From an optimization exercise on the open Yosys and OpenROAD flow, aimed at small area; shortcuts taken in it are not production practice. Only simulation tests tie the RTL to the original design; equivalence was not proved. Not every run is shown, and edits may drop behaviour that the tests do not exercise.

==> design/flow/design.v <==
module ALU(
	input 			[15:0]	a,
	input 			[15:0]	b,
	input 			[3:0] 	opcode,
	output	reg 	[15:0]	out
);
always @(a, b, opcode) begin
	case (opcode)
		4'b0000: out <= b;			 
		4'b0001: out <= a + b;
		4'b0010: out <= a * b;
		4'b0011: out <= (b == 16'd0) ? 16'hFFFF : a / b;	 
		4'b0100: out <= a > b;
		4'b0101: out <= a == b;
		4'b0110: out <= a >> b;
		4'b0111: out <= a << b;
		4'b1000: out <= a - b;
		4'b1001: out <= a >>> b;	 
		4'b1010: out <= ~a;
		4'b1011: out <= a < b;		
		4'b1100: out <= a & b;		 
		4'b1101: out <= a | b;		 
		4'b1110: out <= a ^ b;		 
		4'b1111: out <= 16'd0;		 
		default: out <= 16'd0;
	endcase
end
endmodule 
module Mux_2(
	input 	 		select,
	input [15:0] 	a,
	input [15:0] 	b,
	output [15:0] 	out
);
assign out = select? b : a;
endmodule 
module Sign_ext_8(
	input 	[7:0] 	a,
	output 	[15:0] 	out
);
assign out = {{8{a[7]}}, a};
endmodule 
module Reg(
	input 						enable,
	input 						clk,
	input 						rst,
	input 			[15:0] 	D,
	output 	reg	[15:0] 	Q
);
always @(posedge clk) begin
	if (rst) Q <= 16'd0;
	else case (enable)
		1'b1:		Q <= D;
		1'b0:		Q <= Q;
		default: Q <= Q;
	endcase
end
endmodule 
module Register_file(
	input							clk,
	input							rst,
	input 						read_enable,
	input							write_enable,
	input 			[3:0]		reg1,
	input				[3:0]		reg2,
	input				[15:0] 	in_data,
	output	reg	[15:0]	out_data1,
	output	reg	[15:0]	out_data2
);
	reg [15:0]	enable;
	wire [15:0] r_out [0:15];
	Reg r0 (.enable(enable[0]), .clk(clk), .rst(rst), .D(in_data), .Q(r_out[0]));
	Reg r1 (.enable(enable[1]), .clk(clk), .rst(rst), .D(in_data), .Q(r_out[1]));
	Reg r2 (.enable(enable[2]), .clk(clk), .rst(rst), .D(in_data), .Q(r_out[2]));
	Reg r3 (.enable(enable[3]), .clk(clk), .rst(rst), .D(in_data), .Q(r_out[3]));
	Reg r4 (.enable(enable[4]), .clk(clk), .rst(rst), .D(in_data), .Q(r_out[4]));
	Reg r5 (.enable(enable[5]), .clk(clk), .rst(rst), .D(in_data), .Q(r_out[5]));
	Reg r6 (.enable(enable[6]), .clk(clk), .rst(rst), .D(in_data), .Q(r_out[6]));
	Reg r7 (.enable(enable[7]), .clk(clk), .rst(rst), .D(in_data), .Q(r_out[7]));
	Reg r8 (.enable(enable[8]), .clk(clk), .rst(rst), .D(in_data), .Q(r_out[8]));
	Reg r9 (.enable(enable[9]), .clk(clk), .rst(rst), .D(in_data), .Q(r_out[9]));
	Reg r10 (.enable(enable[10]), .clk(clk), .rst(rst), .D(in_data), .Q(r_out[10]));
	Reg r11 (.enable(enable[11]), .clk(clk), .rst(rst), .D(in_data), .Q(r_out[11]));
	Reg r12 (.enable(enable[12]), .clk(clk), .rst(rst), .D(in_data), .Q(r_out[12]));
	Reg r13 (.enable(enable[13]), .clk(clk), .rst(rst), .D(in_data), .Q(r_out[13]));
	Reg r14 (.enable(enable[14]), .clk(clk), .rst(rst), .D(in_data), .Q(r_out[14]));
	Reg r15 (.enable(enable[15]), .clk(clk), .rst(rst), .D(in_data), .Q(r_out[15]));
always @(*) begin
	case (read_enable)
		1'b1:	begin
			out_data1 = r_out[reg1];
			out_data2 = r_out[reg2];
		end
		default: begin
			out_data1 = 16'd0;
			out_data2 = 16'd0;
		end
	endcase
	case (write_enable)
		1'b1: enable = 16'd1 << reg1;
		default: enable = 16'd0;
	endcase
end
endmodule
module PC_counter(
	input 						replace,		 
	input 						increment,	 
	input 						add,			 
	input 						clk,
	input 						rst,
	input 			[15:0] 	D,
	output 	reg	[15:0] 	Q
);
always @(posedge clk) begin
	if (rst) begin
		Q <= 16'd0;
	end else if (replace) begin
		Q <= D;
	end else if (increment) begin
		Q <= Q + 1'b1;
	end else if (add) begin
		Q <= Q + D;
	end
end
endmodule 
module tick_FSM(
	input					clk,
	input					rst,
	output reg	[4:0]	tick
);
always @(posedge clk) begin
	if (rst) tick <= 5'b10000;
	else case (tick)
		5'b10000: 	tick <= 5'b01000;		 
		5'b01000: 	tick <= 5'b00100;		 
		5'b00100: 	tick <= 5'b00010;		 
		5'b00010: 	tick <= 5'b00001;		 
		5'b00001: 	tick <= 5'b10000;		 
		default: 	tick <= 5'b10000;
	endcase
end
endmodule 
module Control_unit(
	input 						clk,
	input 						rst,
	input							enable,
	input 			[15:0] 	instruction,
	input				[4:0]		tick,
	input 			[15:0]	alu_out,
	output			[3:0]		Reg_a,
	output			[3:0] 	Reg_b,
	output 			[7:0] 	Sign_ext_in,
	output	reg				Reg_r_enable,
	output	reg				Reg_w_enable,
	output 	reg				ALU_mux,				 
	output	reg				Sign_mux,			 
	output 	reg				write_data_mux,
	output 	reg				disp_enable,
	output 	reg	[2:0] 	PC_enables,
	output	reg	[3:0] 	ALU_op
);
assign Reg_a = instruction[11:8];
assign Reg_b = instruction[7:4];
assign Sign_ext_in = instruction[7:0];
reg				Reg_r_enable_q, Reg_w_enable_q, ALU_mux_q, Sign_mux_q, write_data_mux_q, disp_enable_q;
reg		[2:0]	PC_enables_q;
reg		[3:0]	ALU_op_q;
always @(posedge clk) begin
	if (rst) begin
		Reg_r_enable_q <= 1'b0;
		Reg_w_enable_q <= 1'b0;
		ALU_mux_q <= 1'b0;
		Sign_mux_q <= 1'b0;
		write_data_mux_q <= 1'b0;
		disp_enable_q <= 1'b0;
		PC_enables_q <= 3'b0;
		ALU_op_q <= 4'b0;
	end else begin
		Reg_r_enable_q <= Reg_r_enable;
		Reg_w_enable_q <= Reg_w_enable;
		ALU_mux_q <= ALU_mux;
		Sign_mux_q <= Sign_mux;
		write_data_mux_q <= write_data_mux;
		disp_enable_q <= disp_enable;
		PC_enables_q <= PC_enables;
		ALU_op_q <= ALU_op;
	end
end
always @(*) begin
	Reg_r_enable = Reg_r_enable_q;
	Reg_w_enable = Reg_w_enable_q;
	ALU_mux = ALU_mux_q;
	Sign_mux = Sign_mux_q;
	write_data_mux = write_data_mux_q;
	disp_enable = disp_enable_q;
	PC_enables = PC_enables_q;
	ALU_op = ALU_op_q;
	case (enable)
		1'b1: begin
			case (tick)
				5'b10000: begin
					Reg_w_enable = 1'b0;
					disp_enable = 1'b0;
					case (instruction[15:12])
						4'b0000: begin
						end
						4'b1111: begin
						end
						default: begin
						end
					endcase
				end
				5'b01000: begin
					Sign_mux = 1'b1;
					case (instruction[15:12])
						4'b0000: begin
							Reg_r_enable = 1'b1;
						end
						4'b1111: begin
						end
						default: begin
							Reg_r_enable = 1'b1;
						end
					endcase
				end
				5'b00100: begin
					Reg_r_enable = 1'b0;
					case (instruction[15:12])
						4'b0000: begin
							ALU_mux = 1'b0;					 
							ALU_op = instruction[3:0];		 
						end
						4'b1111: begin
						end
						default: begin
							ALU_mux = 1'b1;		 
							case (instruction[15:12])
								4'b0001: ALU_op = 4'b0001;	 
								4'b0010: ALU_op = 4'b0000;	 
								4'b0011: ALU_op = 4'b1100;	 
								4'b0100: ALU_op = 4'b1101;	 
								4'b0101: ALU_op = 4'b1110;	 
								4'b0110: ALU_op = 4'b0111;	 
								4'b0111: ALU_op = 4'b0110;	 
								4'b1000: ALU_op = 4'b1001;	 
								4'b1001: ALU_op = 4'b1010;	 
								4'b1010: begin 					 
									Sign_mux = 1'b0;
									ALU_op = 4'b0101;
								end
								4'b1011: begin						 
									Sign_mux = 1'b0;
									ALU_op = 4'b0100;	
								end
								4'b1100: begin						 
									Sign_mux = 1'b0;
									ALU_op = 4'b1011;	
								end
								4'b1101: ;	 
								4'b1110: ;	 
								default: ALU_op = 4'b0000;
							endcase
						end
					endcase
				end
				5'b00010: begin
					case (instruction[15:12])
						4'b0000: begin
						end
						4'b1111: begin
						end
						default: begin
						end
					endcase
				end
				5'b00001: begin
					case (instruction[15:12])
						4'b0000: begin
							write_data_mux = 1'b0;
							Reg_w_enable = 1'b1;
							PC_enables = 3'b010;
						end
						4'b1111: begin
						end
						default: begin
							case (instruction[15:12])
								4'b1001: disp_enable = 1'b1;	 
								4'b1010: begin 					 
									PC_enables = alu_out[0]? 3'b100 : 3'b010;
								end
								4'b1011: begin						 
									PC_enables = alu_out[0]? 3'b100 : 3'b010;
								end
								4'b1100: begin						 
									PC_enables = alu_out[0]? 3'b100 : 3'b010;
								end
								4'b1101: ;	 
								4'b1110: ;	 
								default: begin
									write_data_mux = 1'b0;
									Reg_w_enable = 1'b1;
									PC_enables = 3'b010;
								end
							endcase
						end
					endcase
				end
				default: begin	 
				end
			endcase
		end
		default: begin
			Reg_r_enable = 1'b0;
			Reg_w_enable = 1'b0;
			ALU_op = 4'b0;
		end
	endcase
end
endmodule 
module RISC_16(
	output	[15:0]		t_alu_in1, 
	output	[15:0]		t_alu_in2,
	output	[15:0]		t_alu_out,
	input 				clk,
	input 				rst,			 
	input 				enable,
	input 	[15:0] 	instruction,
	output 	[4:0] 	tick_out,
	output 	[15:0] 	display
);
assign 	t_alu_in1 = alu_in1; 
assign	t_alu_in2 = alu_in2;
assign 	t_alu_out = alu_out;
wire 	[15:0] 	alu_out;
wire 	[3:0]		reg_a, reg_b;
wire 	[3:0] 	alu_op;
wire	[2:0]		pc_enables;
wire 				reg_r_enable, reg_w_enable, alu_mux, w_data_mux, sign_mux, disp_enable; 
wire 	[15:0] 	alu_in1, alu_in2, reg_in1, reg_in2, reg_out2, reg_data_in, sign_out, sign_mux_out, pc_out;
wire 	[7:0] 	sign_in;
wire	[4:0]		tick;
assign tick_out = tick;
Control_unit C0 (
	.clk(clk),
	.rst(rst),
	.enable(enable),
	.instruction(instruction),
	.tick(tick),
	.alu_out(alu_out),
	.Reg_a(reg_a),
	.Reg_b(reg_b),
	.Sign_ext_in(sign_in),
	.Reg_r_enable(reg_r_enable),
	.Reg_w_enable(reg_w_enable),
	.ALU_mux(alu_mux),
	.Sign_mux(sign_mux),
	.write_data_mux(w_data_mux),
	.disp_enable(disp_enable),
	.PC_enables(pc_enables),
	.ALU_op(alu_op)
);
Register_file R0 (
	.clk(clk),
	.rst(rst),
	.read_enable(reg_r_enable),
	.write_enable(reg_w_enable),
	.reg1(reg_a),
	.reg2(reg_b),
	.in_data(reg_data_in),
	.out_data1(alu_in1),
	.out_data2(reg_out2)
);
PC_counter PC(
	.replace(pc_enables[0]),
	.increment(pc_enables[1]),
	.add(pc_enables[2]),
	.clk(clk),
	.rst(rst),
	.D(sign_out),
	.Q(pc_out)
);
ALU Alu (
	.a(alu_in1),
	.b(alu_in2),
	.opcode(alu_op),
	.out(alu_out)
);
tick_FSM Tick (
	.clk(clk),
	.rst(rst),
	.tick(tick)
);
Mux_2 ALU_mux (
	.select(alu_mux),
	.a(reg_out2),
	.b(sign_mux_out),
	.out(alu_in2)
);
Mux_2 Write_data_mux (
	.select(w_data_mux),
	.a(alu_out),
	.b(alu_out),		 
	.out(reg_data_in)
);
Mux_2 Sign_ext_mux(
	.select(sign_mux),
	.a(16'd0),
	.b(sign_out),		
	.out(sign_mux_out)
);
Sign_ext_8 sign_x (
	.a(sign_in),
	.out(sign_out)
);
Reg disp_register(
	.enable(disp_enable),
	.clk(clk),
	.rst(rst),
	.D(~alu_out),
	.Q(display)			 
);
endmodule 
==> design/flow/run.sh <==
#!/bin/bash
# synth_recipe.tcl (not shown) runs the flow's synth.tcl, then flattens the netlist and writes it again
# the make line also repeats each setting of config.mk as NAME=value (left out here)
make -C /OpenROAD-flow-scripts/flow DESIGN_CONFIG=/design/flow/config.mk WORK_HOME=/design/flow/orfs CLKGATE_MAP_FILE= SYNTH_SCRIPT=/design/flow/synth_recipe.tcl finish
==> design/flow/config.mk <==
export PLATFORM = sky130hd
export DESIGN_NAME = RISC_16
export DESIGN_NICKNAME = RISC_16
export VERILOG_FILES = /design/flow/design.v
export SDC_FILE = /design/flow/constraint.sdc
export NUM_CORES = 4
export LEC_CHECK = 0
export CAP_MARGIN = 20
export CORE_MARGIN = 2
export CORE_UTILIZATION = 40
export SLEW_MARGIN = 20
==> design/flow/constraint.sdc <==
create_clock -name core_clock -period 70.0 [get_ports {clk}]
set_input_delay 14.0000 -clock core_clock [delete_from_list [all_inputs] [get_ports {clk}]]
set_output_delay 14.0000 -clock core_clock [all_outputs]
set_load 0.01 [all_outputs]
==> out/metrics.cfg, run 1 <==
[setup_path]
critical_path.most_common_cell = o21a_1
r2r_setup_slack_ps = 32100
cp.arrival_ps = 53000
critical_path_class = in2out
r2r-start = Tick.tick[1]$_SDFF_PP0_
crit_required_ps = 56000
slowest_stage = nor2_1

[clock_network]
clockRootBuffer = clkbuf_16
cts_made_buffers = 29
clock_sinks = 286
clockBufferDepth = 3

[timing]
slew_headroom = 0.195
fmax_mhz = 14.9
tightest_slew_ps = 1210
final_hold_viol_count = 0
fin_crit_ps = 67000

[logic_synthesis]
synthAdderAreaFrac = 0.155
synth_top_area_share = 0.192
synth_seq_cells = 286
synth_edf_count = 0
syn-num-nets = 4255
synth_seq_area_share = 0.192
synthTopCellsByArea = dfxtp_1 19%, ha_1 10%, nand2_1 6.7%
ys.flop_type = dfxtp_1

[final_layout]
finalCoreUtilization = 0.442
fin_nets = 4247
sh_seq_area = 0.175
final_common_cell = nand2_1
multi_input_gates = 3158

[floorplanning]
core_area_sq_mm = 0.0741

[route]
detail_route.wl_per_cell_um = 29.5
remaining_drc_errors = 0
top_layer = met5
ant_nets = 0

[grt]
use_met2 = 0.565
grt_pass1_wl_um = 209000
grt.busiest_layer = met2

[place]
placed_cells = 4845
place_area_sq_mm = 0.0317

[run_status]
status = timing/DRC/antenna clean

[min_path]
hp-class = reg2reg

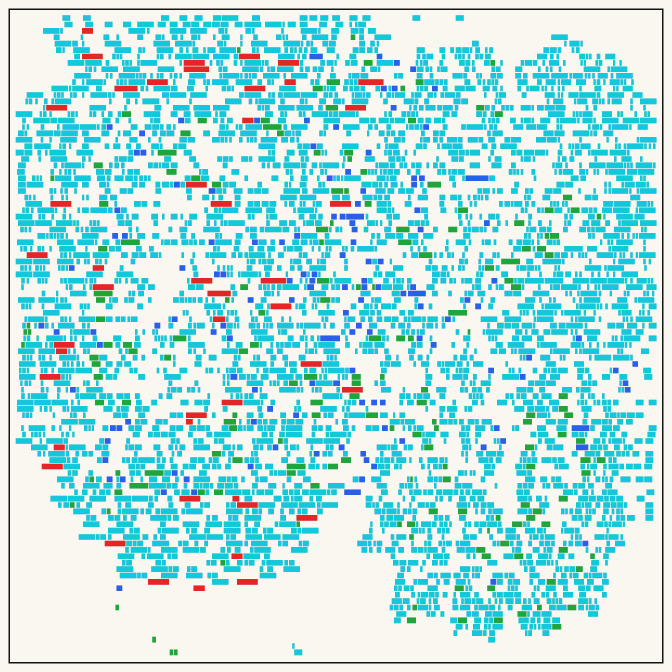
**Above:** run 1 (cell sizes after repair).
[_0 and _1 cells] cyan | cells: 3572
[_3 and _4 cells] blue | cells: 138
[_2 cells] green | cells: 176
[_6 and larger] red | cells: 45
synthesis-to-layout area growth: 10.1%
bufs w/o clock: 214
setup slack after layout: 3000 ps
post-route cell area: 0.0328 sq mm

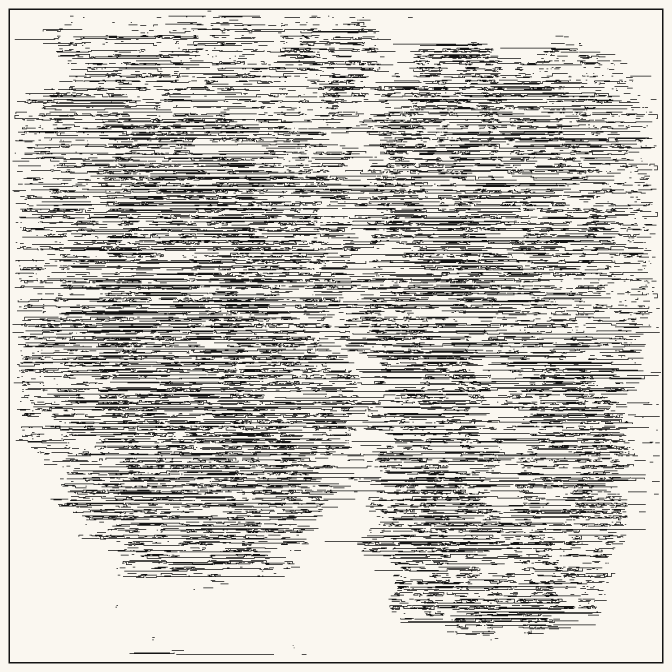
**Above:** run 1 (met1 routing).
wire length on this layer: 56.1 mm
share of all routed wire: 39%
longest straight run: 77.3 um
main direction: horizontal
nets with wire on the layer: 4025
final wirelength: 145000 um
GR Layer Usage met1: 0.458

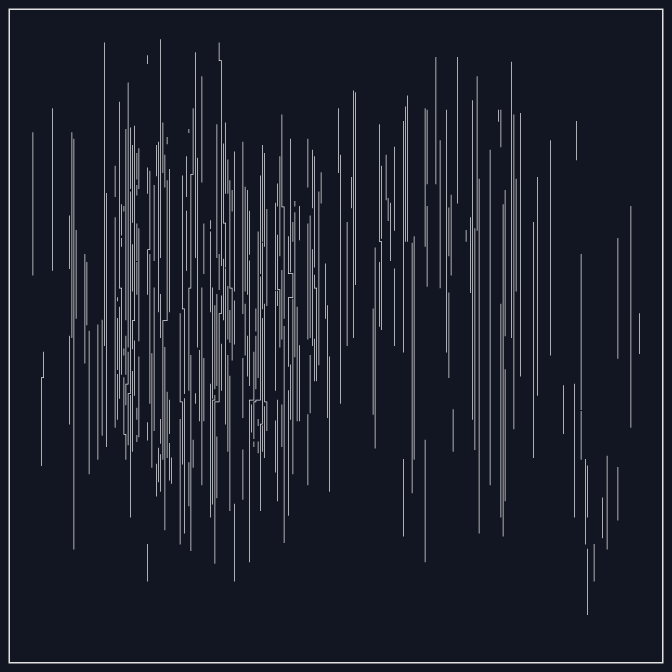
**Above:** run 1 (metal 4).
share of all routed wire: 8.0%
wire length on this layer: 11500 um
routed vias: 32000

==> run 2: a larger rewrite; changed files in full <==
==> design/flow/design.v <==
module mul8s(
	input [7:0] a,
	input [7:0] b,
	output [15:0] p
);
wire w1 = (a[0] & b[0]);
wire w2 = (a[0] & b[1]);
wire w3 = (a[1] & b[0]);
wire w4 = (a[0] & b[2]);
wire w5 = (a[1] & b[1]);
wire w6 = (a[2] & b[0]);
wire w7 = (a[0] & b[3]);
wire w8 = (a[1] & b[2]);
wire w9 = (a[2] & b[1]);
wire w10 = (a[3] & b[0]);
wire w11 = (a[0] & b[4]);
wire w12 = (a[1] & b[3]);
wire w13 = (a[2] & b[2]);
wire w14 = (a[3] & b[1]);
wire w15 = (a[4] & b[0]);
wire w16 = (a[0] & b[5]);
wire w17 = (a[1] & b[4]);
wire w18 = (a[2] & b[3]);
wire w19 = (a[3] & b[2]);
wire w20 = (a[4] & b[1]);
wire w21 = (a[5] & b[0]);
wire w22 = (a[0] & b[6]);
wire w23 = (a[1] & b[5]);
wire w24 = (a[2] & b[4]);
wire w25 = (a[3] & b[3]);
wire w26 = (a[4] & b[2]);
wire w27 = (a[5] & b[1]);
wire w28 = (a[6] & b[0]);
wire w29 = ~(a[0] & b[7]);
wire w30 = (a[1] & b[6]);
wire w31 = (a[2] & b[5]);
wire w32 = (a[3] & b[4]);
wire w33 = (a[4] & b[3]);
wire w34 = (a[5] & b[2]);
wire w35 = (a[6] & b[1]);
wire w36 = ~(a[7] & b[0]);
wire w37 = ~(a[1] & b[7]);
wire w38 = (a[2] & b[6]);
wire w39 = (a[3] & b[5]);
wire w40 = (a[4] & b[4]);
wire w41 = (a[5] & b[3]);
wire w42 = (a[6] & b[2]);
wire w43 = ~(a[7] & b[1]);
wire w44 = ~(a[2] & b[7]);
wire w45 = (a[3] & b[6]);
wire w46 = (a[4] & b[5]);
wire w47 = (a[5] & b[4]);
wire w48 = (a[6] & b[3]);
wire w49 = ~(a[7] & b[2]);
wire w50 = ~(a[3] & b[7]);
wire w51 = (a[4] & b[6]);
wire w52 = (a[5] & b[5]);
wire w53 = (a[6] & b[4]);
wire w54 = ~(a[7] & b[3]);
wire w55 = ~(a[4] & b[7]);
wire w56 = (a[5] & b[6]);
wire w57 = (a[6] & b[5]);
wire w58 = ~(a[7] & b[4]);
wire w59 = ~(a[5] & b[7]);
wire w60 = (a[6] & b[6]);
wire w61 = ~(a[7] & b[5]);
wire w62 = ~(a[6] & b[7]);
wire w63 = ~(a[7] & b[6]);
wire w64 = (a[7] & b[7]);
wire w65 = w22 ^ w23;
wire w66 = w22 & w23;
wire w67 = w29 ^ w30 ^ w31;
wire w68 = (w29 & w30) | (w29 & w31) | (w30 & w31);
wire w69 = w32 ^ w33;
wire w70 = w32 & w33;
wire w71 = w37 ^ w38 ^ w39;
wire w72 = (w37 & w38) | (w37 & w39) | (w38 & w39);
wire w73 = w40 ^ w41 ^ w42;
wire w74 = (w40 & w41) | (w40 & w42) | (w41 & w42);
wire w75 = w44 ^ w45 ^ w46;
wire w76 = (w44 & w45) | (w44 & w46) | (w45 & w46);
wire w77 = w11 ^ w12;
wire w78 = w11 & w12;
wire w79 = w16 ^ w17 ^ w18;
wire w80 = (w16 & w17) | (w16 & w18) | (w17 & w18);
wire w81 = w19 ^ w20;
wire w82 = w19 & w20;
wire w83 = w24 ^ w25 ^ w26;
wire w84 = (w24 & w25) | (w24 & w26) | (w25 & w26);
wire w85 = w27 ^ w28 ^ w65;
wire w86 = (w27 & w28) | (w27 & w65) | (w28 & w65);
wire w87 = w34 ^ w35 ^ w36;
wire w88 = (w34 & w35) | (w34 & w36) | (w35 & w36);
wire w89 = w66 ^ w67 ^ w69;
wire w90 = (w66 & w67) | (w66 & w69) | (w67 & w69);
wire w91 = w43 ^ 1'b1 ^ w68;
wire w92 = (w43 & 1'b1) | (w43 & w68) | (1'b1 & w68);
wire w93 = w70 ^ w71 ^ w73;
wire w94 = (w70 & w71) | (w70 & w73) | (w71 & w73);
wire w95 = w47 ^ w48 ^ w49;
wire w96 = (w47 & w48) | (w47 & w49) | (w48 & w49);
wire w97 = w72 ^ w74 ^ w75;
wire w98 = (w72 & w74) | (w72 & w75) | (w74 & w75);
wire w99 = w50 ^ w51 ^ w52;
wire w100 = (w50 & w51) | (w50 & w52) | (w51 & w52);
wire w101 = w53 ^ w54 ^ w76;
wire w102 = (w53 & w54) | (w53 & w76) | (w54 & w76);
wire w103 = w55 ^ w56 ^ w57;
wire w104 = (w55 & w56) | (w55 & w57) | (w56 & w57);
wire w105 = w7 ^ w8;
wire w106 = w7 & w8;
wire w107 = w13 ^ w14 ^ w15;
wire w108 = (w13 & w14) | (w13 & w15) | (w14 & w15);
wire w109 = w21 ^ w78 ^ w79;
wire w110 = (w21 & w78) | (w21 & w79) | (w78 & w79);
wire w111 = w80 ^ w82 ^ w83;
wire w112 = (w80 & w82) | (w80 & w83) | (w82 & w83);
wire w113 = w84 ^ w86 ^ w87;
wire w114 = (w84 & w86) | (w84 & w87) | (w86 & w87);
wire w115 = w88 ^ w90 ^ w91;
wire w116 = (w88 & w90) | (w88 & w91) | (w90 & w91);
wire w117 = w92 ^ w94 ^ w95;
wire w118 = (w92 & w94) | (w92 & w95) | (w94 & w95);
wire w119 = w96 ^ w98 ^ w99;
wire w120 = (w96 & w98) | (w96 & w99) | (w98 & w99);
wire w121 = w58 ^ w100 ^ w102;
wire w122 = (w58 & w100) | (w58 & w102) | (w100 & w102);
wire w123 = w59 ^ w60 ^ w61;
wire w124 = (w59 & w60) | (w59 & w61) | (w60 & w61);
wire w125 = w4 ^ w5;
wire w126 = w4 & w5;
wire w127 = w9 ^ w10 ^ w105;
wire w128 = (w9 & w10) | (w9 & w105) | (w10 & w105);
wire w129 = w77 ^ w106 ^ w107;
wire w130 = (w77 & w106) | (w77 & w107) | (w106 & w107);
wire w131 = w81 ^ w108 ^ w109;
wire w132 = (w81 & w108) | (w81 & w109) | (w108 & w109);
wire w133 = w85 ^ w110 ^ w111;
wire w134 = (w85 & w110) | (w85 & w111) | (w110 & w111);
wire w135 = w89 ^ w112 ^ w113;
wire w136 = (w89 & w112) | (w89 & w113) | (w112 & w113);
wire w137 = w93 ^ w114 ^ w115;
wire w138 = (w93 & w114) | (w93 & w115) | (w114 & w115);
wire w139 = w97 ^ w116 ^ w117;
wire w140 = (w97 & w116) | (w97 & w117) | (w116 & w117);
wire w141 = w101 ^ w118 ^ w119;
wire w142 = (w101 & w118) | (w101 & w119) | (w118 & w119);
wire w143 = w103 ^ w120 ^ w121;
wire w144 = (w103 & w120) | (w103 & w121) | (w120 & w121);
wire w145 = w104 ^ w122 ^ w123;
wire w146 = (w104 & w122) | (w104 & w123) | (w122 & w123);
wire w147 = w62 ^ w63 ^ w124;
wire w148 = (w62 & w63) | (w62 & w124) | (w63 & w124);
wire w149 = w2 ^ w3;
wire w150 = w2 & w3;
wire w151 = w6 ^ w125 ^ w150;
wire w152 = (w6 & w125) | (w6 & w150) | (w125 & w150);
wire w153 = w126 ^ w127 ^ w152;
wire w154 = (w126 & w127) | (w126 & w152) | (w127 & w152);
wire w155 = w128 ^ w129 ^ w154;
wire w156 = (w128 & w129) | (w128 & w154) | (w129 & w154);
wire w157 = w130 ^ w131 ^ w156;
wire w158 = (w130 & w131) | (w130 & w156) | (w131 & w156);
wire w159 = w132 ^ w133 ^ w158;
wire w160 = (w132 & w133) | (w132 & w158) | (w133 & w158);
wire w161 = w134 ^ w135 ^ w160;
wire w162 = (w134 & w135) | (w134 & w160) | (w135 & w160);
wire w163 = w136 ^ w137 ^ w162;
wire w164 = (w136 & w137) | (w136 & w162) | (w137 & w162);
wire w165 = w138 ^ w139 ^ w164;
wire w166 = (w138 & w139) | (w138 & w164) | (w139 & w164);
wire w167 = w140 ^ w141 ^ w166;
wire w168 = (w140 & w141) | (w140 & w166) | (w141 & w166);
wire w169 = w142 ^ w143 ^ w168;
wire w170 = (w142 & w143) | (w142 & w168) | (w143 & w168);
wire w171 = w144 ^ w145 ^ w170;
wire w172 = (w144 & w145) | (w144 & w170) | (w145 & w170);
wire w173 = w146 ^ w147 ^ w172;
wire w174 = (w146 & w147) | (w146 & w172) | (w147 & w172);
wire w175 = w64 ^ w148 ^ w174;
wire w176 = (w64 & w148) | (w64 & w174) | (w148 & w174);
wire w177 = 1'b1 ^ w176;
wire w178 = 1'b1 & w176;
assign p = {w177, w175, w173, w171, w169, w167, w165, w163, w161, w159, w157, w155, w153, w151, w149, w1};
endmodule
module divrows(
	input [6:0] rem_in,	 
	input [7:0] bits,	 
	input [6:0] d,		 
	output [7:0] q,		 
	output [6:0] rem_out
);
wire [7:0] t0 = {rem_in, bits[7]};
wire [7:0] c0;
wire [6:0] s0;
assign c0[0] = 1'b1;
assign s0[0] = t0[0] ^ ~d[0] ^ c0[0];
assign c0[1] = (t0[0] & ~d[0]) | (t0[0] & c0[0]) | (~d[0] & c0[0]);
assign s0[1] = t0[1] ^ ~d[1] ^ c0[1];
assign c0[2] = (t0[1] & ~d[1]) | (t0[1] & c0[1]) | (~d[1] & c0[1]);
assign s0[2] = t0[2] ^ ~d[2] ^ c0[2];
assign c0[3] = (t0[2] & ~d[2]) | (t0[2] & c0[2]) | (~d[2] & c0[2]);
assign s0[3] = t0[3] ^ ~d[3] ^ c0[3];
assign c0[4] = (t0[3] & ~d[3]) | (t0[3] & c0[3]) | (~d[3] & c0[3]);
assign s0[4] = t0[4] ^ ~d[4] ^ c0[4];
assign c0[5] = (t0[4] & ~d[4]) | (t0[4] & c0[4]) | (~d[4] & c0[4]);
assign s0[5] = t0[5] ^ ~d[5] ^ c0[5];
assign c0[6] = (t0[5] & ~d[5]) | (t0[5] & c0[5]) | (~d[5] & c0[5]);
assign s0[6] = t0[6] ^ ~d[6] ^ c0[6];
assign c0[7] = (t0[6] & ~d[6]) | (t0[6] & c0[6]) | (~d[6] & c0[6]);
assign q[7] = t0[7] | c0[7];
wire [6:0] r0 = q[7] ? s0 : t0[6:0];
wire [7:0] t1 = {r0, bits[6]};
wire [7:0] c1;
wire [6:0] s1;
assign c1[0] = 1'b1;
assign s1[0] = t1[0] ^ ~d[0] ^ c1[0];
assign c1[1] = (t1[0] & ~d[0]) | (t1[0] & c1[0]) | (~d[0] & c1[0]);
assign s1[1] = t1[1] ^ ~d[1] ^ c1[1];
assign c1[2] = (t1[1] & ~d[1]) | (t1[1] & c1[1]) | (~d[1] & c1[1]);
assign s1[2] = t1[2] ^ ~d[2] ^ c1[2];
assign c1[3] = (t1[2] & ~d[2]) | (t1[2] & c1[2]) | (~d[2] & c1[2]);
assign s1[3] = t1[3] ^ ~d[3] ^ c1[3];
assign c1[4] = (t1[3] & ~d[3]) | (t1[3] & c1[3]) | (~d[3] & c1[3]);
assign s1[4] = t1[4] ^ ~d[4] ^ c1[4];
assign c1[5] = (t1[4] & ~d[4]) | (t1[4] & c1[4]) | (~d[4] & c1[4]);
assign s1[5] = t1[5] ^ ~d[5] ^ c1[5];
assign c1[6] = (t1[5] & ~d[5]) | (t1[5] & c1[5]) | (~d[5] & c1[5]);
assign s1[6] = t1[6] ^ ~d[6] ^ c1[6];
assign c1[7] = (t1[6] & ~d[6]) | (t1[6] & c1[6]) | (~d[6] & c1[6]);
assign q[6] = t1[7] | c1[7];
wire [6:0] r1 = q[6] ? s1 : t1[6:0];
wire [7:0] t2 = {r1, bits[5]};
wire [7:0] c2;
wire [6:0] s2;
assign c2[0] = 1'b1;
assign s2[0] = t2[0] ^ ~d[0] ^ c2[0];
assign c2[1] = (t2[0] & ~d[0]) | (t2[0] & c2[0]) | (~d[0] & c2[0]);
assign s2[1] = t2[1] ^ ~d[1] ^ c2[1];
assign c2[2] = (t2[1] & ~d[1]) | (t2[1] & c2[1]) | (~d[1] & c2[1]);
assign s2[2] = t2[2] ^ ~d[2] ^ c2[2];
assign c2[3] = (t2[2] & ~d[2]) | (t2[2] & c2[2]) | (~d[2] & c2[2]);
assign s2[3] = t2[3] ^ ~d[3] ^ c2[3];
assign c2[4] = (t2[3] & ~d[3]) | (t2[3] & c2[3]) | (~d[3] & c2[3]);
assign s2[4] = t2[4] ^ ~d[4] ^ c2[4];
assign c2[5] = (t2[4] & ~d[4]) | (t2[4] & c2[4]) | (~d[4] & c2[4]);
assign s2[5] = t2[5] ^ ~d[5] ^ c2[5];
assign c2[6] = (t2[5] & ~d[5]) | (t2[5] & c2[5]) | (~d[5] & c2[5]);
assign s2[6] = t2[6] ^ ~d[6] ^ c2[6];
assign c2[7] = (t2[6] & ~d[6]) | (t2[6] & c2[6]) | (~d[6] & c2[6]);
assign q[5] = t2[7] | c2[7];
wire [6:0] r2 = q[5] ? s2 : t2[6:0];
wire [7:0] t3 = {r2, bits[4]};
wire [7:0] c3;
wire [6:0] s3;
assign c3[0] = 1'b1;
assign s3[0] = t3[0] ^ ~d[0] ^ c3[0];
assign c3[1] = (t3[0] & ~d[0]) | (t3[0] & c3[0]) | (~d[0] & c3[0]);
assign s3[1] = t3[1] ^ ~d[1] ^ c3[1];
assign c3[2] = (t3[1] & ~d[1]) | (t3[1] & c3[1]) | (~d[1] & c3[1]);
assign s3[2] = t3[2] ^ ~d[2] ^ c3[2];
assign c3[3] = (t3[2] & ~d[2]) | (t3[2] & c3[2]) | (~d[2] & c3[2]);
assign s3[3] = t3[3] ^ ~d[3] ^ c3[3];
assign c3[4] = (t3[3] & ~d[3]) | (t3[3] & c3[3]) | (~d[3] & c3[3]);
assign s3[4] = t3[4] ^ ~d[4] ^ c3[4];
assign c3[5] = (t3[4] & ~d[4]) | (t3[4] & c3[4]) | (~d[4] & c3[4]);
assign s3[5] = t3[5] ^ ~d[5] ^ c3[5];
assign c3[6] = (t3[5] & ~d[5]) | (t3[5] & c3[5]) | (~d[5] & c3[5]);
assign s3[6] = t3[6] ^ ~d[6] ^ c3[6];
assign c3[7] = (t3[6] & ~d[6]) | (t3[6] & c3[6]) | (~d[6] & c3[6]);
assign q[4] = t3[7] | c3[7];
wire [6:0] r3 = q[4] ? s3 : t3[6:0];
wire [7:0] t4 = {r3, bits[3]};
wire [7:0] c4;
wire [6:0] s4;
assign c4[0] = 1'b1;
assign s4[0] = t4[0] ^ ~d[0] ^ c4[0];
assign c4[1] = (t4[0] & ~d[0]) | (t4[0] & c4[0]) | (~d[0] & c4[0]);
assign s4[1] = t4[1] ^ ~d[1] ^ c4[1];
assign c4[2] = (t4[1] & ~d[1]) | (t4[1] & c4[1]) | (~d[1] & c4[1]);
assign s4[2] = t4[2] ^ ~d[2] ^ c4[2];
assign c4[3] = (t4[2] & ~d[2]) | (t4[2] & c4[2]) | (~d[2] & c4[2]);
assign s4[3] = t4[3] ^ ~d[3] ^ c4[3];
assign c4[4] = (t4[3] & ~d[3]) | (t4[3] & c4[3]) | (~d[3] & c4[3]);
assign s4[4] = t4[4] ^ ~d[4] ^ c4[4];
assign c4[5] = (t4[4] & ~d[4]) | (t4[4] & c4[4]) | (~d[4] & c4[4]);
assign s4[5] = t4[5] ^ ~d[5] ^ c4[5];
assign c4[6] = (t4[5] & ~d[5]) | (t4[5] & c4[5]) | (~d[5] & c4[5]);
assign s4[6] = t4[6] ^ ~d[6] ^ c4[6];
assign c4[7] = (t4[6] & ~d[6]) | (t4[6] & c4[6]) | (~d[6] & c4[6]);
assign q[3] = t4[7] | c4[7];
wire [6:0] r4 = q[3] ? s4 : t4[6:0];
wire [7:0] t5 = {r4, bits[2]};
wire [7:0] c5;
wire [6:0] s5;
assign c5[0] = 1'b1;
assign s5[0] = t5[0] ^ ~d[0] ^ c5[0];
assign c5[1] = (t5[0] & ~d[0]) | (t5[0] & c5[0]) | (~d[0] & c5[0]);
assign s5[1] = t5[1] ^ ~d[1] ^ c5[1];
assign c5[2] = (t5[1] & ~d[1]) | (t5[1] & c5[1]) | (~d[1] & c5[1]);
assign s5[2] = t5[2] ^ ~d[2] ^ c5[2];
assign c5[3] = (t5[2] & ~d[2]) | (t5[2] & c5[2]) | (~d[2] & c5[2]);
assign s5[3] = t5[3] ^ ~d[3] ^ c5[3];
assign c5[4] = (t5[3] & ~d[3]) | (t5[3] & c5[3]) | (~d[3] & c5[3]);
assign s5[4] = t5[4] ^ ~d[4] ^ c5[4];
assign c5[5] = (t5[4] & ~d[4]) | (t5[4] & c5[4]) | (~d[4] & c5[4]);
assign s5[5] = t5[5] ^ ~d[5] ^ c5[5];
assign c5[6] = (t5[5] & ~d[5]) | (t5[5] & c5[5]) | (~d[5] & c5[5]);
assign s5[6] = t5[6] ^ ~d[6] ^ c5[6];
assign c5[7] = (t5[6] & ~d[6]) | (t5[6] & c5[6]) | (~d[6] & c5[6]);
assign q[2] = t5[7] | c5[7];
wire [6:0] r5 = q[2] ? s5 : t5[6:0];
wire [7:0] t6 = {r5, bits[1]};
wire [7:0] c6;
wire [6:0] s6;
assign c6[0] = 1'b1;
assign s6[0] = t6[0] ^ ~d[0] ^ c6[0];
assign c6[1] = (t6[0] & ~d[0]) | (t6[0] & c6[0]) | (~d[0] & c6[0]);
assign s6[1] = t6[1] ^ ~d[1] ^ c6[1];
assign c6[2] = (t6[1] & ~d[1]) | (t6[1] & c6[1]) | (~d[1] & c6[1]);
assign s6[2] = t6[2] ^ ~d[2] ^ c6[2];
assign c6[3] = (t6[2] & ~d[2]) | (t6[2] & c6[2]) | (~d[2] & c6[2]);
assign s6[3] = t6[3] ^ ~d[3] ^ c6[3];
assign c6[4] = (t6[3] & ~d[3]) | (t6[3] & c6[3]) | (~d[3] & c6[3]);
assign s6[4] = t6[4] ^ ~d[4] ^ c6[4];
assign c6[5] = (t6[4] & ~d[4]) | (t6[4] & c6[4]) | (~d[4] & c6[4]);
assign s6[5] = t6[5] ^ ~d[5] ^ c6[5];
assign c6[6] = (t6[5] & ~d[5]) | (t6[5] & c6[5]) | (~d[5] & c6[5]);
assign s6[6] = t6[6] ^ ~d[6] ^ c6[6];
assign c6[7] = (t6[6] & ~d[6]) | (t6[6] & c6[6]) | (~d[6] & c6[6]);
assign q[1] = t6[7] | c6[7];
wire [6:0] r6 = q[1] ? s6 : t6[6:0];
wire [7:0] t7 = {r6, bits[0]};
wire [7:0] c7;
wire [6:0] s7;
assign c7[0] = 1'b1;
assign s7[0] = t7[0] ^ ~d[0] ^ c7[0];
assign c7[1] = (t7[0] & ~d[0]) | (t7[0] & c7[0]) | (~d[0] & c7[0]);
assign s7[1] = t7[1] ^ ~d[1] ^ c7[1];
assign c7[2] = (t7[1] & ~d[1]) | (t7[1] & c7[1]) | (~d[1] & c7[1]);
assign s7[2] = t7[2] ^ ~d[2] ^ c7[2];
assign c7[3] = (t7[2] & ~d[2]) | (t7[2] & c7[2]) | (~d[2] & c7[2]);
assign s7[3] = t7[3] ^ ~d[3] ^ c7[3];
assign c7[4] = (t7[3] & ~d[3]) | (t7[3] & c7[3]) | (~d[3] & c7[3]);
assign s7[4] = t7[4] ^ ~d[4] ^ c7[4];
assign c7[5] = (t7[4] & ~d[4]) | (t7[4] & c7[4]) | (~d[4] & c7[4]);
assign s7[5] = t7[5] ^ ~d[5] ^ c7[5];
assign c7[6] = (t7[5] & ~d[5]) | (t7[5] & c7[5]) | (~d[5] & c7[5]);
assign s7[6] = t7[6] ^ ~d[6] ^ c7[6];
assign c7[7] = (t7[6] & ~d[6]) | (t7[6] & c7[6]) | (~d[6] & c7[6]);
assign q[0] = t7[7] | c7[7];
wire [6:0] r7 = q[0] ? s7 : t7[6:0];
assign rem_out = r7;
endmodule
module RISC_16(
	output	[15:0]		t_alu_in1,
	output	[15:0]		t_alu_in2,
	output	[15:0]		t_alu_out,
	input 				clk,
	input 				rst,
	input 				enable,
	input 	[15:0] 	instruction,
	output 	[4:0] 	tick_out,
	output 	[15:0] 	display
);
wire [3:0] op = instruction[15:12];
wire [3:0] ra = instruction[11:8];
wire [3:0] rb = instruction[7:4];
wire [7:0] imm = instruction[7:0];
reg [4:0] tick;
always @(posedge clk) begin
	if (rst) tick <= 5'b10000;
	else tick <= {tick[0], tick[4:1]};
end
assign tick_out = tick;
wire tF = tick[4], tD = tick[3], tE = tick[2], tW = tick[0];
reg alu_mux_q, sign_mux_q, disp_q;
reg [3:0] aluop_q;
wire op_j = (op == 4'hF);
wire op_r = (op == 4'h0);
wire op_br = (op == 4'hA) | (op == 4'hB) | (op == 4'hC);
wire op_ls = (op == 4'hD) | (op == 4'hE);
wire rd_en = enable & tD & ~op_j;
wire wr_en = enable & tW & (op_r | (~op[3] & |op[2:0]) | (op == 4'h8));
wire alu_mux = (enable & tE & ~op_j) ? ~op_r : alu_mux_q;
wire sign_mux = (enable & tD) ? 1'b1 : (enable & tE & op_br) ? 1'b0 : sign_mux_q;
wire disp_en = (enable & tF) ? 1'b0 : (enable & tW & (op == 4'h9)) ? 1'b1 : disp_q;
reg [3:0] imap;
always @(*) begin
	case (op)
		4'h1: imap = 4'h1;
		4'h2: imap = 4'h0;
		4'h3: imap = 4'hC;
		4'h4: imap = 4'hD;
		4'h5: imap = 4'hE;
		4'h6: imap = 4'h7;
		4'h7: imap = 4'h6;
		4'h8: imap = 4'h9;
		4'h9: imap = 4'hA;
		4'hA: imap = 4'h5;
		4'hB: imap = 4'h4;
		4'hC: imap = 4'hB;
		default: imap = 4'h0;
	endcase
end
wire [3:0] aluop = ~enable ? 4'h0 :
                   (tE & op_r) ? instruction[3:0] :
                   (tE & ~op_j & ~op_ls) ? imap : aluop_q;
always @(posedge clk) begin
	if (rst) begin
		alu_mux_q <= 1'b0;
		sign_mux_q <= 1'b0;
		disp_q <= 1'b0;
		aluop_q <= 4'h0;
	end else begin
		alu_mux_q <= alu_mux;
		sign_mux_q <= sign_mux;
		disp_q <= disp_en;
		aluop_q <= aluop;
	end
end
reg [7:0] rf [0:15];
wire [7:0] alu_lo;
wire [7:0] wdata = rst ? 8'd0 : alu_lo;
genvar gi;
generate
	for (gi = 0; gi < 16; gi = gi + 1) begin : g_rf
		always @(posedge clk)
			if (rst | (wr_en & (ra == gi))) rf[gi] <= wdata;
	end
endgenerate
wire [7:0] port = rf[tF ? rb : ra];
reg [7:0] breg;		 
always @(posedge clk) breg <= port;
wire [7:0] a = rd_en ? port : 8'd0;
wire [7:0] b = alu_mux ? (sign_mux ? imm : 8'd0) : (rd_en ? breg : 8'd0);
assign t_alu_in1 = {{8{a[7]}}, a};
assign t_alu_in2 = {{8{b[7]}}, b};
wire [6:0] d_f = alu_mux_q ? imm[6:0] : (op_j ? 7'd0 : port[6:0]);
wire [6:0] d = tF ? d_f : b[6:0];
wire [6:0] rem_in = rem_q & {7{tD & a[7]}};
wire [7:0] dbits = tF ? 8'hFF : a;
wire [7:0] q8;
wire [6:0] rem8;
divrows u_div(.rem_in(rem_in), .bits(dbits), .d(d), .q(q8), .rem_out(rem8));
reg [7:0] qh_q;
reg [6:0] rem_q;
always @(posedge clk) begin
	qh_q <= q8;
	rem_q <= rem8;
end
wire dz = (b[6:0] == 7'd0);
wire [15:0] quo = {a[7] ? qh_q : {8{dz}}, tF ? {8{dz}} : q8};
wire [8:0] sum = {a[7], a} + {b[7], b};
wire [8:0] dif = {a[7], a} - {b[7], b};
wire [15:0] prod;
mul8s u_mul(.a(a), .b(b), .p(prod));
wire [15:0] A = {{8{a[7]}}, a};
wire sh_ok = (b[7:4] == 4'd0);
wire [15:0] srl = sh_ok ? (A >> b[3:0]) : 16'd0;
wire [15:0] sll = sh_ok ? (A << b[3:0]) : 16'd0;
wire lt = a < b;
wire eq = a == b;
wire gt = ~lt & ~eq;
wire [15:0] div = b[7] ? {15'd0, a[7] & ~lt} : quo;
reg [15:0] y;
always @(*) begin
	case (aluop)
		4'h0: y = {{8{b[7]}}, b};
		4'h1: y = {{7{sum[8]}}, sum};
		4'h2: y = prod;
		4'h3: y = div;
		4'h4: y = {15'd0, gt};
		4'h5: y = {15'd0, eq};
		4'h6: y = srl;
		4'h7: y = sll;
		4'h8: y = {{7{dif[8]}}, dif};
		4'h9: y = srl;
		4'hA: y = ~A;
		4'hB: y = {15'd0, lt};
		4'hC: y = {{8{a[7] & b[7]}}, a & b};
		4'hD: y = {{8{a[7] | b[7]}}, a | b};
		4'hE: y = {{8{a[7] ^ b[7]}}, a ^ b};
		default: y = 16'd0;
	endcase
end
assign t_alu_out = y;
assign alu_lo = y[7:0];
reg [15:0] disp_r;
always @(posedge clk) begin
	if (rst) disp_r <= 16'd0;
	else if (disp_en) disp_r <= ~y;
end
assign display = disp_r;
endmodule
==> design/flow/config.mk <==
export PLATFORM = sky130hd
export DESIGN_NAME = RISC_16
export DESIGN_NICKNAME = RISC_16
export VERILOG_FILES = /design/flow/design.v
export SDC_FILE = /design/flow/constraint.sdc
export NUM_CORES = 4
export LEC_CHECK = 0
export ABC_AREA = 1
export CAP_MARGIN = 20
export CORE_MARGIN = 2
export CORE_UTILIZATION = 50
export SLEW_MARGIN = 20
==> out/metrics.cfg, run 2 <==
[final_layout]
multi_input_gates = 1095
sh_seq_area = 0.314
fin_nets = 1835
final_common_cell = nand2_1

[setup_path]
r2r_setup_slack_ps = 45170
critical_path.most_common_cell = fa_1
r2r-start = tick[4]$_SDFF_PP1_
crit_required_ps = 56000
cp.arrival_ps = 38050
startpoint = instruction[9]
slowest_stage = nor2_1
critical_path_class = in2out

[grt]
grt_use_met1 = 0.471
grt.busiest_layer = met2
grt_pass1_wl_um = 69600
use_met2 = 0.490

[floorplanning]
nWellTaps = 341

[clock_network]
cts_made_buffers = 17
clock_sinks = 179
clockRootBuffer = clkbuf_16

[logic_synthesis]
synth_seq_area_share = 0.356
synth_seq_cells = 179
synthTopCellsByArea = edfxtp_1 28%, fa_1 14%, nand2_1 9.2%
synth_top_area_share = 0.281
ys.flop_type = edfxtp_1
synth_edf_count = 128
synthAdderAreaFrac = 0.181

[route]
detail_route.wl_per_cell_um = 22.4
drt-total-wl_um = 45500
num_vias = 11900
ant_nets = 0
top_layer = met5

[timing]
fmax_mhz = 19.2
final_hold_viol_count = 0
fin_crit_ps = 52050

[run_status]
status = timing/DRC/antenna clean

[min_path]
hp-class = reg2reg

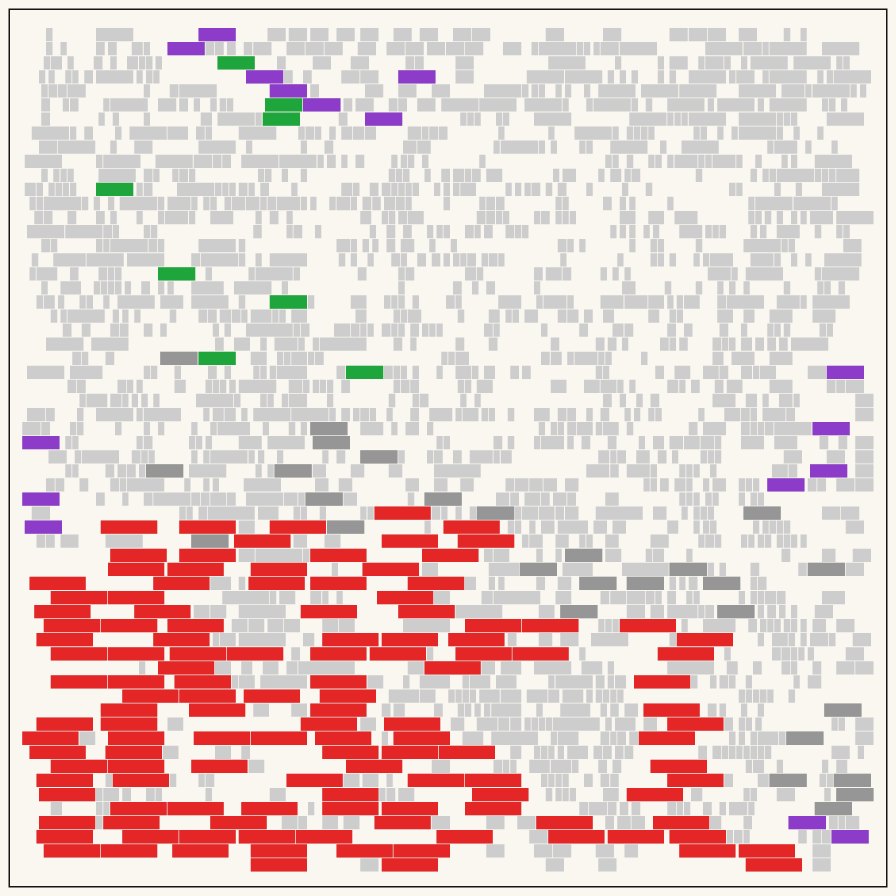
**Above:** run 2 (register map, names as in the netlist).
[disp_r] purple | flops: 16 | where: all over the die
[qh_q] green | flops: 8
[rf] red | flops: 128
not coloured: 27
Register Area: 0.00486 sq mm
post-layout util: 0.576

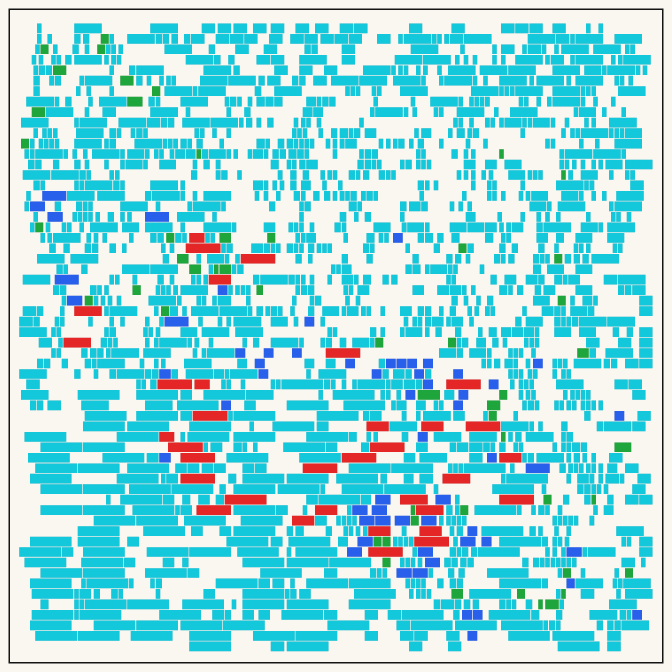
**Above:** run 2 (cell sizes after repair).
[_2 cells] green | cells: 51
[_3 and _4 cells] blue | cells: 59
[_0 and _1 cells] cyan | cells: 1546
[_6 and larger] red | cells: 34
post-route cell area: 0.0155 sq mm
synthesis-to-layout area growth: 13.3%
bufs w/o clock: 118
setup slack after layout: 17950 ps

==> run 2 -> run 3 <==
--- a/design/flow/design.v
+++ b/design/flow/design.v
@@ -452,6 +452,20 @@
 wire dz = (b[6:0] == 7'd0);
 wire [15:0] quo = {a[7] ? qh_q : {8{dz}}, tF ? {8{dz}} : q8};
-wire [8:0] sum = {a[7], a} + {b[7], b};
-wire [8:0] dif = {a[7], a} - {b[7], b};
+wire sm = (aluop != 4'h1);	 
+wire [7:0] bx = b ^ {8{sm}};
+wire [8:0] c;
+wire [7:0] s;
+assign c[0] = sm;
+generate
+	for (gi = 0; gi < 8; gi = gi + 1) begin : g_add
+		assign s[gi] = a[gi] ^ bx[gi] ^ c[gi];
+		assign c[gi+1] = (a[gi] & bx[gi]) | (a[gi] & c[gi]) | (bx[gi] & c[gi]);
+	end
+endgenerate
+wire s8 = a[7] ^ bx[7] ^ c[8];
+wire [7:0] x = a ^ b;
+wire eq = ~|x;
+wire lt = ~c[8];		 
+wire gt = c[8] & ~eq;
 wire [15:0] prod;
 mul8s u_mul(.a(a), .b(b), .p(prod));
@@ -460,7 +474,4 @@
 wire [15:0] srl = sh_ok ? (A >> b[3:0]) : 16'd0;
 wire [15:0] sll = sh_ok ? (A << b[3:0]) : 16'd0;
-wire lt = a < b;
-wire eq = a == b;
-wire gt = ~lt & ~eq;
 wire [15:0] div = b[7] ? {15'd0, a[7] & ~lt} : quo;
 reg [15:0] y;
@@ -468,5 +479,5 @@
 	case (aluop)
 		4'h0: y = {{8{b[7]}}, b};
-		4'h1: y = {{7{sum[8]}}, sum};
+		4'h1: y = {{8{s8}}, s};
 		4'h2: y = prod;
 		4'h3: y = div;
@@ -475,11 +486,11 @@
 		4'h6: y = srl;
 		4'h7: y = sll;
-		4'h8: y = {{7{dif[8]}}, dif};
+		4'h8: y = {{8{s8}}, s};
 		4'h9: y = srl;
-		4'hA: y = ~A;
+		4'hA: y = {{8{~a[7]}}, ~a};
 		4'hB: y = {15'd0, lt};
 		4'hC: y = {{8{a[7] & b[7]}}, a & b};
 		4'hD: y = {{8{a[7] | b[7]}}, a | b};
-		4'hE: y = {{8{a[7] ^ b[7]}}, a ^ b};
+		4'hE: y = {{8{x[7]}}, x};
 		default: y = 16'd0;
 	endcase
==> design/flow/flow/run.sh (new file) <==
#!/bin/bash
# Own layout flow: the standard flow (standard.sh), except that synthesis
# maps the combinational logic with an area-only ABC script (flow/synth.tcl).
set -euo pipefail
W=$(pwd)
export MY_ABC_SCRIPT=$W/flow/area.abc
# port buffers: the smallest buffer (the default picks a larger delay cell)
export BUFFER_PORTS_ARGS="-buffer_cell sky130_fd_sc_hd__buf_1"
sed "s#SYNTH_SCRIPT=[^ ]*#SYNTH_SCRIPT=$W/flow/synth.tcl#" standard.sh > $W/synth_area.sh
bash $W/synth_area.sh synth > $W/synth.log 2>&1
bash standard.sh > $W/layout.log 2>&1
==> design/flow/flow/area.abc (new file) <==
strash
&get -n
&fraig -x
&put
dc2
dch -f
map -a
strash
dch -f
map -a
topo
==> design/flow/flow/synth.tcl (new file) <==
# The standard flow's synthesis script (synth_recipe.tcl), with ABC's combinational mapping
# run with an area-only script (flow/area.abc) instead of ORFS's, which buffers
# and upsizes for delay. Registers are mapped before ABC, so they are the same.
proc synth {args} { yosys synth -nofsm -noshare {*}$args }
proc abc {args} {
  set i [lsearch -exact $args -script]
  if { $i >= 0 } { lset args [expr {$i + 1}] $::env(MY_ABC_SCRIPT) }
  yosys abc {*}$args
}
source $::env(SCRIPTS_DIR)/synth.tcl
# left out here: clear keep_hierarchy, flatten, clean up, hide names made inside functions, write 1_2_yosys.v
==> design/flow/standard.sh (new file) <==
#!/bin/bash
# synth_recipe.tcl (not shown) runs the flow's synth.tcl, then flattens the netlist and writes it again
# the make line also repeats each setting of config.mk as NAME=value (left out here)
make -C /OpenROAD-flow-scripts/flow DESIGN_CONFIG=/design/flow/config.mk WORK_HOME=/design/flow/orfs CLKGATE_MAP_FILE= SYNTH_SCRIPT=/design/flow/synth_recipe.tcl "${@:-finish}"
--- a/design/flow/config.mk
+++ b/design/flow/config.mk
@@ -9,4 +9,5 @@
 export CAP_MARGIN = 20
 export CORE_MARGIN = 2
-export CORE_UTILIZATION = 50
+export CORE_UTILIZATION = 70
+export CTS_BUF_LIST = sky130_fd_sc_hd__clkbuf_8
 export SLEW_MARGIN = 20
removed: design/flow/run.sh
==> out/metrics.cfg, run 3 <==
[run_status]
status = timing/DRC/antenna clean

[clock_network]
clockBufferDepth = 2
clock_sinks = 179
cts_made_buffers = 17

[setup_path]
crit_required_ps = 56000
r2r-start = tick[4]$_SDFF_PP1_
r2r_setup_slack_ps = 42690
critical_path_class = in2out
startpoint = instruction[15]

[timing]
fmax_mhz = 18.5
setup_violations = 0
slew_headroom = 0.147
fin_crit_ps = 54000
tightest_slew_ps = 1250

[route]
detail_route.wl_per_cell_um = 23.5
drt-total-wl_um = 39100
num_vias = 11100
top_layer = met4
met3WireLength_um = 5680

[grt]
use_met2 = 0.666
grt_use_met1 = 0.590
grt.busiest_layer = met2
grt_pass1_wl_um = 58600

[final_layout]
fin_nets = 1579
final_common_cell = clkinv_1
sh_seq_area = 0.365
ff_latch_area_sq_mm = 0.00486
nClkBuffers = 17

[place]
placed_cells = 1627
place_area_sq_mm = 0.0129

[logic_synthesis]
synth_top_area_share = 0.318
ys.flop_type = edfxtp_1
synth_edf_count = 128
syn-num-nets = 1454
synthAdderAreaFrac = 0.206
synth_seq_area_share = 0.402

[floorplanning]
die_w_um = 135

[min_path]
hp-class = reg2reg

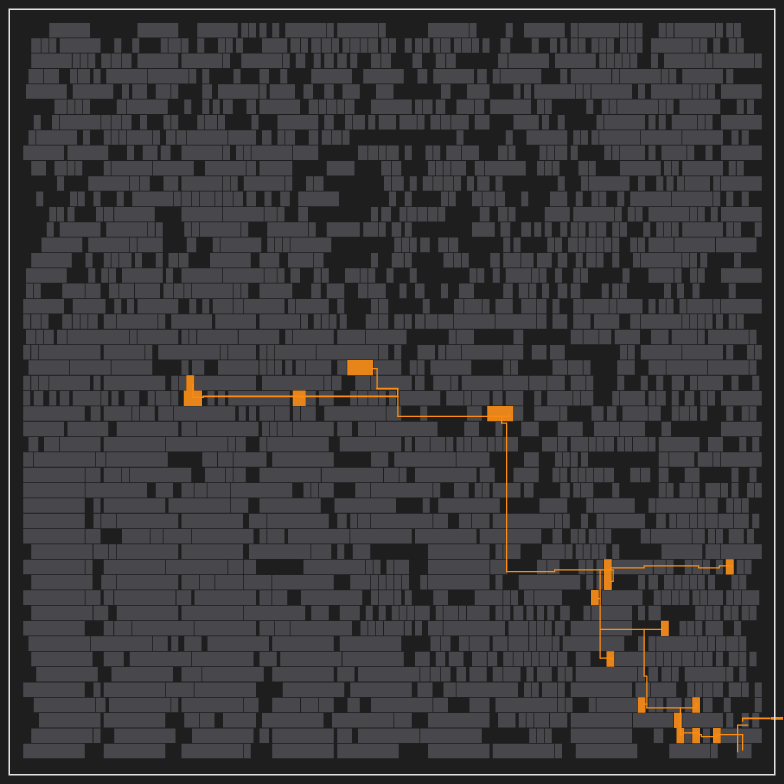
**Above:** run 3 (port wiring).
[rst] orange | direction: input | end cells: 17 | buffers: 2 | wire: 233 um
IO Pins: 88
port bufs: 87

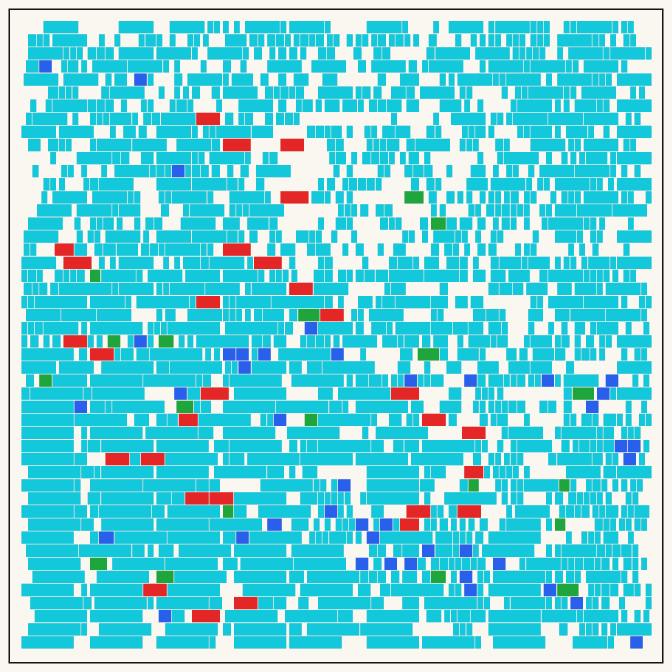
**Above:** run 3 (cell sizes after repair).
[_0 and _1 cells] cyan | cells: 1346
[_2 cells] green | cells: 19
[_6 and larger] red | cells: 29
[_3 and _4 cells] blue | cells: 42
bufs w/o clock: 126
synthesis-to-layout area growth: 10.1%
setup slack after layout: 16000 ps
post-route cell area: 0.0133 sq mm

--- run 4 (changed files replaced; the others as in run 3) ---
==> design/flow/design.v <==
module mul8s(
	input [7:0] a,
	input [7:0] b,
	output [15:0] p
);
wire w1 = ~(a[0] & b[0]);
wire w2 = ~(a[0] & b[1]);
wire w3 = ~(a[1] & b[0]);
wire w4 = ~(a[0] & b[2]);
wire w5 = ~(a[1] & b[1]);
wire w6 = ~(a[2] & b[0]);
wire w7 = ~(a[0] & b[3]);
wire w8 = ~(a[1] & b[2]);
wire w9 = ~(a[2] & b[1]);
wire w10 = ~(a[3] & b[0]);
wire w11 = ~(a[0] & b[4]);
wire w12 = ~(a[1] & b[3]);
wire w13 = ~(a[2] & b[2]);
wire w14 = ~(a[3] & b[1]);
wire w15 = ~(a[4] & b[0]);
wire w16 = ~(a[0] & b[5]);
wire w17 = ~(a[1] & b[4]);
wire w18 = ~(a[2] & b[3]);
wire w19 = ~(a[3] & b[2]);
wire w20 = ~(a[4] & b[1]);
wire w21 = ~(a[5] & b[0]);
wire w22 = ~(a[0] & b[6]);
wire w23 = ~(a[1] & b[5]);
wire w24 = ~(a[2] & b[4]);
wire w25 = ~(a[3] & b[3]);
wire w26 = ~(a[4] & b[2]);
wire w27 = ~(a[5] & b[1]);
wire w28 = ~(a[6] & b[0]);
wire w29 = (a[0] & b[7]);
wire w30 = ~(a[1] & b[6]);
wire w31 = ~(a[2] & b[5]);
wire w32 = ~(a[3] & b[4]);
wire w33 = ~(a[4] & b[3]);
wire w34 = ~(a[5] & b[2]);
wire w35 = ~(a[6] & b[1]);
wire w36 = (a[7] & b[0]);
wire w37 = (a[1] & b[7]);
wire w38 = ~(a[2] & b[6]);
wire w39 = ~(a[3] & b[5]);
wire w40 = ~(a[4] & b[4]);
wire w41 = ~(a[5] & b[3]);
wire w42 = ~(a[6] & b[2]);
wire w43 = (a[7] & b[1]);
wire w44 = (a[2] & b[7]);
wire w45 = ~(a[3] & b[6]);
wire w46 = ~(a[4] & b[5]);
wire w47 = ~(a[5] & b[4]);
wire w48 = ~(a[6] & b[3]);
wire w49 = (a[7] & b[2]);
wire w50 = (a[3] & b[7]);
wire w51 = ~(a[4] & b[6]);
wire w52 = ~(a[5] & b[5]);
wire w53 = ~(a[6] & b[4]);
wire w54 = (a[7] & b[3]);
wire w55 = (a[4] & b[7]);
wire w56 = ~(a[5] & b[6]);
wire w57 = ~(a[6] & b[5]);
wire w58 = (a[7] & b[4]);
wire w59 = (a[5] & b[7]);
wire w60 = ~(a[6] & b[6]);
wire w61 = (a[7] & b[5]);
wire w62 = (a[6] & b[7]);
wire w63 = (a[7] & b[6]);
wire w64 = ~(a[7] & b[7]);
wire w65 = ~(w22 ^ w23);
wire w66 = w22 | w23;
wire w67 = w29 ^ w30 ^ w31;
wire w68 = (w29 & w30) | (w29 & w31) | (w30 & w31);
wire w69 = ~(w32 ^ w33);
wire w70 = w32 | w33;
wire w71 = w37 ^ w38 ^ w39;
wire w72 = (w37 & w38) | (w37 & w39) | (w38 & w39);
wire w73 = w40 ^ w41 ^ w42;
wire w74 = (w40 & w41) | (w40 & w42) | (w41 & w42);
wire w75 = w44 ^ w45 ^ w46;
wire w76 = (w44 & w45) | (w44 & w46) | (w45 & w46);
wire w77 = ~(w11 ^ w12);
wire w78 = w11 | w12;
wire w79 = w16 ^ w17 ^ w18;
wire w80 = (w16 & w17) | (w16 & w18) | (w17 & w18);
wire w81 = ~(w19 ^ w20);
wire w82 = w19 | w20;
wire w83 = w24 ^ w25 ^ w26;
wire w84 = (w24 & w25) | (w24 & w26) | (w25 & w26);
wire w85 = w27 ^ w28 ^ w65;
wire w86 = (w27 & w28) | (w27 & w65) | (w28 & w65);
wire w87 = w34 ^ w35 ^ w36;
wire w88 = (w34 & w35) | (w34 & w36) | (w35 & w36);
wire w89 = w66 ^ w67 ^ w69;
wire w90 = (w66 & w67) | (w66 & w69) | (w67 & w69);
wire w91 = w43 ^ 1'b0 ^ w68;
wire w92 = (w43 & 1'b0) | (w43 & w68) | (1'b0 & w68);
wire w93 = w70 ^ w71 ^ w73;
wire w94 = (w70 & w71) | (w70 & w73) | (w71 & w73);
wire w95 = w47 ^ w48 ^ w49;
wire w96 = (w47 & w48) | (w47 & w49) | (w48 & w49);
wire w97 = w72 ^ w74 ^ w75;
wire w98 = (w72 & w74) | (w72 & w75) | (w74 & w75);
wire w99 = w50 ^ w51 ^ w52;
wire w100 = (w50 & w51) | (w50 & w52) | (w51 & w52);
wire w101 = w53 ^ w54 ^ w76;
wire w102 = (w53 & w54) | (w53 & w76) | (w54 & w76);
wire w103 = w55 ^ w56 ^ w57;
wire w104 = (w55 & w56) | (w55 & w57) | (w56 & w57);
wire w105 = ~(w7 ^ w8);
wire w106 = w7 | w8;
wire w107 = w13 ^ w14 ^ w15;
wire w108 = (w13 & w14) | (w13 & w15) | (w14 & w15);
wire w109 = w21 ^ w78 ^ w79;
wire w110 = (w21 & w78) | (w21 & w79) | (w78 & w79);
wire w111 = w80 ^ w82 ^ w83;
wire w112 = (w80 & w82) | (w80 & w83) | (w82 & w83);
wire w113 = w84 ^ w86 ^ w87;
wire w114 = (w84 & w86) | (w84 & w87) | (w86 & w87);
wire w115 = w88 ^ w90 ^ w91;
wire w116 = (w88 & w90) | (w88 & w91) | (w90 & w91);
wire w117 = w92 ^ w94 ^ w95;
wire w118 = (w92 & w94) | (w92 & w95) | (w94 & w95);
wire w119 = w96 ^ w98 ^ w99;
wire w120 = (w96 & w98) | (w96 & w99) | (w98 & w99);
wire w121 = w58 ^ w100 ^ w102;
wire w122 = (w58 & w100) | (w58 & w102) | (w100 & w102);
wire w123 = w59 ^ w60 ^ w61;
wire w124 = (w59 & w60) | (w59 & w61) | (w60 & w61);
wire w125 = ~(w4 ^ w5);
wire w126 = w4 | w5;
wire w127 = w9 ^ w10 ^ w105;
wire w128 = (w9 & w10) | (w9 & w105) | (w10 & w105);
wire w129 = w77 ^ w106 ^ w107;
wire w130 = (w77 & w106) | (w77 & w107) | (w106 & w107);
wire w131 = w81 ^ w108 ^ w109;
wire w132 = (w81 & w108) | (w81 & w109) | (w108 & w109);
wire w133 = w85 ^ w110 ^ w111;
wire w134 = (w85 & w110) | (w85 & w111) | (w110 & w111);
wire w135 = w89 ^ w112 ^ w113;
wire w136 = (w89 & w112) | (w89 & w113) | (w112 & w113);
wire w137 = w93 ^ w114 ^ w115;
wire w138 = (w93 & w114) | (w93 & w115) | (w114 & w115);
wire w139 = w97 ^ w116 ^ w117;
wire w140 = (w97 & w116) | (w97 & w117) | (w116 & w117);
wire w141 = w101 ^ w118 ^ w119;
wire w142 = (w101 & w118) | (w101 & w119) | (w118 & w119);
wire w143 = w103 ^ w120 ^ w121;
wire w144 = (w103 & w120) | (w103 & w121) | (w120 & w121);
wire w145 = w104 ^ w122 ^ w123;
wire w146 = (w104 & w122) | (w104 & w123) | (w122 & w123);
wire w147 = w62 ^ w63 ^ w124;
wire w148 = (w62 & w63) | (w62 & w124) | (w63 & w124);
wire w149 = ~(w2 ^ w3);
wire w150 = w2 | w3;
wire w151 = w6 ^ w125 ^ w150;
wire w152 = (w6 & w125) | (w6 & w150) | (w125 & w150);
wire w153 = w126 ^ w127 ^ w152;
wire w154 = (w126 & w127) | (w126 & w152) | (w127 & w152);
wire w155 = w128 ^ w129 ^ w154;
wire w156 = (w128 & w129) | (w128 & w154) | (w129 & w154);
wire w157 = w130 ^ w131 ^ w156;
wire w158 = (w130 & w131) | (w130 & w156) | (w131 & w156);
wire w159 = w132 ^ w133 ^ w158;
wire w160 = (w132 & w133) | (w132 & w158) | (w133 & w158);
wire w161 = w134 ^ w135 ^ w160;
wire w162 = (w134 & w135) | (w134 & w160) | (w135 & w160);
wire w163 = w136 ^ w137 ^ w162;
wire w164 = (w136 & w137) | (w136 & w162) | (w137 & w162);
wire w165 = w138 ^ w139 ^ w164;
wire w166 = (w138 & w139) | (w138 & w164) | (w139 & w164);
wire w167 = w140 ^ w141 ^ w166;
wire w168 = (w140 & w141) | (w140 & w166) | (w141 & w166);
wire w169 = w142 ^ w143 ^ w168;
wire w170 = (w142 & w143) | (w142 & w168) | (w143 & w168);
wire w171 = w144 ^ w145 ^ w170;
wire w172 = (w144 & w145) | (w144 & w170) | (w145 & w170);
wire w173 = w146 ^ w147 ^ w172;
wire w174 = (w146 & w147) | (w146 & w172) | (w147 & w172);
wire w175 = w64 ^ w148 ^ w174;
wire w176 = (w64 & w148) | (w64 & w174) | (w148 & w174);
wire w177 = ~(1'b0 ^ w176);
wire w178 = 1'b0 | w176;
assign p = ~{w177, w175, w173, w171, w169, w167, w165, w163, w161, w159, w157, w155, w153, w151, w149, w1};
endmodule
module divrows(
	input [6:0] rem_in,	 
	input [7:0] bits,	 
	input [6:0] d,		 
	output [7:0] q,		 
	output [6:0] rem_out
);
wire [6:0] nd = ~d;
wire [7:0] nbits = ~bits;
wire [7:0] t0 = {rem_in, bits[7]};
wire [7:0] c0;
wire [6:0] s0;
assign c0[0] = 1'b1;
assign s0[0] = t0[0] ^ nd[0] ^ c0[0];
assign c0[1] = (t0[0] & nd[0]) | (t0[0] & c0[0]) | (nd[0] & c0[0]);
assign s0[1] = t0[1] ^ nd[1] ^ c0[1];
assign c0[2] = (t0[1] & nd[1]) | (t0[1] & c0[1]) | (nd[1] & c0[1]);
assign s0[2] = t0[2] ^ nd[2] ^ c0[2];
assign c0[3] = (t0[2] & nd[2]) | (t0[2] & c0[2]) | (nd[2] & c0[2]);
assign s0[3] = t0[3] ^ nd[3] ^ c0[3];
assign c0[4] = (t0[3] & nd[3]) | (t0[3] & c0[3]) | (nd[3] & c0[3]);
assign s0[4] = t0[4] ^ nd[4] ^ c0[4];
assign c0[5] = (t0[4] & nd[4]) | (t0[4] & c0[4]) | (nd[4] & c0[4]);
assign s0[5] = t0[5] ^ nd[5] ^ c0[5];
assign c0[6] = (t0[5] & nd[5]) | (t0[5] & c0[5]) | (nd[5] & c0[5]);
assign s0[6] = t0[6] ^ nd[6] ^ c0[6];
assign c0[7] = (t0[6] & nd[6]) | (t0[6] & c0[6]) | (nd[6] & c0[6]);
assign q[7] = t0[7] | c0[7];
wire [6:0] r0 = ~(q[7] ? s0 : t0[6:0]);
wire [7:0] t1 = {r0, nbits[6]};
wire [7:0] c1;
wire [6:0] s1;
assign c1[0] = 1'b0;
assign s1[0] = t1[0] ^ d[0] ^ c1[0];
assign c1[1] = (t1[0] & d[0]) | (t1[0] & c1[0]) | (d[0] & c1[0]);
assign s1[1] = t1[1] ^ d[1] ^ c1[1];
assign c1[2] = (t1[1] & d[1]) | (t1[1] & c1[1]) | (d[1] & c1[1]);
assign s1[2] = t1[2] ^ d[2] ^ c1[2];
assign c1[3] = (t1[2] & d[2]) | (t1[2] & c1[2]) | (d[2] & c1[2]);
assign s1[3] = t1[3] ^ d[3] ^ c1[3];
assign c1[4] = (t1[3] & d[3]) | (t1[3] & c1[3]) | (d[3] & c1[3]);
assign s1[4] = t1[4] ^ d[4] ^ c1[4];
assign c1[5] = (t1[4] & d[4]) | (t1[4] & c1[4]) | (d[4] & c1[4]);
assign s1[5] = t1[5] ^ d[5] ^ c1[5];
assign c1[6] = (t1[5] & d[5]) | (t1[5] & c1[5]) | (d[5] & c1[5]);
assign s1[6] = t1[6] ^ d[6] ^ c1[6];
assign c1[7] = (t1[6] & d[6]) | (t1[6] & c1[6]) | (d[6] & c1[6]);
assign q[6] = ~(t1[7] & c1[7]);
wire [6:0] r1 = ~(q[6] ? s1 : t1[6:0]);
wire [7:0] t2 = {r1, bits[5]};
wire [7:0] c2;
wire [6:0] s2;
assign c2[0] = 1'b1;
assign s2[0] = t2[0] ^ nd[0] ^ c2[0];
assign c2[1] = (t2[0] & nd[0]) | (t2[0] & c2[0]) | (nd[0] & c2[0]);
assign s2[1] = t2[1] ^ nd[1] ^ c2[1];
assign c2[2] = (t2[1] & nd[1]) | (t2[1] & c2[1]) | (nd[1] & c2[1]);
assign s2[2] = t2[2] ^ nd[2] ^ c2[2];
assign c2[3] = (t2[2] & nd[2]) | (t2[2] & c2[2]) | (nd[2] & c2[2]);
assign s2[3] = t2[3] ^ nd[3] ^ c2[3];
assign c2[4] = (t2[3] & nd[3]) | (t2[3] & c2[3]) | (nd[3] & c2[3]);
assign s2[4] = t2[4] ^ nd[4] ^ c2[4];
assign c2[5] = (t2[4] & nd[4]) | (t2[4] & c2[4]) | (nd[4] & c2[4]);
assign s2[5] = t2[5] ^ nd[5] ^ c2[5];
assign c2[6] = (t2[5] & nd[5]) | (t2[5] & c2[5]) | (nd[5] & c2[5]);
assign s2[6] = t2[6] ^ nd[6] ^ c2[6];
assign c2[7] = (t2[6] & nd[6]) | (t2[6] & c2[6]) | (nd[6] & c2[6]);
assign q[5] = t2[7] | c2[7];
wire [6:0] r2 = ~(q[5] ? s2 : t2[6:0]);
wire [7:0] t3 = {r2, nbits[4]};
wire [7:0] c3;
wire [6:0] s3;
assign c3[0] = 1'b0;
assign s3[0] = t3[0] ^ d[0] ^ c3[0];
assign c3[1] = (t3[0] & d[0]) | (t3[0] & c3[0]) | (d[0] & c3[0]);
assign s3[1] = t3[1] ^ d[1] ^ c3[1];
assign c3[2] = (t3[1] & d[1]) | (t3[1] & c3[1]) | (d[1] & c3[1]);
assign s3[2] = t3[2] ^ d[2] ^ c3[2];
assign c3[3] = (t3[2] & d[2]) | (t3[2] & c3[2]) | (d[2] & c3[2]);
assign s3[3] = t3[3] ^ d[3] ^ c3[3];
assign c3[4] = (t3[3] & d[3]) | (t3[3] & c3[3]) | (d[3] & c3[3]);
assign s3[4] = t3[4] ^ d[4] ^ c3[4];
assign c3[5] = (t3[4] & d[4]) | (t3[4] & c3[4]) | (d[4] & c3[4]);
assign s3[5] = t3[5] ^ d[5] ^ c3[5];
assign c3[6] = (t3[5] & d[5]) | (t3[5] & c3[5]) | (d[5] & c3[5]);
assign s3[6] = t3[6] ^ d[6] ^ c3[6];
assign c3[7] = (t3[6] & d[6]) | (t3[6] & c3[6]) | (d[6] & c3[6]);
assign q[4] = ~(t3[7] & c3[7]);
wire [6:0] r3 = ~(q[4] ? s3 : t3[6:0]);
wire [7:0] t4 = {r3, bits[3]};
wire [7:0] c4;
wire [6:0] s4;
assign c4[0] = 1'b1;
assign s4[0] = t4[0] ^ nd[0] ^ c4[0];
assign c4[1] = (t4[0] & nd[0]) | (t4[0] & c4[0]) | (nd[0] & c4[0]);
assign s4[1] = t4[1] ^ nd[1] ^ c4[1];
assign c4[2] = (t4[1] & nd[1]) | (t4[1] & c4[1]) | (nd[1] & c4[1]);
assign s4[2] = t4[2] ^ nd[2] ^ c4[2];
assign c4[3] = (t4[2] & nd[2]) | (t4[2] & c4[2]) | (nd[2] & c4[2]);
assign s4[3] = t4[3] ^ nd[3] ^ c4[3];
assign c4[4] = (t4[3] & nd[3]) | (t4[3] & c4[3]) | (nd[3] & c4[3]);
assign s4[4] = t4[4] ^ nd[4] ^ c4[4];
assign c4[5] = (t4[4] & nd[4]) | (t4[4] & c4[4]) | (nd[4] & c4[4]);
assign s4[5] = t4[5] ^ nd[5] ^ c4[5];
assign c4[6] = (t4[5] & nd[5]) | (t4[5] & c4[5]) | (nd[5] & c4[5]);
assign s4[6] = t4[6] ^ nd[6] ^ c4[6];
assign c4[7] = (t4[6] & nd[6]) | (t4[6] & c4[6]) | (nd[6] & c4[6]);
assign q[3] = t4[7] | c4[7];
wire [6:0] r4 = ~(q[3] ? s4 : t4[6:0]);
wire [7:0] t5 = {r4, nbits[2]};
wire [7:0] c5;
wire [6:0] s5;
assign c5[0] = 1'b0;
assign s5[0] = t5[0] ^ d[0] ^ c5[0];
assign c5[1] = (t5[0] & d[0]) | (t5[0] & c5[0]) | (d[0] & c5[0]);
assign s5[1] = t5[1] ^ d[1] ^ c5[1];
assign c5[2] = (t5[1] & d[1]) | (t5[1] & c5[1]) | (d[1] & c5[1]);
assign s5[2] = t5[2] ^ d[2] ^ c5[2];
assign c5[3] = (t5[2] & d[2]) | (t5[2] & c5[2]) | (d[2] & c5[2]);
assign s5[3] = t5[3] ^ d[3] ^ c5[3];
assign c5[4] = (t5[3] & d[3]) | (t5[3] & c5[3]) | (d[3] & c5[3]);
assign s5[4] = t5[4] ^ d[4] ^ c5[4];
assign c5[5] = (t5[4] & d[4]) | (t5[4] & c5[4]) | (d[4] & c5[4]);
assign s5[5] = t5[5] ^ d[5] ^ c5[5];
assign c5[6] = (t5[5] & d[5]) | (t5[5] & c5[5]) | (d[5] & c5[5]);
assign s5[6] = t5[6] ^ d[6] ^ c5[6];
assign c5[7] = (t5[6] & d[6]) | (t5[6] & c5[6]) | (d[6] & c5[6]);
assign q[2] = ~(t5[7] & c5[7]);
wire [6:0] r5 = ~(q[2] ? s5 : t5[6:0]);
wire [7:0] t6 = {r5, bits[1]};
wire [7:0] c6;
wire [6:0] s6;
assign c6[0] = 1'b1;
assign s6[0] = t6[0] ^ nd[0] ^ c6[0];
assign c6[1] = (t6[0] & nd[0]) | (t6[0] & c6[0]) | (nd[0] & c6[0]);
assign s6[1] = t6[1] ^ nd[1] ^ c6[1];
assign c6[2] = (t6[1] & nd[1]) | (t6[1] & c6[1]) | (nd[1] & c6[1]);
assign s6[2] = t6[2] ^ nd[2] ^ c6[2];
assign c6[3] = (t6[2] & nd[2]) | (t6[2] & c6[2]) | (nd[2] & c6[2]);
assign s6[3] = t6[3] ^ nd[3] ^ c6[3];
assign c6[4] = (t6[3] & nd[3]) | (t6[3] & c6[3]) | (nd[3] & c6[3]);
assign s6[4] = t6[4] ^ nd[4] ^ c6[4];
assign c6[5] = (t6[4] & nd[4]) | (t6[4] & c6[4]) | (nd[4] & c6[4]);
assign s6[5] = t6[5] ^ nd[5] ^ c6[5];
assign c6[6] = (t6[5] & nd[5]) | (t6[5] & c6[5]) | (nd[5] & c6[5]);
assign s6[6] = t6[6] ^ nd[6] ^ c6[6];
assign c6[7] = (t6[6] & nd[6]) | (t6[6] & c6[6]) | (nd[6] & c6[6]);
assign q[1] = t6[7] | c6[7];
wire [6:0] r6 = ~(q[1] ? s6 : t6[6:0]);
wire [7:0] t7 = {r6, nbits[0]};
wire [7:0] c7;
wire [6:0] s7;
assign c7[0] = 1'b0;
assign s7[0] = t7[0] ^ d[0] ^ c7[0];
assign c7[1] = (t7[0] & d[0]) | (t7[0] & c7[0]) | (d[0] & c7[0]);
assign s7[1] = t7[1] ^ d[1] ^ c7[1];
assign c7[2] = (t7[1] & d[1]) | (t7[1] & c7[1]) | (d[1] & c7[1]);
assign s7[2] = t7[2] ^ d[2] ^ c7[2];
assign c7[3] = (t7[2] & d[2]) | (t7[2] & c7[2]) | (d[2] & c7[2]);
assign s7[3] = t7[3] ^ d[3] ^ c7[3];
assign c7[4] = (t7[3] & d[3]) | (t7[3] & c7[3]) | (d[3] & c7[3]);
assign s7[4] = t7[4] ^ d[4] ^ c7[4];
assign c7[5] = (t7[4] & d[4]) | (t7[4] & c7[4]) | (d[4] & c7[4]);
assign s7[5] = t7[5] ^ d[5] ^ c7[5];
assign c7[6] = (t7[5] & d[5]) | (t7[5] & c7[5]) | (d[5] & c7[5]);
assign s7[6] = t7[6] ^ d[6] ^ c7[6];
assign c7[7] = (t7[6] & d[6]) | (t7[6] & c7[6]) | (d[6] & c7[6]);
assign q[0] = ~(t7[7] & c7[7]);
wire [6:0] r7 = ~(q[0] ? s7 : t7[6:0]);
assign rem_out = r7;
endmodule
module RISC_16(
	output	[15:0]		t_alu_in1,
	output	[15:0]		t_alu_in2,
	output	[15:0]		t_alu_out,
	input 				clk,
	input 				rst,
	input 				enable,
	input 	[15:0] 	instruction,
	output 	[4:0] 	tick_out,
	output 	[15:0] 	display
);
wire [3:0] op = instruction[15:12];
wire [3:0] ra = instruction[11:8];
wire [3:0] rb = instruction[7:4];
wire [7:0] imm = instruction[7:0];
reg [4:0] tick;
always @(posedge clk) begin
	if (rst) tick <= 5'b10000;
	else tick <= {tick[0], tick[4:1]};
end
assign tick_out = tick;
wire tF = tick[4], tD = tick[3], tE = tick[2], tW = tick[0];
reg alu_mux_q, sign_mux_q, disp_q;
reg [3:0] aluop_q;
wire op_j = (op == 4'hF);
wire op_r = (op == 4'h0);
wire op_br = (op == 4'hA) | (op == 4'hB) | (op == 4'hC);
wire op_ls = (op == 4'hD) | (op == 4'hE);
wire rd_en = enable & tD & ~op_j;
wire wr_en = enable & tW & (op_r | (~op[3] & |op[2:0]) | (op == 4'h8));
wire alu_mux = (enable & tE & ~op_j) ? ~op_r : alu_mux_q;
wire sign_mux = (enable & tD) ? 1'b1 : (enable & tE & op_br) ? 1'b0 : sign_mux_q;
wire disp_en = (enable & tF) ? 1'b0 : (enable & tW & (op == 4'h9)) ? 1'b1 : disp_q;
reg [3:0] imap;
always @(*) begin
	case (op)
		4'h1: imap = 4'h1;
		4'h2: imap = 4'h0;
		4'h3: imap = 4'hC;
		4'h4: imap = 4'hD;
		4'h5: imap = 4'hE;
		4'h6: imap = 4'h7;
		4'h7: imap = 4'h6;
		4'h8: imap = 4'h9;
		4'h9: imap = 4'hA;
		4'hA: imap = 4'h5;
		4'hB: imap = 4'h4;
		4'hC: imap = 4'hB;
		default: imap = 4'h0;
	endcase
end
wire [3:0] aluop = ~enable ? 4'h0 :
                   (tE & op_r) ? instruction[3:0] :
                   (tE & ~op_j & ~op_ls) ? imap : aluop_q;
always @(posedge clk) begin
	if (rst) begin
		alu_mux_q <= 1'b0;
		sign_mux_q <= 1'b0;
		disp_q <= 1'b0;
		aluop_q <= 4'h0;
	end else begin
		alu_mux_q <= alu_mux;
		sign_mux_q <= sign_mux;
		disp_q <= disp_en;
		aluop_q <= aluop;
	end
end
reg [7:0] rf [0:15];
wire [7:0] alu_lo;
wire [7:0] wdata = rst ? 8'd0 : alu_lo;
genvar gi;
generate
	for (gi = 0; gi < 16; gi = gi + 1) begin : g_rf
		always @(posedge clk)
			if (rst | (wr_en & (ra == gi))) rf[gi] <= wdata;
	end
endgenerate
wire [7:0] port = rf[tF ? rb : ra];
reg [7:0] breg;		 
always @(posedge clk) breg <= port;
wire [7:0] a = rd_en ? port : 8'd0;
wire [7:0] b = alu_mux ? (sign_mux ? imm : 8'd0) : (rd_en ? breg : 8'd0);
assign t_alu_in1 = {{8{a[7]}}, a};
assign t_alu_in2 = {{8{b[7]}}, b};
wire [6:0] d_f = alu_mux_q ? imm[6:0] : (op_j ? 7'd0 : port[6:0]);
wire [6:0] d = tF ? d_f : b[6:0];
wire [6:0] rem_in = rem_q & {7{tD & a[7]}};
wire [7:0] dbits = tF ? 8'hFF : a;
wire [7:0] q8;
wire [6:0] rem8;
divrows u_div(.rem_in(rem_in), .bits(dbits), .d(d), .q(q8), .rem_out(rem8));
reg [7:0] qh_q;
reg [6:0] rem_q;
always @(posedge clk) begin
	qh_q <= q8;
	rem_q <= rem8;
end
wire dz = (b[6:0] == 7'd0);
wire [15:0] quo = {a[7] ? qh_q : {8{dz}}, tF ? {8{dz}} : q8};
wire sm = (aluop != 4'h1);	 
wire [7:0] bx = b ^ {8{sm}};
wire [8:0] c;
wire [7:0] s;
assign c[0] = sm;
generate
	for (gi = 0; gi < 8; gi = gi + 1) begin : g_add
		assign s[gi] = a[gi] ^ bx[gi] ^ c[gi];
		assign c[gi+1] = (a[gi] & bx[gi]) | (a[gi] & c[gi]) | (bx[gi] & c[gi]);
	end
endgenerate
wire s8 = a[7] ^ bx[7] ^ c[8];
wire [7:0] x = a ^ b;
wire eq = ~|x;
wire lt = ~c[8];		 
wire gt = c[8] & ~eq;
wire [15:0] prod;
mul8s u_mul(.a(a), .b(b), .p(prod));
wire [15:0] A = {{8{a[7]}}, a};
wire sh_ok = (b[7:4] == 4'd0);
wire [3:0] sa = b[3:0];
wire [15:0] sr16 = A >> sa[2:0];
wire [15:0] fill = {16{a[7]}} & (16'hFFFF >> sa);
wire [15:0] srl = sh_ok ? {fill[15:8], sa[3] ? fill[7:0] : sr16[7:0]} : 16'd0;
wire [15:0] sl16 = A << sa[2:0];
wire [15:0] sll = sh_ok ? (sa[3] ? {sl16[7:0], 8'd0} : sl16) : 16'd0;
wire [15:0] div = b[7] ? {15'd0, a[7] & ~lt} : quo;
reg [15:0] y;
always @(*) begin
	case (aluop)
		4'h0: y = {{8{b[7]}}, b};
		4'h1: y = {{8{s8}}, s};
		4'h2: y = prod;
		4'h3: y = div;
		4'h4: y = {15'd0, gt};
		4'h5: y = {15'd0, eq};
		4'h6: y = srl;
		4'h7: y = sll;
		4'h8: y = {{8{s8}}, s};
		4'h9: y = srl;
		4'hA: y = {{8{~a[7]}}, ~a};
		4'hB: y = {15'd0, lt};
		4'hC: y = {{8{a[7] & b[7]}}, a & b};
		4'hD: y = {{8{a[7] | b[7]}}, a | b};
		4'hE: y = {{8{x[7]}}, x};
		default: y = 16'd0;
	endcase
end
assign t_alu_out = y;
assign alu_lo = y[7:0];
reg [15:0] disp_r;
always @(posedge clk) begin
	if (rst) disp_r <= 16'd0;
	else if (disp_en) disp_r <= ~y;
end
assign display = disp_r;
endmodule
==> out/metrics.cfg, run 4 <==
[setup_path]
r2r-start = tick[4]$_SDFF_PP1_
r2r_setup_slack_ps = 40310
startpoint = instruction[15]
slowest_stage = a21oi_1
critical_path_class = in2out
cp.arrival_ps = 42400
crit_required_ps = 56000

[floorplanning]
die_w_um = 135
nWellTaps = 220
ioPinCount = 88
core_area_sq_mm = 0.0166

[timing]
tightest_slew_ps = 1300
setup_violations = 0
fin_crit_ps = 56400

[final_layout]
nClkBuffers = 17
ff_latch_area_sq_mm = 0.00486
syn_to_final_growth_pct = 10.0
finalCoreUtilization = 0.791
multi_input_gates = 925
sh_seq_area = 0.370

[place]
place_area_sq_mm = 0.0127
portBuffers = 87
placed_cells = 1621

[run_status]
status = timing/DRC/antenna clean

[min_path]
hp-class = reg2reg

[logic_synthesis]
synth_seq_area_share = 0.407
synthTopCellsByArea = edfxtp_1 32%, fa_1 16%, dfxtp_1 8.5%
ys.flop_type = edfxtp_1
synth_top_area_share = 0.321
synthAdderAreaFrac = 0.197
syn-num-nets = 1445
synth_edf_count = 128

[clock_network]
clock_sinks = 179
cts_made_buffers = 17

[grt]
use_met2 = 0.668
grt_use_met1 = 0.610

[route]
met3WireLength_um = 6030
detail_route.wl_per_cell_um = 24.0
num_vias = 11200
remaining_drc_errors = 0
drt-total-wl_um = 39700

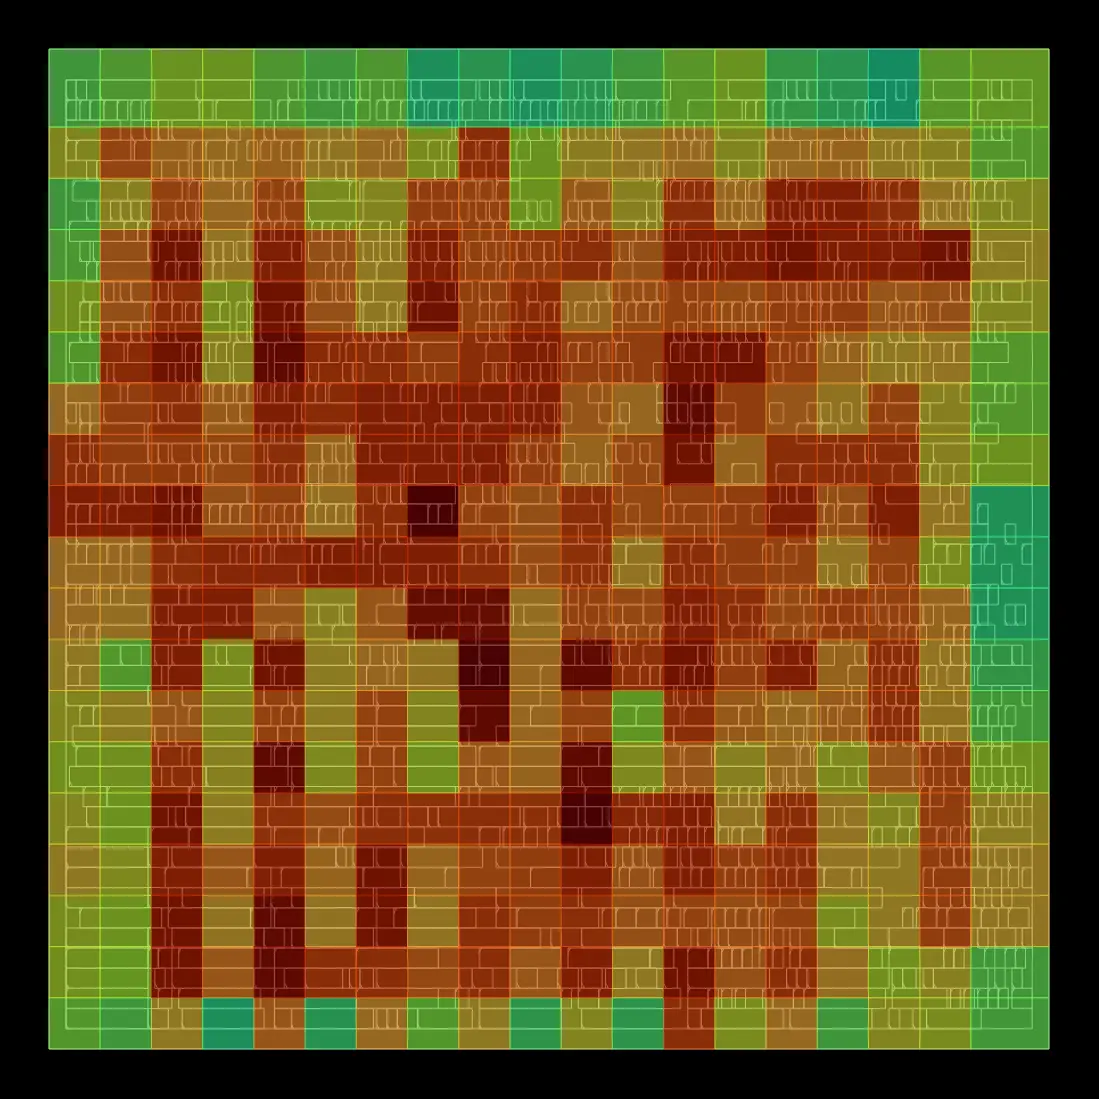
**Above:** run 4 (track usage over the die).
GRT Total Usage: 0.445
M3 GR Usage: 0.133

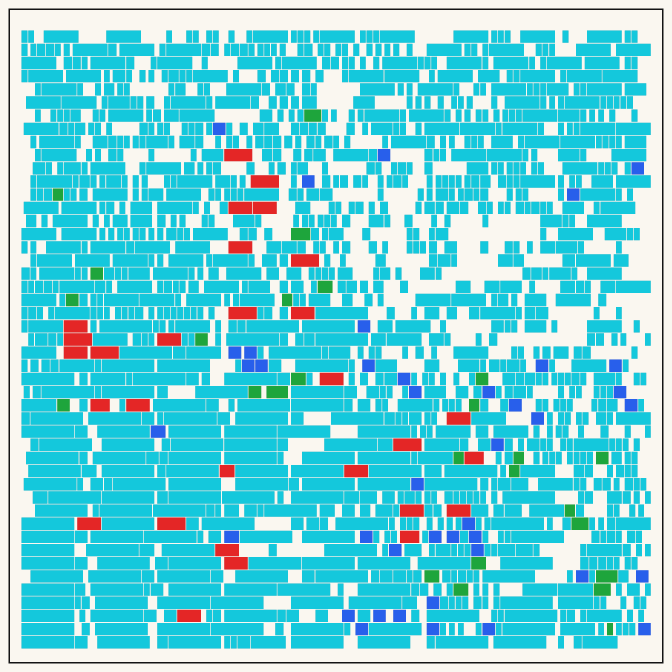
**Above:** run 4 (cell sizes after repair).
[_0 and _1 cells] cyan | cells: 1337
[_6 and larger] red | cells: 29
[_2 cells] green | cells: 26
[_3 and _4 cells] blue | cells: 41
post-route cell area: 0.0132 sq mm
setup slack after layout: 13600 ps

==> run 4 -> run 5 <==
==> design/flow/flow/area.abc (replaced) <==
strash
&get -n
&fraig -x
&put
dc2
dch -f
amap
strash
dch -f
amap
topo
--- a/design/flow/config.mk
+++ b/design/flow/config.mk
@@ -11,3 +11,4 @@
 export CORE_UTILIZATION = 70
 export CTS_BUF_LIST = sky130_fd_sc_hd__clkbuf_8
+export GPL_TIMING_DRIVEN = 0
 export SLEW_MARGIN = 20
==> out/metrics.cfg, run 5 <==
[run_status]
status = timing/DRC/antenna clean

[timing]
final_hold_viol_count = 0
tightest_slew_ps = 1190
fmax_mhz = 17.1
setup_violations = 0

[floorplanning]
ioPinCount = 88
nWellTaps = 220
core_area_sq_mm = 0.0165
die_w_um = 133

[grt]
use_met3 = 0.134
grt_pass1_wl_um = 59300
grt.busiest_layer = met2

[clock_network]
cts_made_buffers = 17
clockBufferDepth = 2
clockRootBuffer = clkbuf_8

[place]
place_area_sq_mm = 0.0127
placed_cells = 1499

[logic_synthesis]
synth_seq_cells = 179
synth_edf_count = 128
ys.flop_type = edfxtp_1
synthTopCellsByArea = edfxtp_1 33%, fa_1 17%, dfxtp_1 8.7%
synth_seq_area_share = 0.417
syn-num-nets = 1310

[route]
remaining_drc_errors = 0
num_vias = 10800
drt-total-wl_um = 38800

[setup_path]
r2r-start = tick[4]$_SDFF_PP1_
startpoint = instruction[14]
r2r_setup_slack_ps = 37170
cp.arrival_ps = 44470
crit_required_ps = 56000

[final_layout]
syn_to_final_growth_pct = 12.7
sh_seq_area = 0.370
ff_latch_area_sq_mm = 0.00487
finalCoreUtilization = 0.799

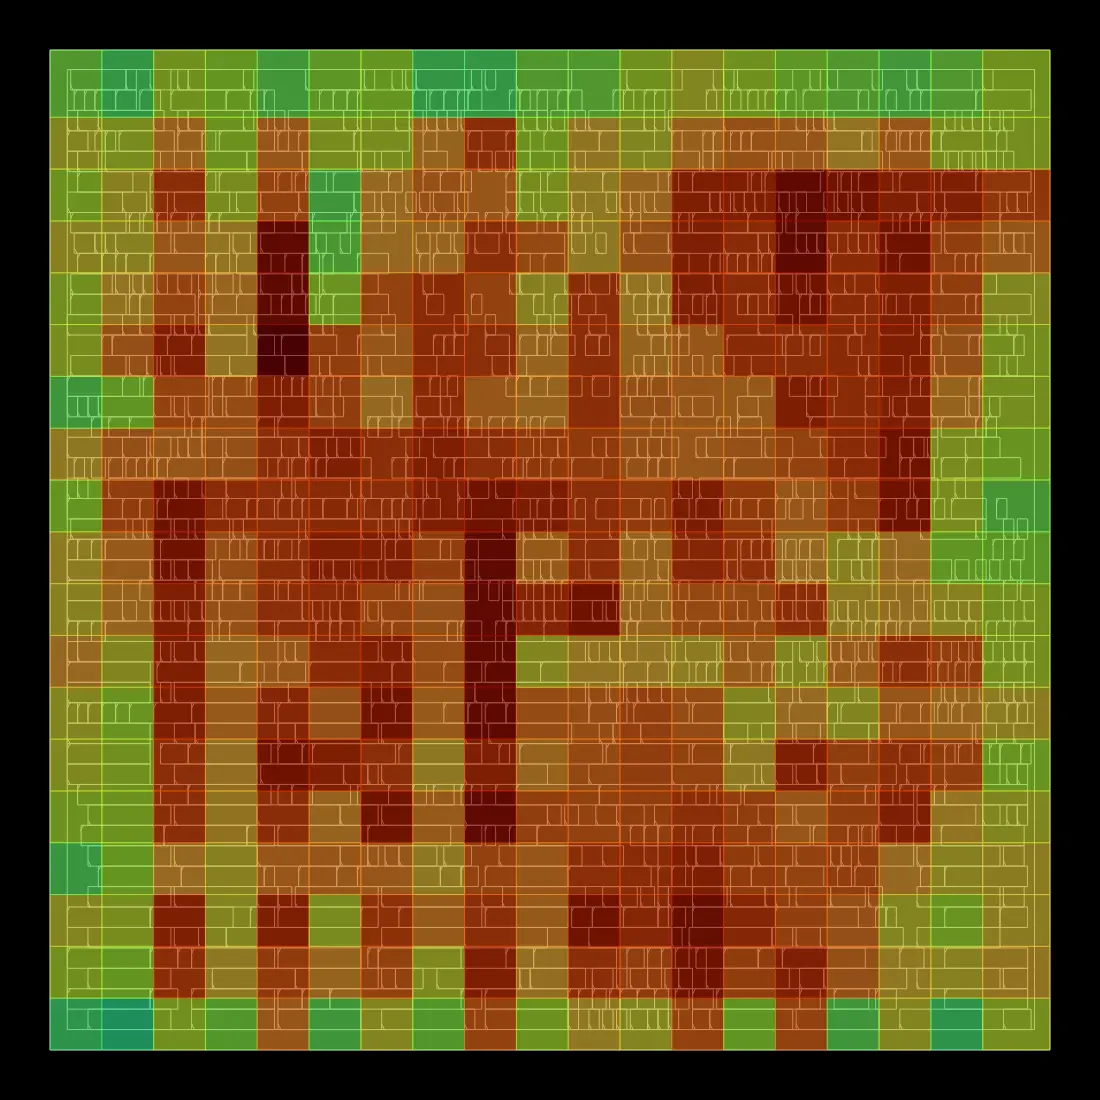
**Above:** run 5 (track usage over the die).
met2 usage in global routing: 0.691
DR WL/cell: 25.3 um
GRT Total Usage: 0.446
GR Layer Usage met1: 0.608

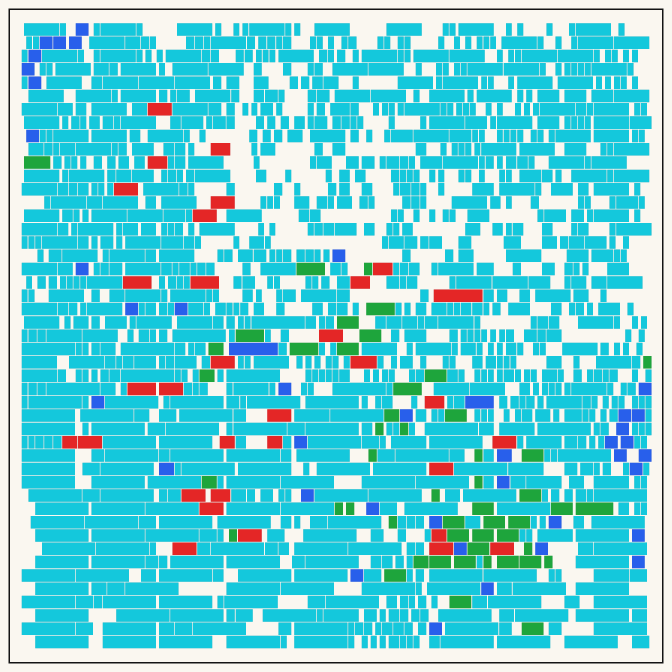
**Above:** run 5 (cell sizes after repair).
[_0 and _1 cells] cyan | cells: 1190
[_2 cells] green | cells: 50
[_6 and larger] red | cells: 32
[_3 and _4 cells] blue | cells: 41
setup slack after layout: 11530 ps
bufs w/o clock: 140
post-route cell area: 0.0132 sq mm

==> run 5 -> run 6 <==
--- a/design/flow/config.mk
+++ b/design/flow/config.mk
@@ -11,4 +11,3 @@
 export CORE_UTILIZATION = 70
 export CTS_BUF_LIST = sky130_fd_sc_hd__clkbuf_8
-export GPL_TIMING_DRIVEN = 0
 export SLEW_MARGIN = 20
==> out/metrics.cfg, run 6 <==
[logic_synthesis]
synthTopCellsByArea = edfxtp_1 33%, fa_1 17%, dfxtp_1 8.7%
synthAdderAreaFrac = 0.202
ys.flop_type = edfxtp_1
synth_seq_area_share = 0.417
syn-num-nets = 1310
synth_compound_area_frac = 0.189
synth_edf_count = 128
synth_seq_cells = 179

[setup_path]
startpoint = instruction[15]
cp.arrival_ps = 40940
r2r-start = tick[4]$_SDFF_PP1_
r2r_setup_slack_ps = 41250
crit_required_ps = 56000
slowest_stage = fa_1

[route]
ant_nets = 0
top_layer = met4
remaining_drc_errors = 0
met3WireLength_um = 5950
detail_route.wl_per_cell_um = 24.1

[place]
portBuffers = 87
place_area_sq_mm = 0.0126
placed_cells = 1502

[grt]
use_met3 = 0.135
grt_pass1_wl_um = 56600
grt_usage = 0.428
use_met2 = 0.631

[floorplanning]
die_w_um = 133
ioPinCount = 88
rows = 47
core_area_sq_mm = 0.0165
nWellTaps = 220

[clock_network]
clock_sinks = 179
clockRootBuffer = clkbuf_8
clockBufferDepth = 2
cts_made_buffers = 17

[final_layout]
multi_input_area_share = 0.473
nClkBuffers = 17
finalInstanceArea_sq_mm = 0.0130
final_common_cell = nor2_1
nNonClkBuffers = 141
syn_to_final_growth_pct = 11.6
fin_nets = 1450
ff_latch_area_sq_mm = 0.00486
multi_input_gates = 816

[timing]
tightest_slew_ps = 1170
fin_crit_ps = 54940
fmax_mhz = 18.2
setup_violations = 0
slew_headroom = 0.211
final_hold_viol_count = 0
skew_ps = 24.9
fin_ws_ps = 15060

[run_status]
status = timing/DRC/antenna clean

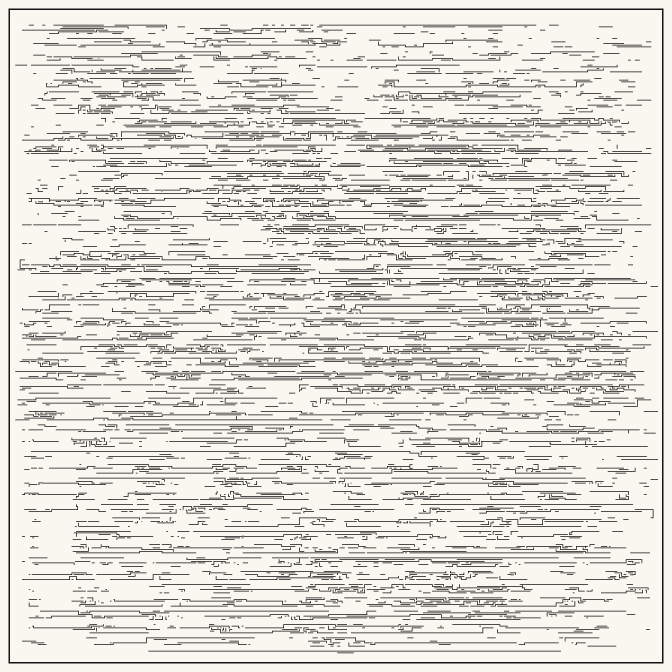
**Above:** run 6 (met1 routing).
wire length on this layer: 13300 um
main direction: horizontal
GR Layer Usage met1: 0.607
routed vias: 10500
final wirelength: 36900 um

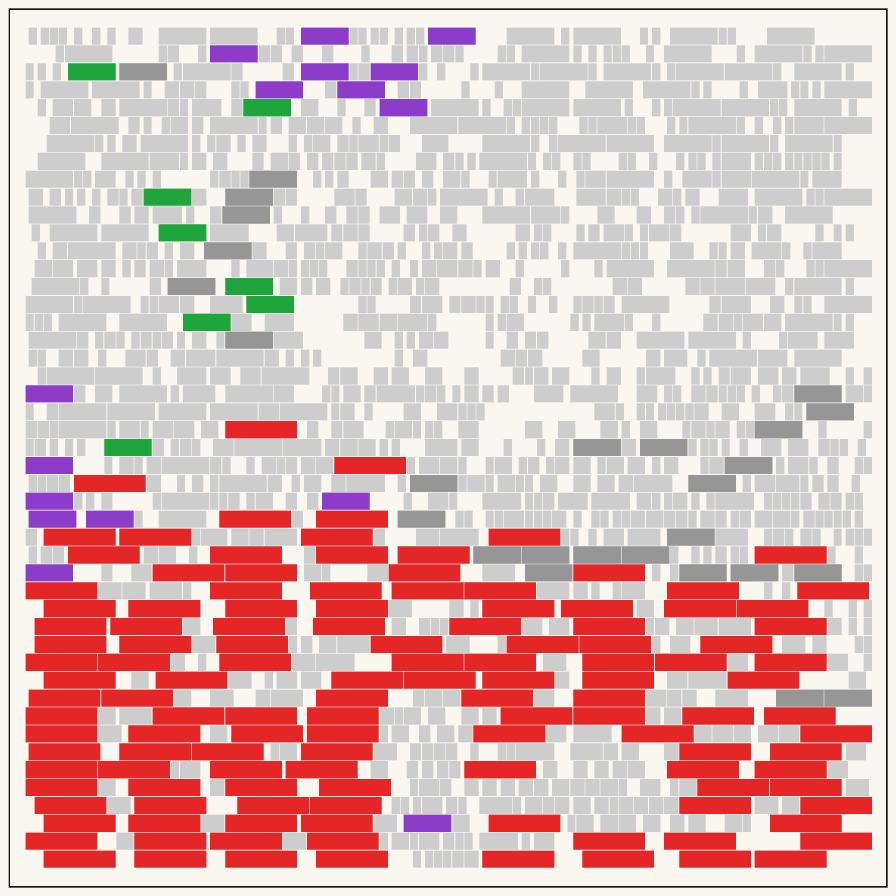
**Above:** run 6 (register map, names as in the netlist).
[rf] red | flops: 128
[disp_r] purple | flops: 16
[qh_q] green | flops: 8
post-layout util: 0.792
sequential portion of the cell area: 0.373

==> run 6 -> run 7 <==
--- a/design/flow/config.mk
+++ b/design/flow/config.mk
@@ -9,5 +9,6 @@
 export CAP_MARGIN = 20
 export CORE_MARGIN = 2
-export CORE_UTILIZATION = 70
+export CORE_UTILIZATION = 80
 export CTS_BUF_LIST = sky130_fd_sc_hd__clkbuf_8
+export PLACE_DENSITY = 0.9
 export SLEW_MARGIN = 20
==> out/metrics.cfg, run 7 <==
[min_path]
hp-class = reg2reg

[final_layout]
fin_nets = 1451
nClkBuffers = 17
multi_input_gates = 816
finalInstanceArea_sq_mm = 0.0130
ff_latch_area_sq_mm = 0.00486
nNonClkBuffers = 142

[route]
met3WireLength_um = 8780
remaining_drc_errors = 0
top_layer = met5
ant_nets = 0
via_per_inst = 8.01
num_vias = 12000
drt-total-wl_um = 45800

[setup_path]
r2r-start = tick[4]$_SDFF_PP1_
cp.arrival_ps = 45040
startpoint = instruction[15]
slowest_stage = a221oi_1
critical_path_class = in2out
crit_required_ps = 56000
critical_path.most_common_cell = fa_1

[clock_network]
clockBufferDepth = 2
cts_made_buffers = 17
clock_sinks = 179
h-tree-depth = 4

[logic_synthesis]
synth_top_area_share = 0.329
synth_compound_area_frac = 0.189
synth_seq_cells = 179
synthSimpleGateAreaFrac = 0.133
syn-num-nets = 1310
synth_edf_count = 128
synthTopCellsByArea = edfxtp_1 33%, fa_1 17%, dfxtp_1 8.7%

[place]
place_area_sq_mm = 0.0125

[timing]
fmax_mhz = 16.9
fin_crit_ps = 59040

[floorplanning]
ioPinCount = 88
die_w_um = 125
rows = 44
core_area_sq_mm = 0.0144

[run_status]
status = timing/DRC/antenna clean

[grt]
grt_use_met1 = 0.660
grt.busiest_layer = met2

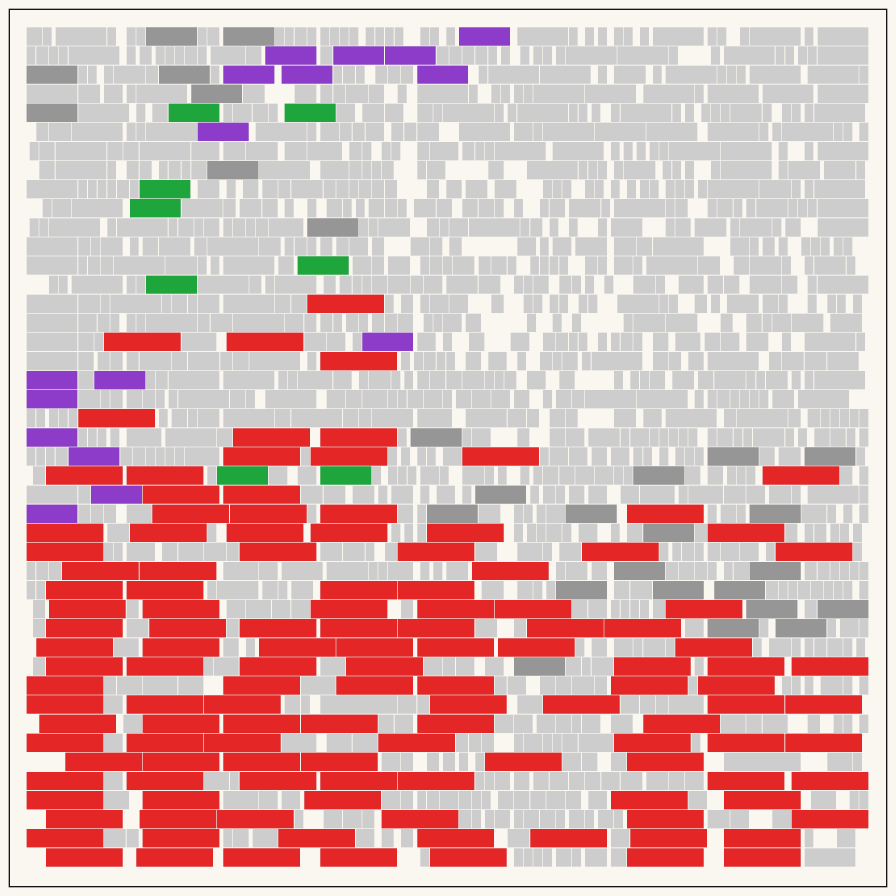
**Above:** run 7 (register map, names as in the netlist).
[qh_q] green | flops: 8
[disp_r] purple | flops: 16
[rf] red | flops: 128
post-layout util: 0.904
sequential portion of the cell area: 0.375

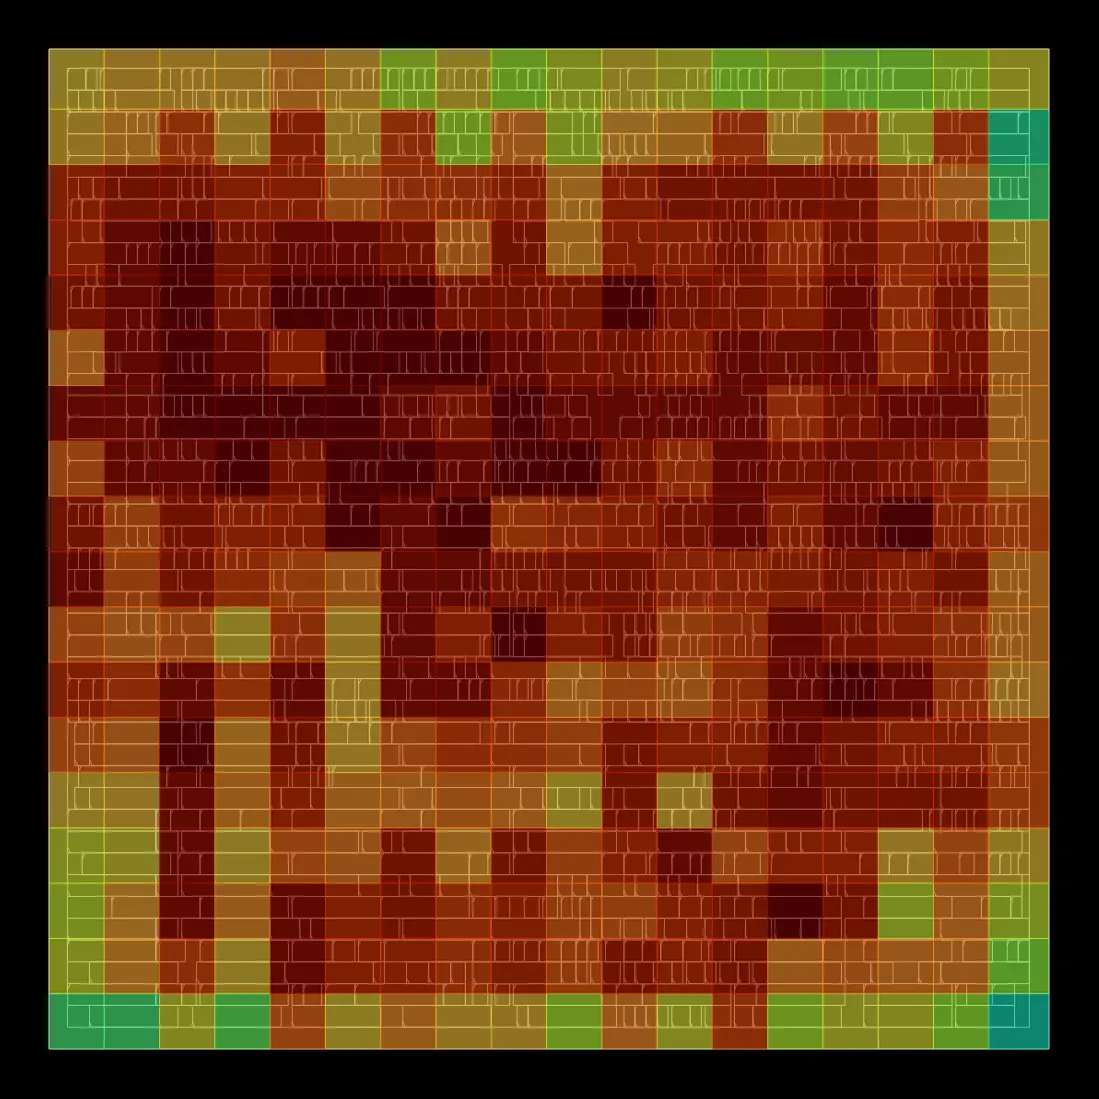
**Above:** run 7 (track usage over the die).
GRT Total Usage: 0.578
DR WL/cell: 30.5 um
M3 GR Usage: 0.305
met2 usage in global routing: 0.822

==> run 7 -> run 8 <==
--- a/design/flow/config.mk
+++ b/design/flow/config.mk
@@ -9,6 +9,5 @@
 export CAP_MARGIN = 20
 export CORE_MARGIN = 2
-export CORE_UTILIZATION = 80
+export CORE_UTILIZATION = 85
 export CTS_BUF_LIST = sky130_fd_sc_hd__clkbuf_8
-export PLACE_DENSITY = 0.9
 export SLEW_MARGIN = 20
==> out/metrics.cfg, run 8 <==
[logic_synthesis]
synthSimpleGateAreaFrac = 0.133
synth_edf_count = 128
synthMuxAreaShare = 0
synth.distinct_cells = 43
syn-num-nets = 1310
synth_compound_area_frac = 0.189
synth_seq_area_share = 0.417
ys.flop_type = edfxtp_1
synth_seq_cells = 179
synth_area_sq_mm = 0.0117
yosysTopAreaCell = edfxtp_1
netlist_instances = 1161
synth-xor-area-share = 0
synth_top_area_share = 0.329
synthTopCellsByArea = edfxtp_1 33%, fa_1 17%, dfxtp_1 8.7%
synthAdderAreaFrac = 0.202

[grt]
grt_max_degree = 33
grt_pass1_wl_um = 83400
grt.busiest_layer = met2
use_met2 = 0.955
grt_pass1_vias = 14300
grt_usage = 0.782
use_met3 = 0.601
grt_use_met1 = 0.805

[place]
globalplace.congestion = 1.13
placed_cells = 1458
place_area_sq_mm = 0.0125
portBuffers = 87

[floorplanning]
ioPinCount = 88
rows = 42
start_util = 0.875
die_h_um = 121
die_w_um = 121

[clock_network]
clockBufferDepth = 2
cts_made_buffers = 17
clockRootBuffer = clkbuf_8
h-tree-depth = 4
ctsResizeCount = 0
clock_sinks = 179

[run_status]
firstError = [ERROR GRT-0116] Global routing finished with congestion. Check the congestion regions in the DRC Viewer.
status = stopped before the end
stop_stage = global routing

==> run 8 -> run 9 <==
--- a/design/flow/flow/run.sh
+++ b/design/flow/flow/run.sh
@@ -7,4 +7,7 @@
 # port buffers: the smallest buffer (the default picks a larger delay cell)
 export BUFFER_PORTS_ARGS="-buffer_cell sky130_fd_sc_hd__buf_1"
+# clock tree: ORFS's default arguments, with clkbuf_8 and without the dummy
+# loads that CTS adds to balance its clusters
+export CTS_ARGS="-sink_clustering_enable -repair_clock_nets -buf_list sky130_fd_sc_hd__clkbuf_8 -dont_use_dummy_load"
 sed "s#SYNTH_SCRIPT=[^ ]*#SYNTH_SCRIPT=$W/flow/synth.tcl#" standard.sh > $W/synth_area.sh
 bash $W/synth_area.sh synth > $W/synth.log 2>&1
--- a/design/flow/config.mk
+++ b/design/flow/config.mk
@@ -9,5 +9,5 @@
 export CAP_MARGIN = 20
 export CORE_MARGIN = 2
-export CORE_UTILIZATION = 85
+export CORE_UTILIZATION = 70
 export CTS_BUF_LIST = sky130_fd_sc_hd__clkbuf_8
 export SLEW_MARGIN = 20
==> out/metrics.cfg, run 9 <==
[final_layout]
final_common_cell = nor2_1
nClkBuffers = 17
sh_seq_area = 0.379
multi_input_area_share = 0.481
nNonClkBuffers = 141
finalCoreUtilization = 0.779

[timing]
skew_ps = 56.5
setup_violations = 0
final_hold_viol_count = 0
slew_headroom = 0.226
tightest_slew_ps = 1150
fmax_mhz = 18.2

[route]
ant_nets = 0
remaining_drc_errors = 0
detail_route.wl_per_cell_um = 24.0
via_per_inst = 6.82
met3WireLength_um = 5670

[logic_synthesis]
synth_top_area_share = 0.329
synth-xor-area-share = 0
synth_compound_area_frac = 0.189
netlist_instances = 1161
synthTopCellsByArea = edfxtp_1 33%, fa_1 17%, dfxtp_1 8.7%
yosysTopAreaCell = edfxtp_1
synthMuxAreaShare = 0
syn-num-nets = 1310
synthAdderAreaFrac = 0.202
ys.flop_type = edfxtp_1
synth.distinct_cells = 43

[place]
place_area_sq_mm = 0.0126
portBuffers = 87
globalplace.congestion = 0.984

[clock_network]
clock_sinks = 179
clockRootBuffer = clkbuf_8
ctsResizeCount = 0
clockBufferDepth = 2
cts_made_buffers = 17

[min_path]
hp-class = reg2reg

[floorplanning]
ioPinCount = 88
start_util = 0.709
core_area_sq_mm = 0.0165
rows = 47

[grt]
use_met3 = 0.143
grt_pass1_vias = 10100
use_met2 = 0.624

[setup_path]
r2r-start = tick[4]$_SDFF_PP1_
cp.arrival_ps = 40920
slowest_stage = fa_1
r2r_setup_slack_ps = 41160
crit_required_ps = 56000

[run_status]
status = timing/DRC/antenna clean

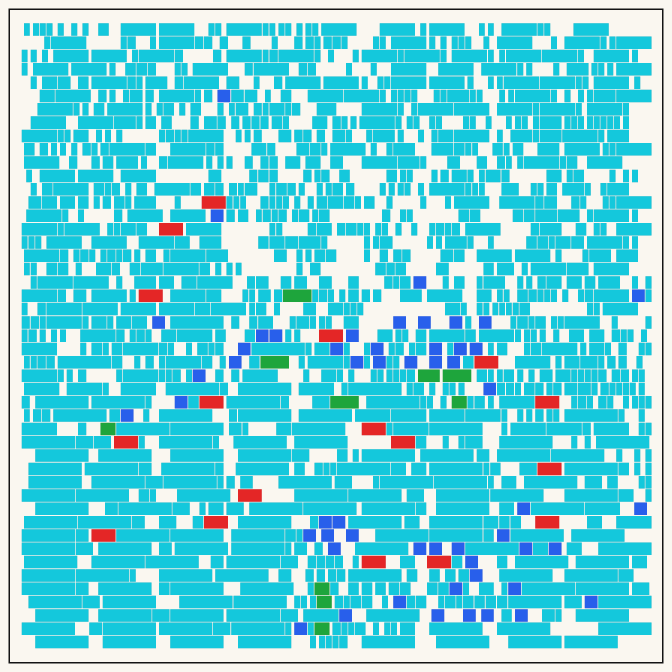
**Above:** run 9 (cell sizes after repair).
[_0 and _1 cells] cyan | cells: 1218
[_3 and _4 cells] blue | cells: 54
[_2 cells] green | cells: 10
[_6 and larger] red | cells: 17
synthesis-to-layout area growth: 9.80%
setup slack after layout: 15080 ps
post-route cell area: 0.0128 sq mm

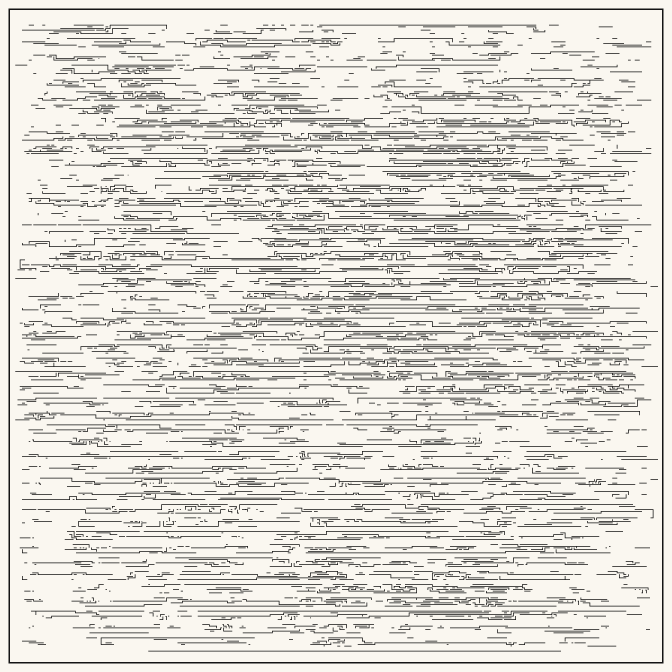
**Above:** run 9 (met1 routing).
wire length on this layer: 13400 um
longest straight run: 84.2 um
nets with wire on the layer: 1306
main direction: horizontal
final wirelength: 36500 um
GR Layer Usage met1: 0.601
routed vias: 10400

==> run 9 -> run 10 <==
--- a/design/flow/config.mk
+++ b/design/flow/config.mk
@@ -7,7 +7,7 @@
 export LEC_CHECK = 0
 export ABC_AREA = 1
-export CAP_MARGIN = 20
+export CAP_MARGIN = 10
 export CORE_MARGIN = 2
 export CORE_UTILIZATION = 70
 export CTS_BUF_LIST = sky130_fd_sc_hd__clkbuf_8
-export SLEW_MARGIN = 20
+export SLEW_MARGIN = 10
==> out/metrics.cfg, run 10 <==
[place]
globalplace.congestion = 0.984
placed_cells = 1502
portBuffers = 87

[final_layout]
fin_nets = 1451
finalCoreUtilization = 0.779
final_common_cell = nor2_1
sh_seq_area = 0.379
nClkBuffers = 17
syn_to_final_growth_pct = 9.78

[setup_path]
crit_required_ps = 56000
critical_path_class = in2out
startpoint = instruction[15]
r2r_setup_slack_ps = 41140
slowest_stage = fa_1
r2r-start = tick[4]$_SDFF_PP1_

[grt]
grt_pass1_vias = 10100
grt_max_degree = 33
grt_usage = 0.426

[timing]
tightest_slew_ps = 1280
final_hold_viol_count = 0
skew_ps = 57.5
fin_crit_ps = 55020
fin_ws_ps = 14980

[floorplanning]
start_util = 0.709
die_h_um = 133
ioPinCount = 88

[logic_synthesis]
synthMuxAreaShare = 0
syn-num-nets = 1310
synthTopCellsByArea = edfxtp_1 33%, fa_1 17%, dfxtp_1 8.7%
synth_area_sq_mm = 0.0117
netlist_instances = 1161
synth_edf_count = 128
synth_top_area_share = 0.329
synthSimpleGateAreaFrac = 0.133
synth_seq_area_share = 0.417
yosysTopAreaCell = edfxtp_1

[route]
remaining_drc_errors = 0
via_per_inst = 6.84
top_layer = met4
ant_nets = 0

[clock_network]
clock_sinks = 179
ctsResizeCount = 0
clockBufferDepth = 2

[run_status]
status = timing/DRC/antenna clean

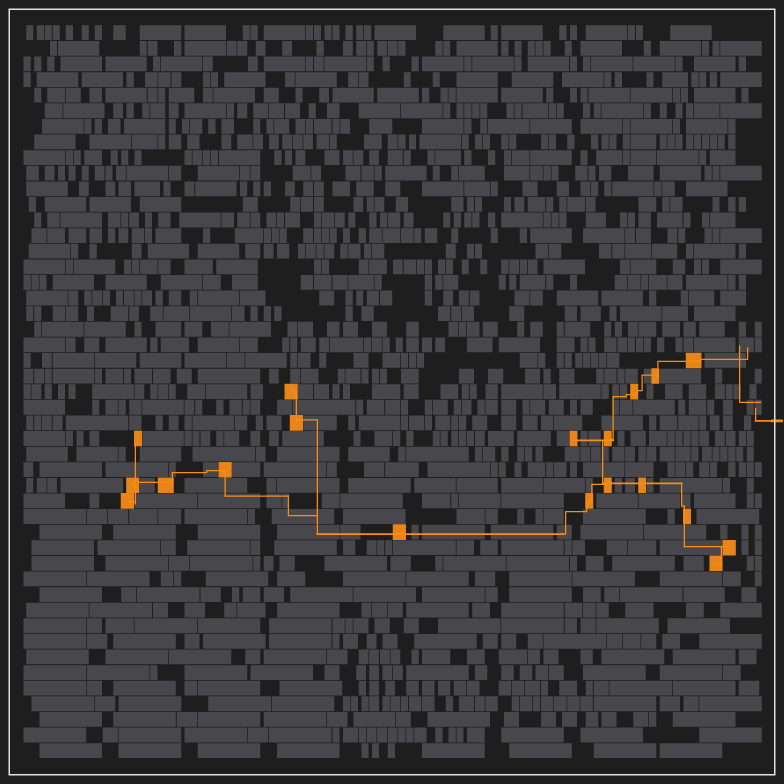
**Above:** run 10 (port wiring).
[rst] orange | direction: input | end cells: 21 | buffers: 2 | wire: 256 um

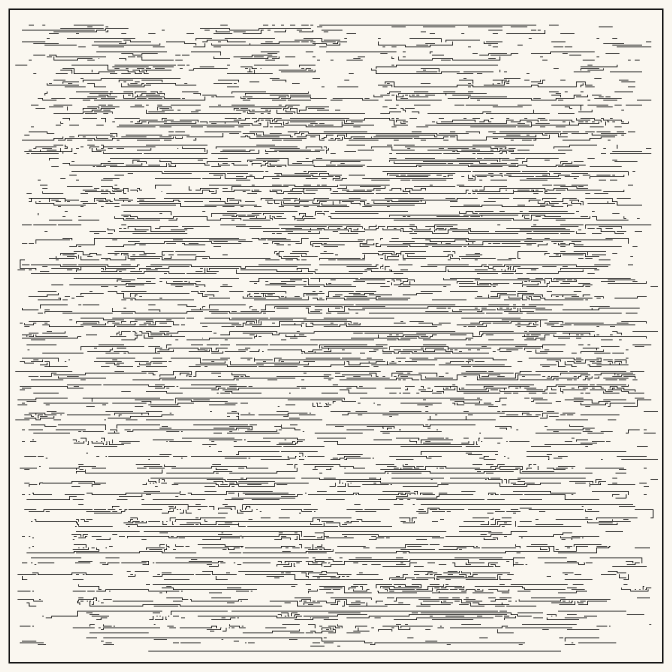
**Above:** run 10 (met1 routing).
share of all routed wire: 37%
nets with wire on the layer: 1305
final wirelength: 36500 um
routed vias: 10400

==> run 10 -> run 11 <==
--- a/design/flow/config.mk
+++ b/design/flow/config.mk
@@ -7,7 +7,7 @@
 export LEC_CHECK = 0
 export ABC_AREA = 1
-export CAP_MARGIN = 10
+export CAP_MARGIN = 5
 export CORE_MARGIN = 2
 export CORE_UTILIZATION = 70
 export CTS_BUF_LIST = sky130_fd_sc_hd__clkbuf_8
-export SLEW_MARGIN = 10
+export SLEW_MARGIN = 5
==> out/metrics.cfg, run 11 <==
[final_layout]
fin_nets = 1450
sh_seq_area = 0.380

[route]
met3WireLength_um = 5950
remaining_drc_errors = 0
top_layer = met4
via_per_inst = 6.87

[timing]
fmax_mhz = 18.2
fin_crit_ps = 54900
skew_ps = 58.6
slew_headroom = 0.110

[logic_synthesis]
netlist_instances = 1161
syn-num-nets = 1310
yosysTopAreaCell = edfxtp_1
synth_edf_count = 128
ys.flop_type = edfxtp_1
synthSimpleGateAreaFrac = 0.133
synthTopCellsByArea = edfxtp_1 33%, fa_1 17%, dfxtp_1 8.7%
synthAdderAreaFrac = 0.202
synth.distinct_cells = 43
synthMuxAreaShare = 0

[floorplanning]
ioPinCount = 88
core_area_sq_mm = 0.0165
start_util = 0.709
nWellTaps = 220
rows = 47

[place]
portBuffers = 87
placed_cells = 1502
globalplace.congestion = 0.984
place_area_sq_mm = 0.0126

[min_path]
hp-class = reg2reg

[run_status]
status = timing/DRC/antenna clean

[clock_network]
ctsResizeCount = 0
cts_made_buffers = 17

[setup_path]
crit_required_ps = 56000
r2r_setup_slack_ps = 41130
critical_path_class = in2out
startpoint = instruction[15]
cp.arrival_ps = 40900
slowest_stage = fa_1
critical_path.most_common_cell = fa_1

[grt]
grt_pass1_wl_um = 56200
grt_max_degree = 33
grt_pass1_vias = 10100
grt_use_met1 = 0.601

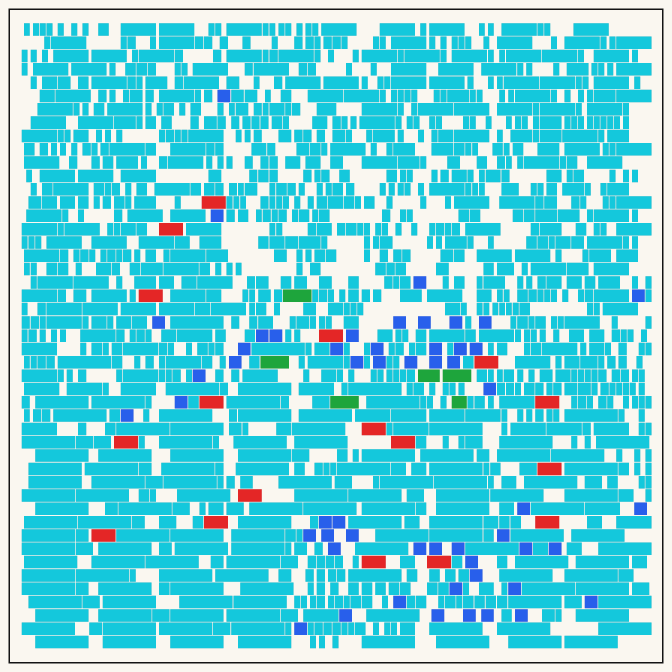
**Above:** run 11 (cell sizes after repair).
[_6 and larger] red | cells: 17
[_0 and _1 cells] cyan | cells: 1222
[_2 cells] green | cells: 6
[_3 and _4 cells] blue | cells: 54
post-route cell area: 0.0128 sq mm
setup slack after layout: 15100 ps
synthesis-to-layout area growth: 9.69%
bufs w/o clock: 141

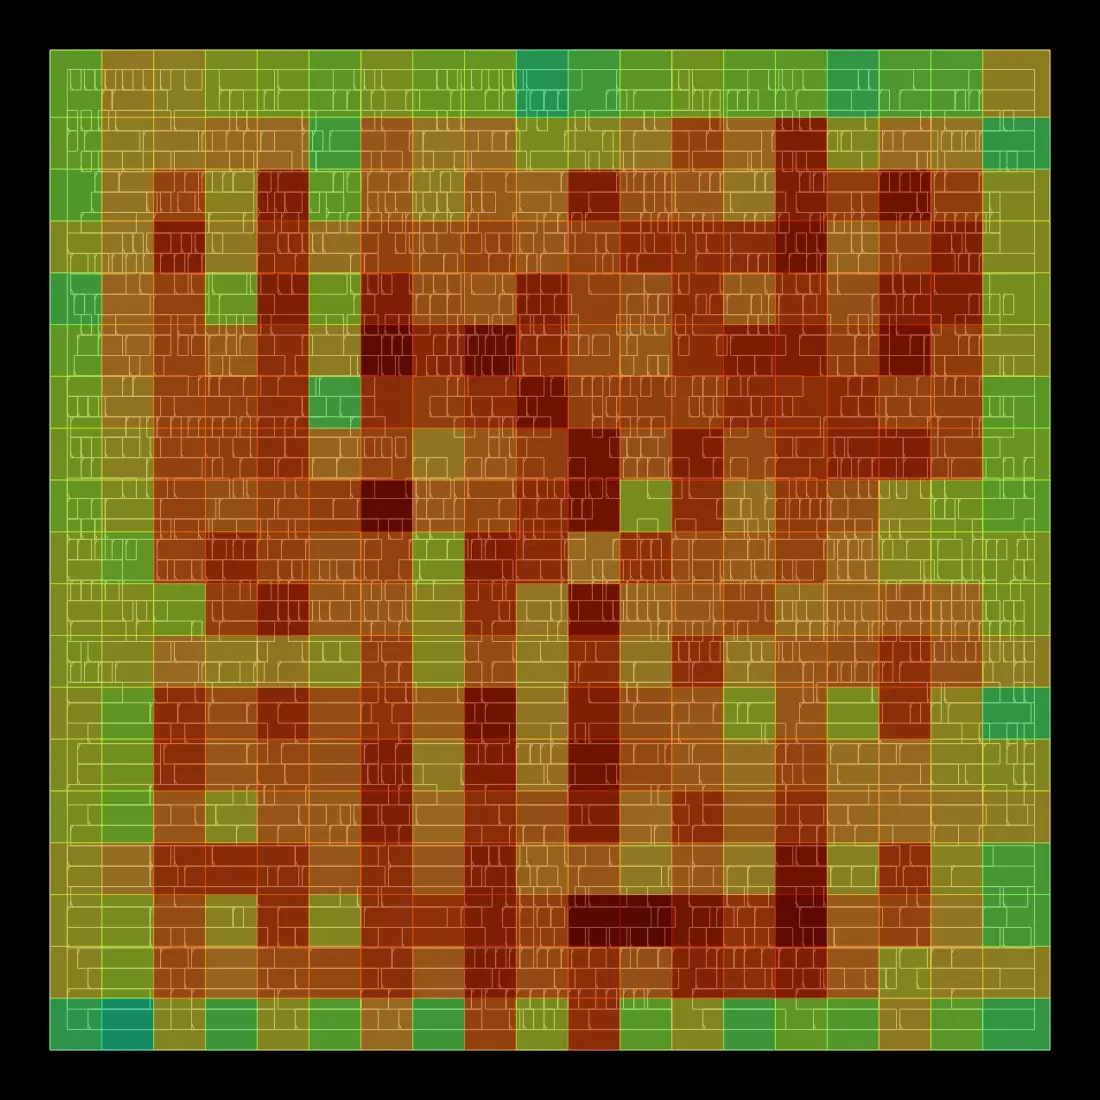
**Above:** run 11 (track usage over the die).
gr busiest metal: met2
DR WL/cell: 24.1 um
GRT Total Usage: 0.426
M3 GR Usage: 0.143
met2 usage in global routing: 0.624

==> re-timing with driven ports <==
How much do the figures lean on ideal ports? The routed layouts below were timed once more, with nothing changed but the port constraints.
Step 1, drivers: a clkbuf_16 drives clk and a buf_2 each remaining input, both assumed.
Step 2, shift: input delay + t, output delay - t, t = (earliest + latest rising clock arrival at the registers) / 2. This alone moves slack from input paths to output paths.
Slacks: no drivers / after step 1 / after step 2; pairs: no drivers / after step 1.
run	t (ns)	setup slack, ns	hold WS [ns]	worst register clock-pin slew, ns
run 1	0.641	3.002 / 2.971 / 2.971	0.474 / 0.474 / 0.474	0.08 / 0.08
run 2	0.489	17.952 / 17.889 / 17.889	0.440 / 0.440 / 0.440	0.09 / 0.09
run 3	0.516	15.999 / 15.977 / 15.977	0.430 / 0.430 / 0.430	0.12 / 0.12
run 4	0.516	13.600 / 13.575 / 13.575	0.434 / 0.434 / 0.434	0.12 / 0.12
run 5	0.514	11.534 / 11.512 / 11.512	0.482 / 0.482 / 0.482	0.12 / 0.12
run 6	0.520	15.062 / 15.039 / 15.039	0.498 / 0.498 / 0.498	0.12 / 0.12
run 7	0.544	10.964 / 10.934 / 10.934	0.487 / 0.487 / 0.487	0.12 / 0.12
run 9	0.502	15.076 / 15.054 / 15.054	0.475 / 0.475 / 0.475	0.12 / 0.12
run 10	0.502	14.980 / 14.958 / 14.958	0.480 / 0.480 / 0.480	0.12 / 0.12
run 11	0.504	15.096 / 15.073 / 15.073	0.481 / 0.481 / 0.481	0.12 / 0.12
After both steps setup and hold are still met in every run listed. For run 2, which loses most, drivers alone change the setup slack by -0.063 ns; drivers and shift together by -0.063 ns.
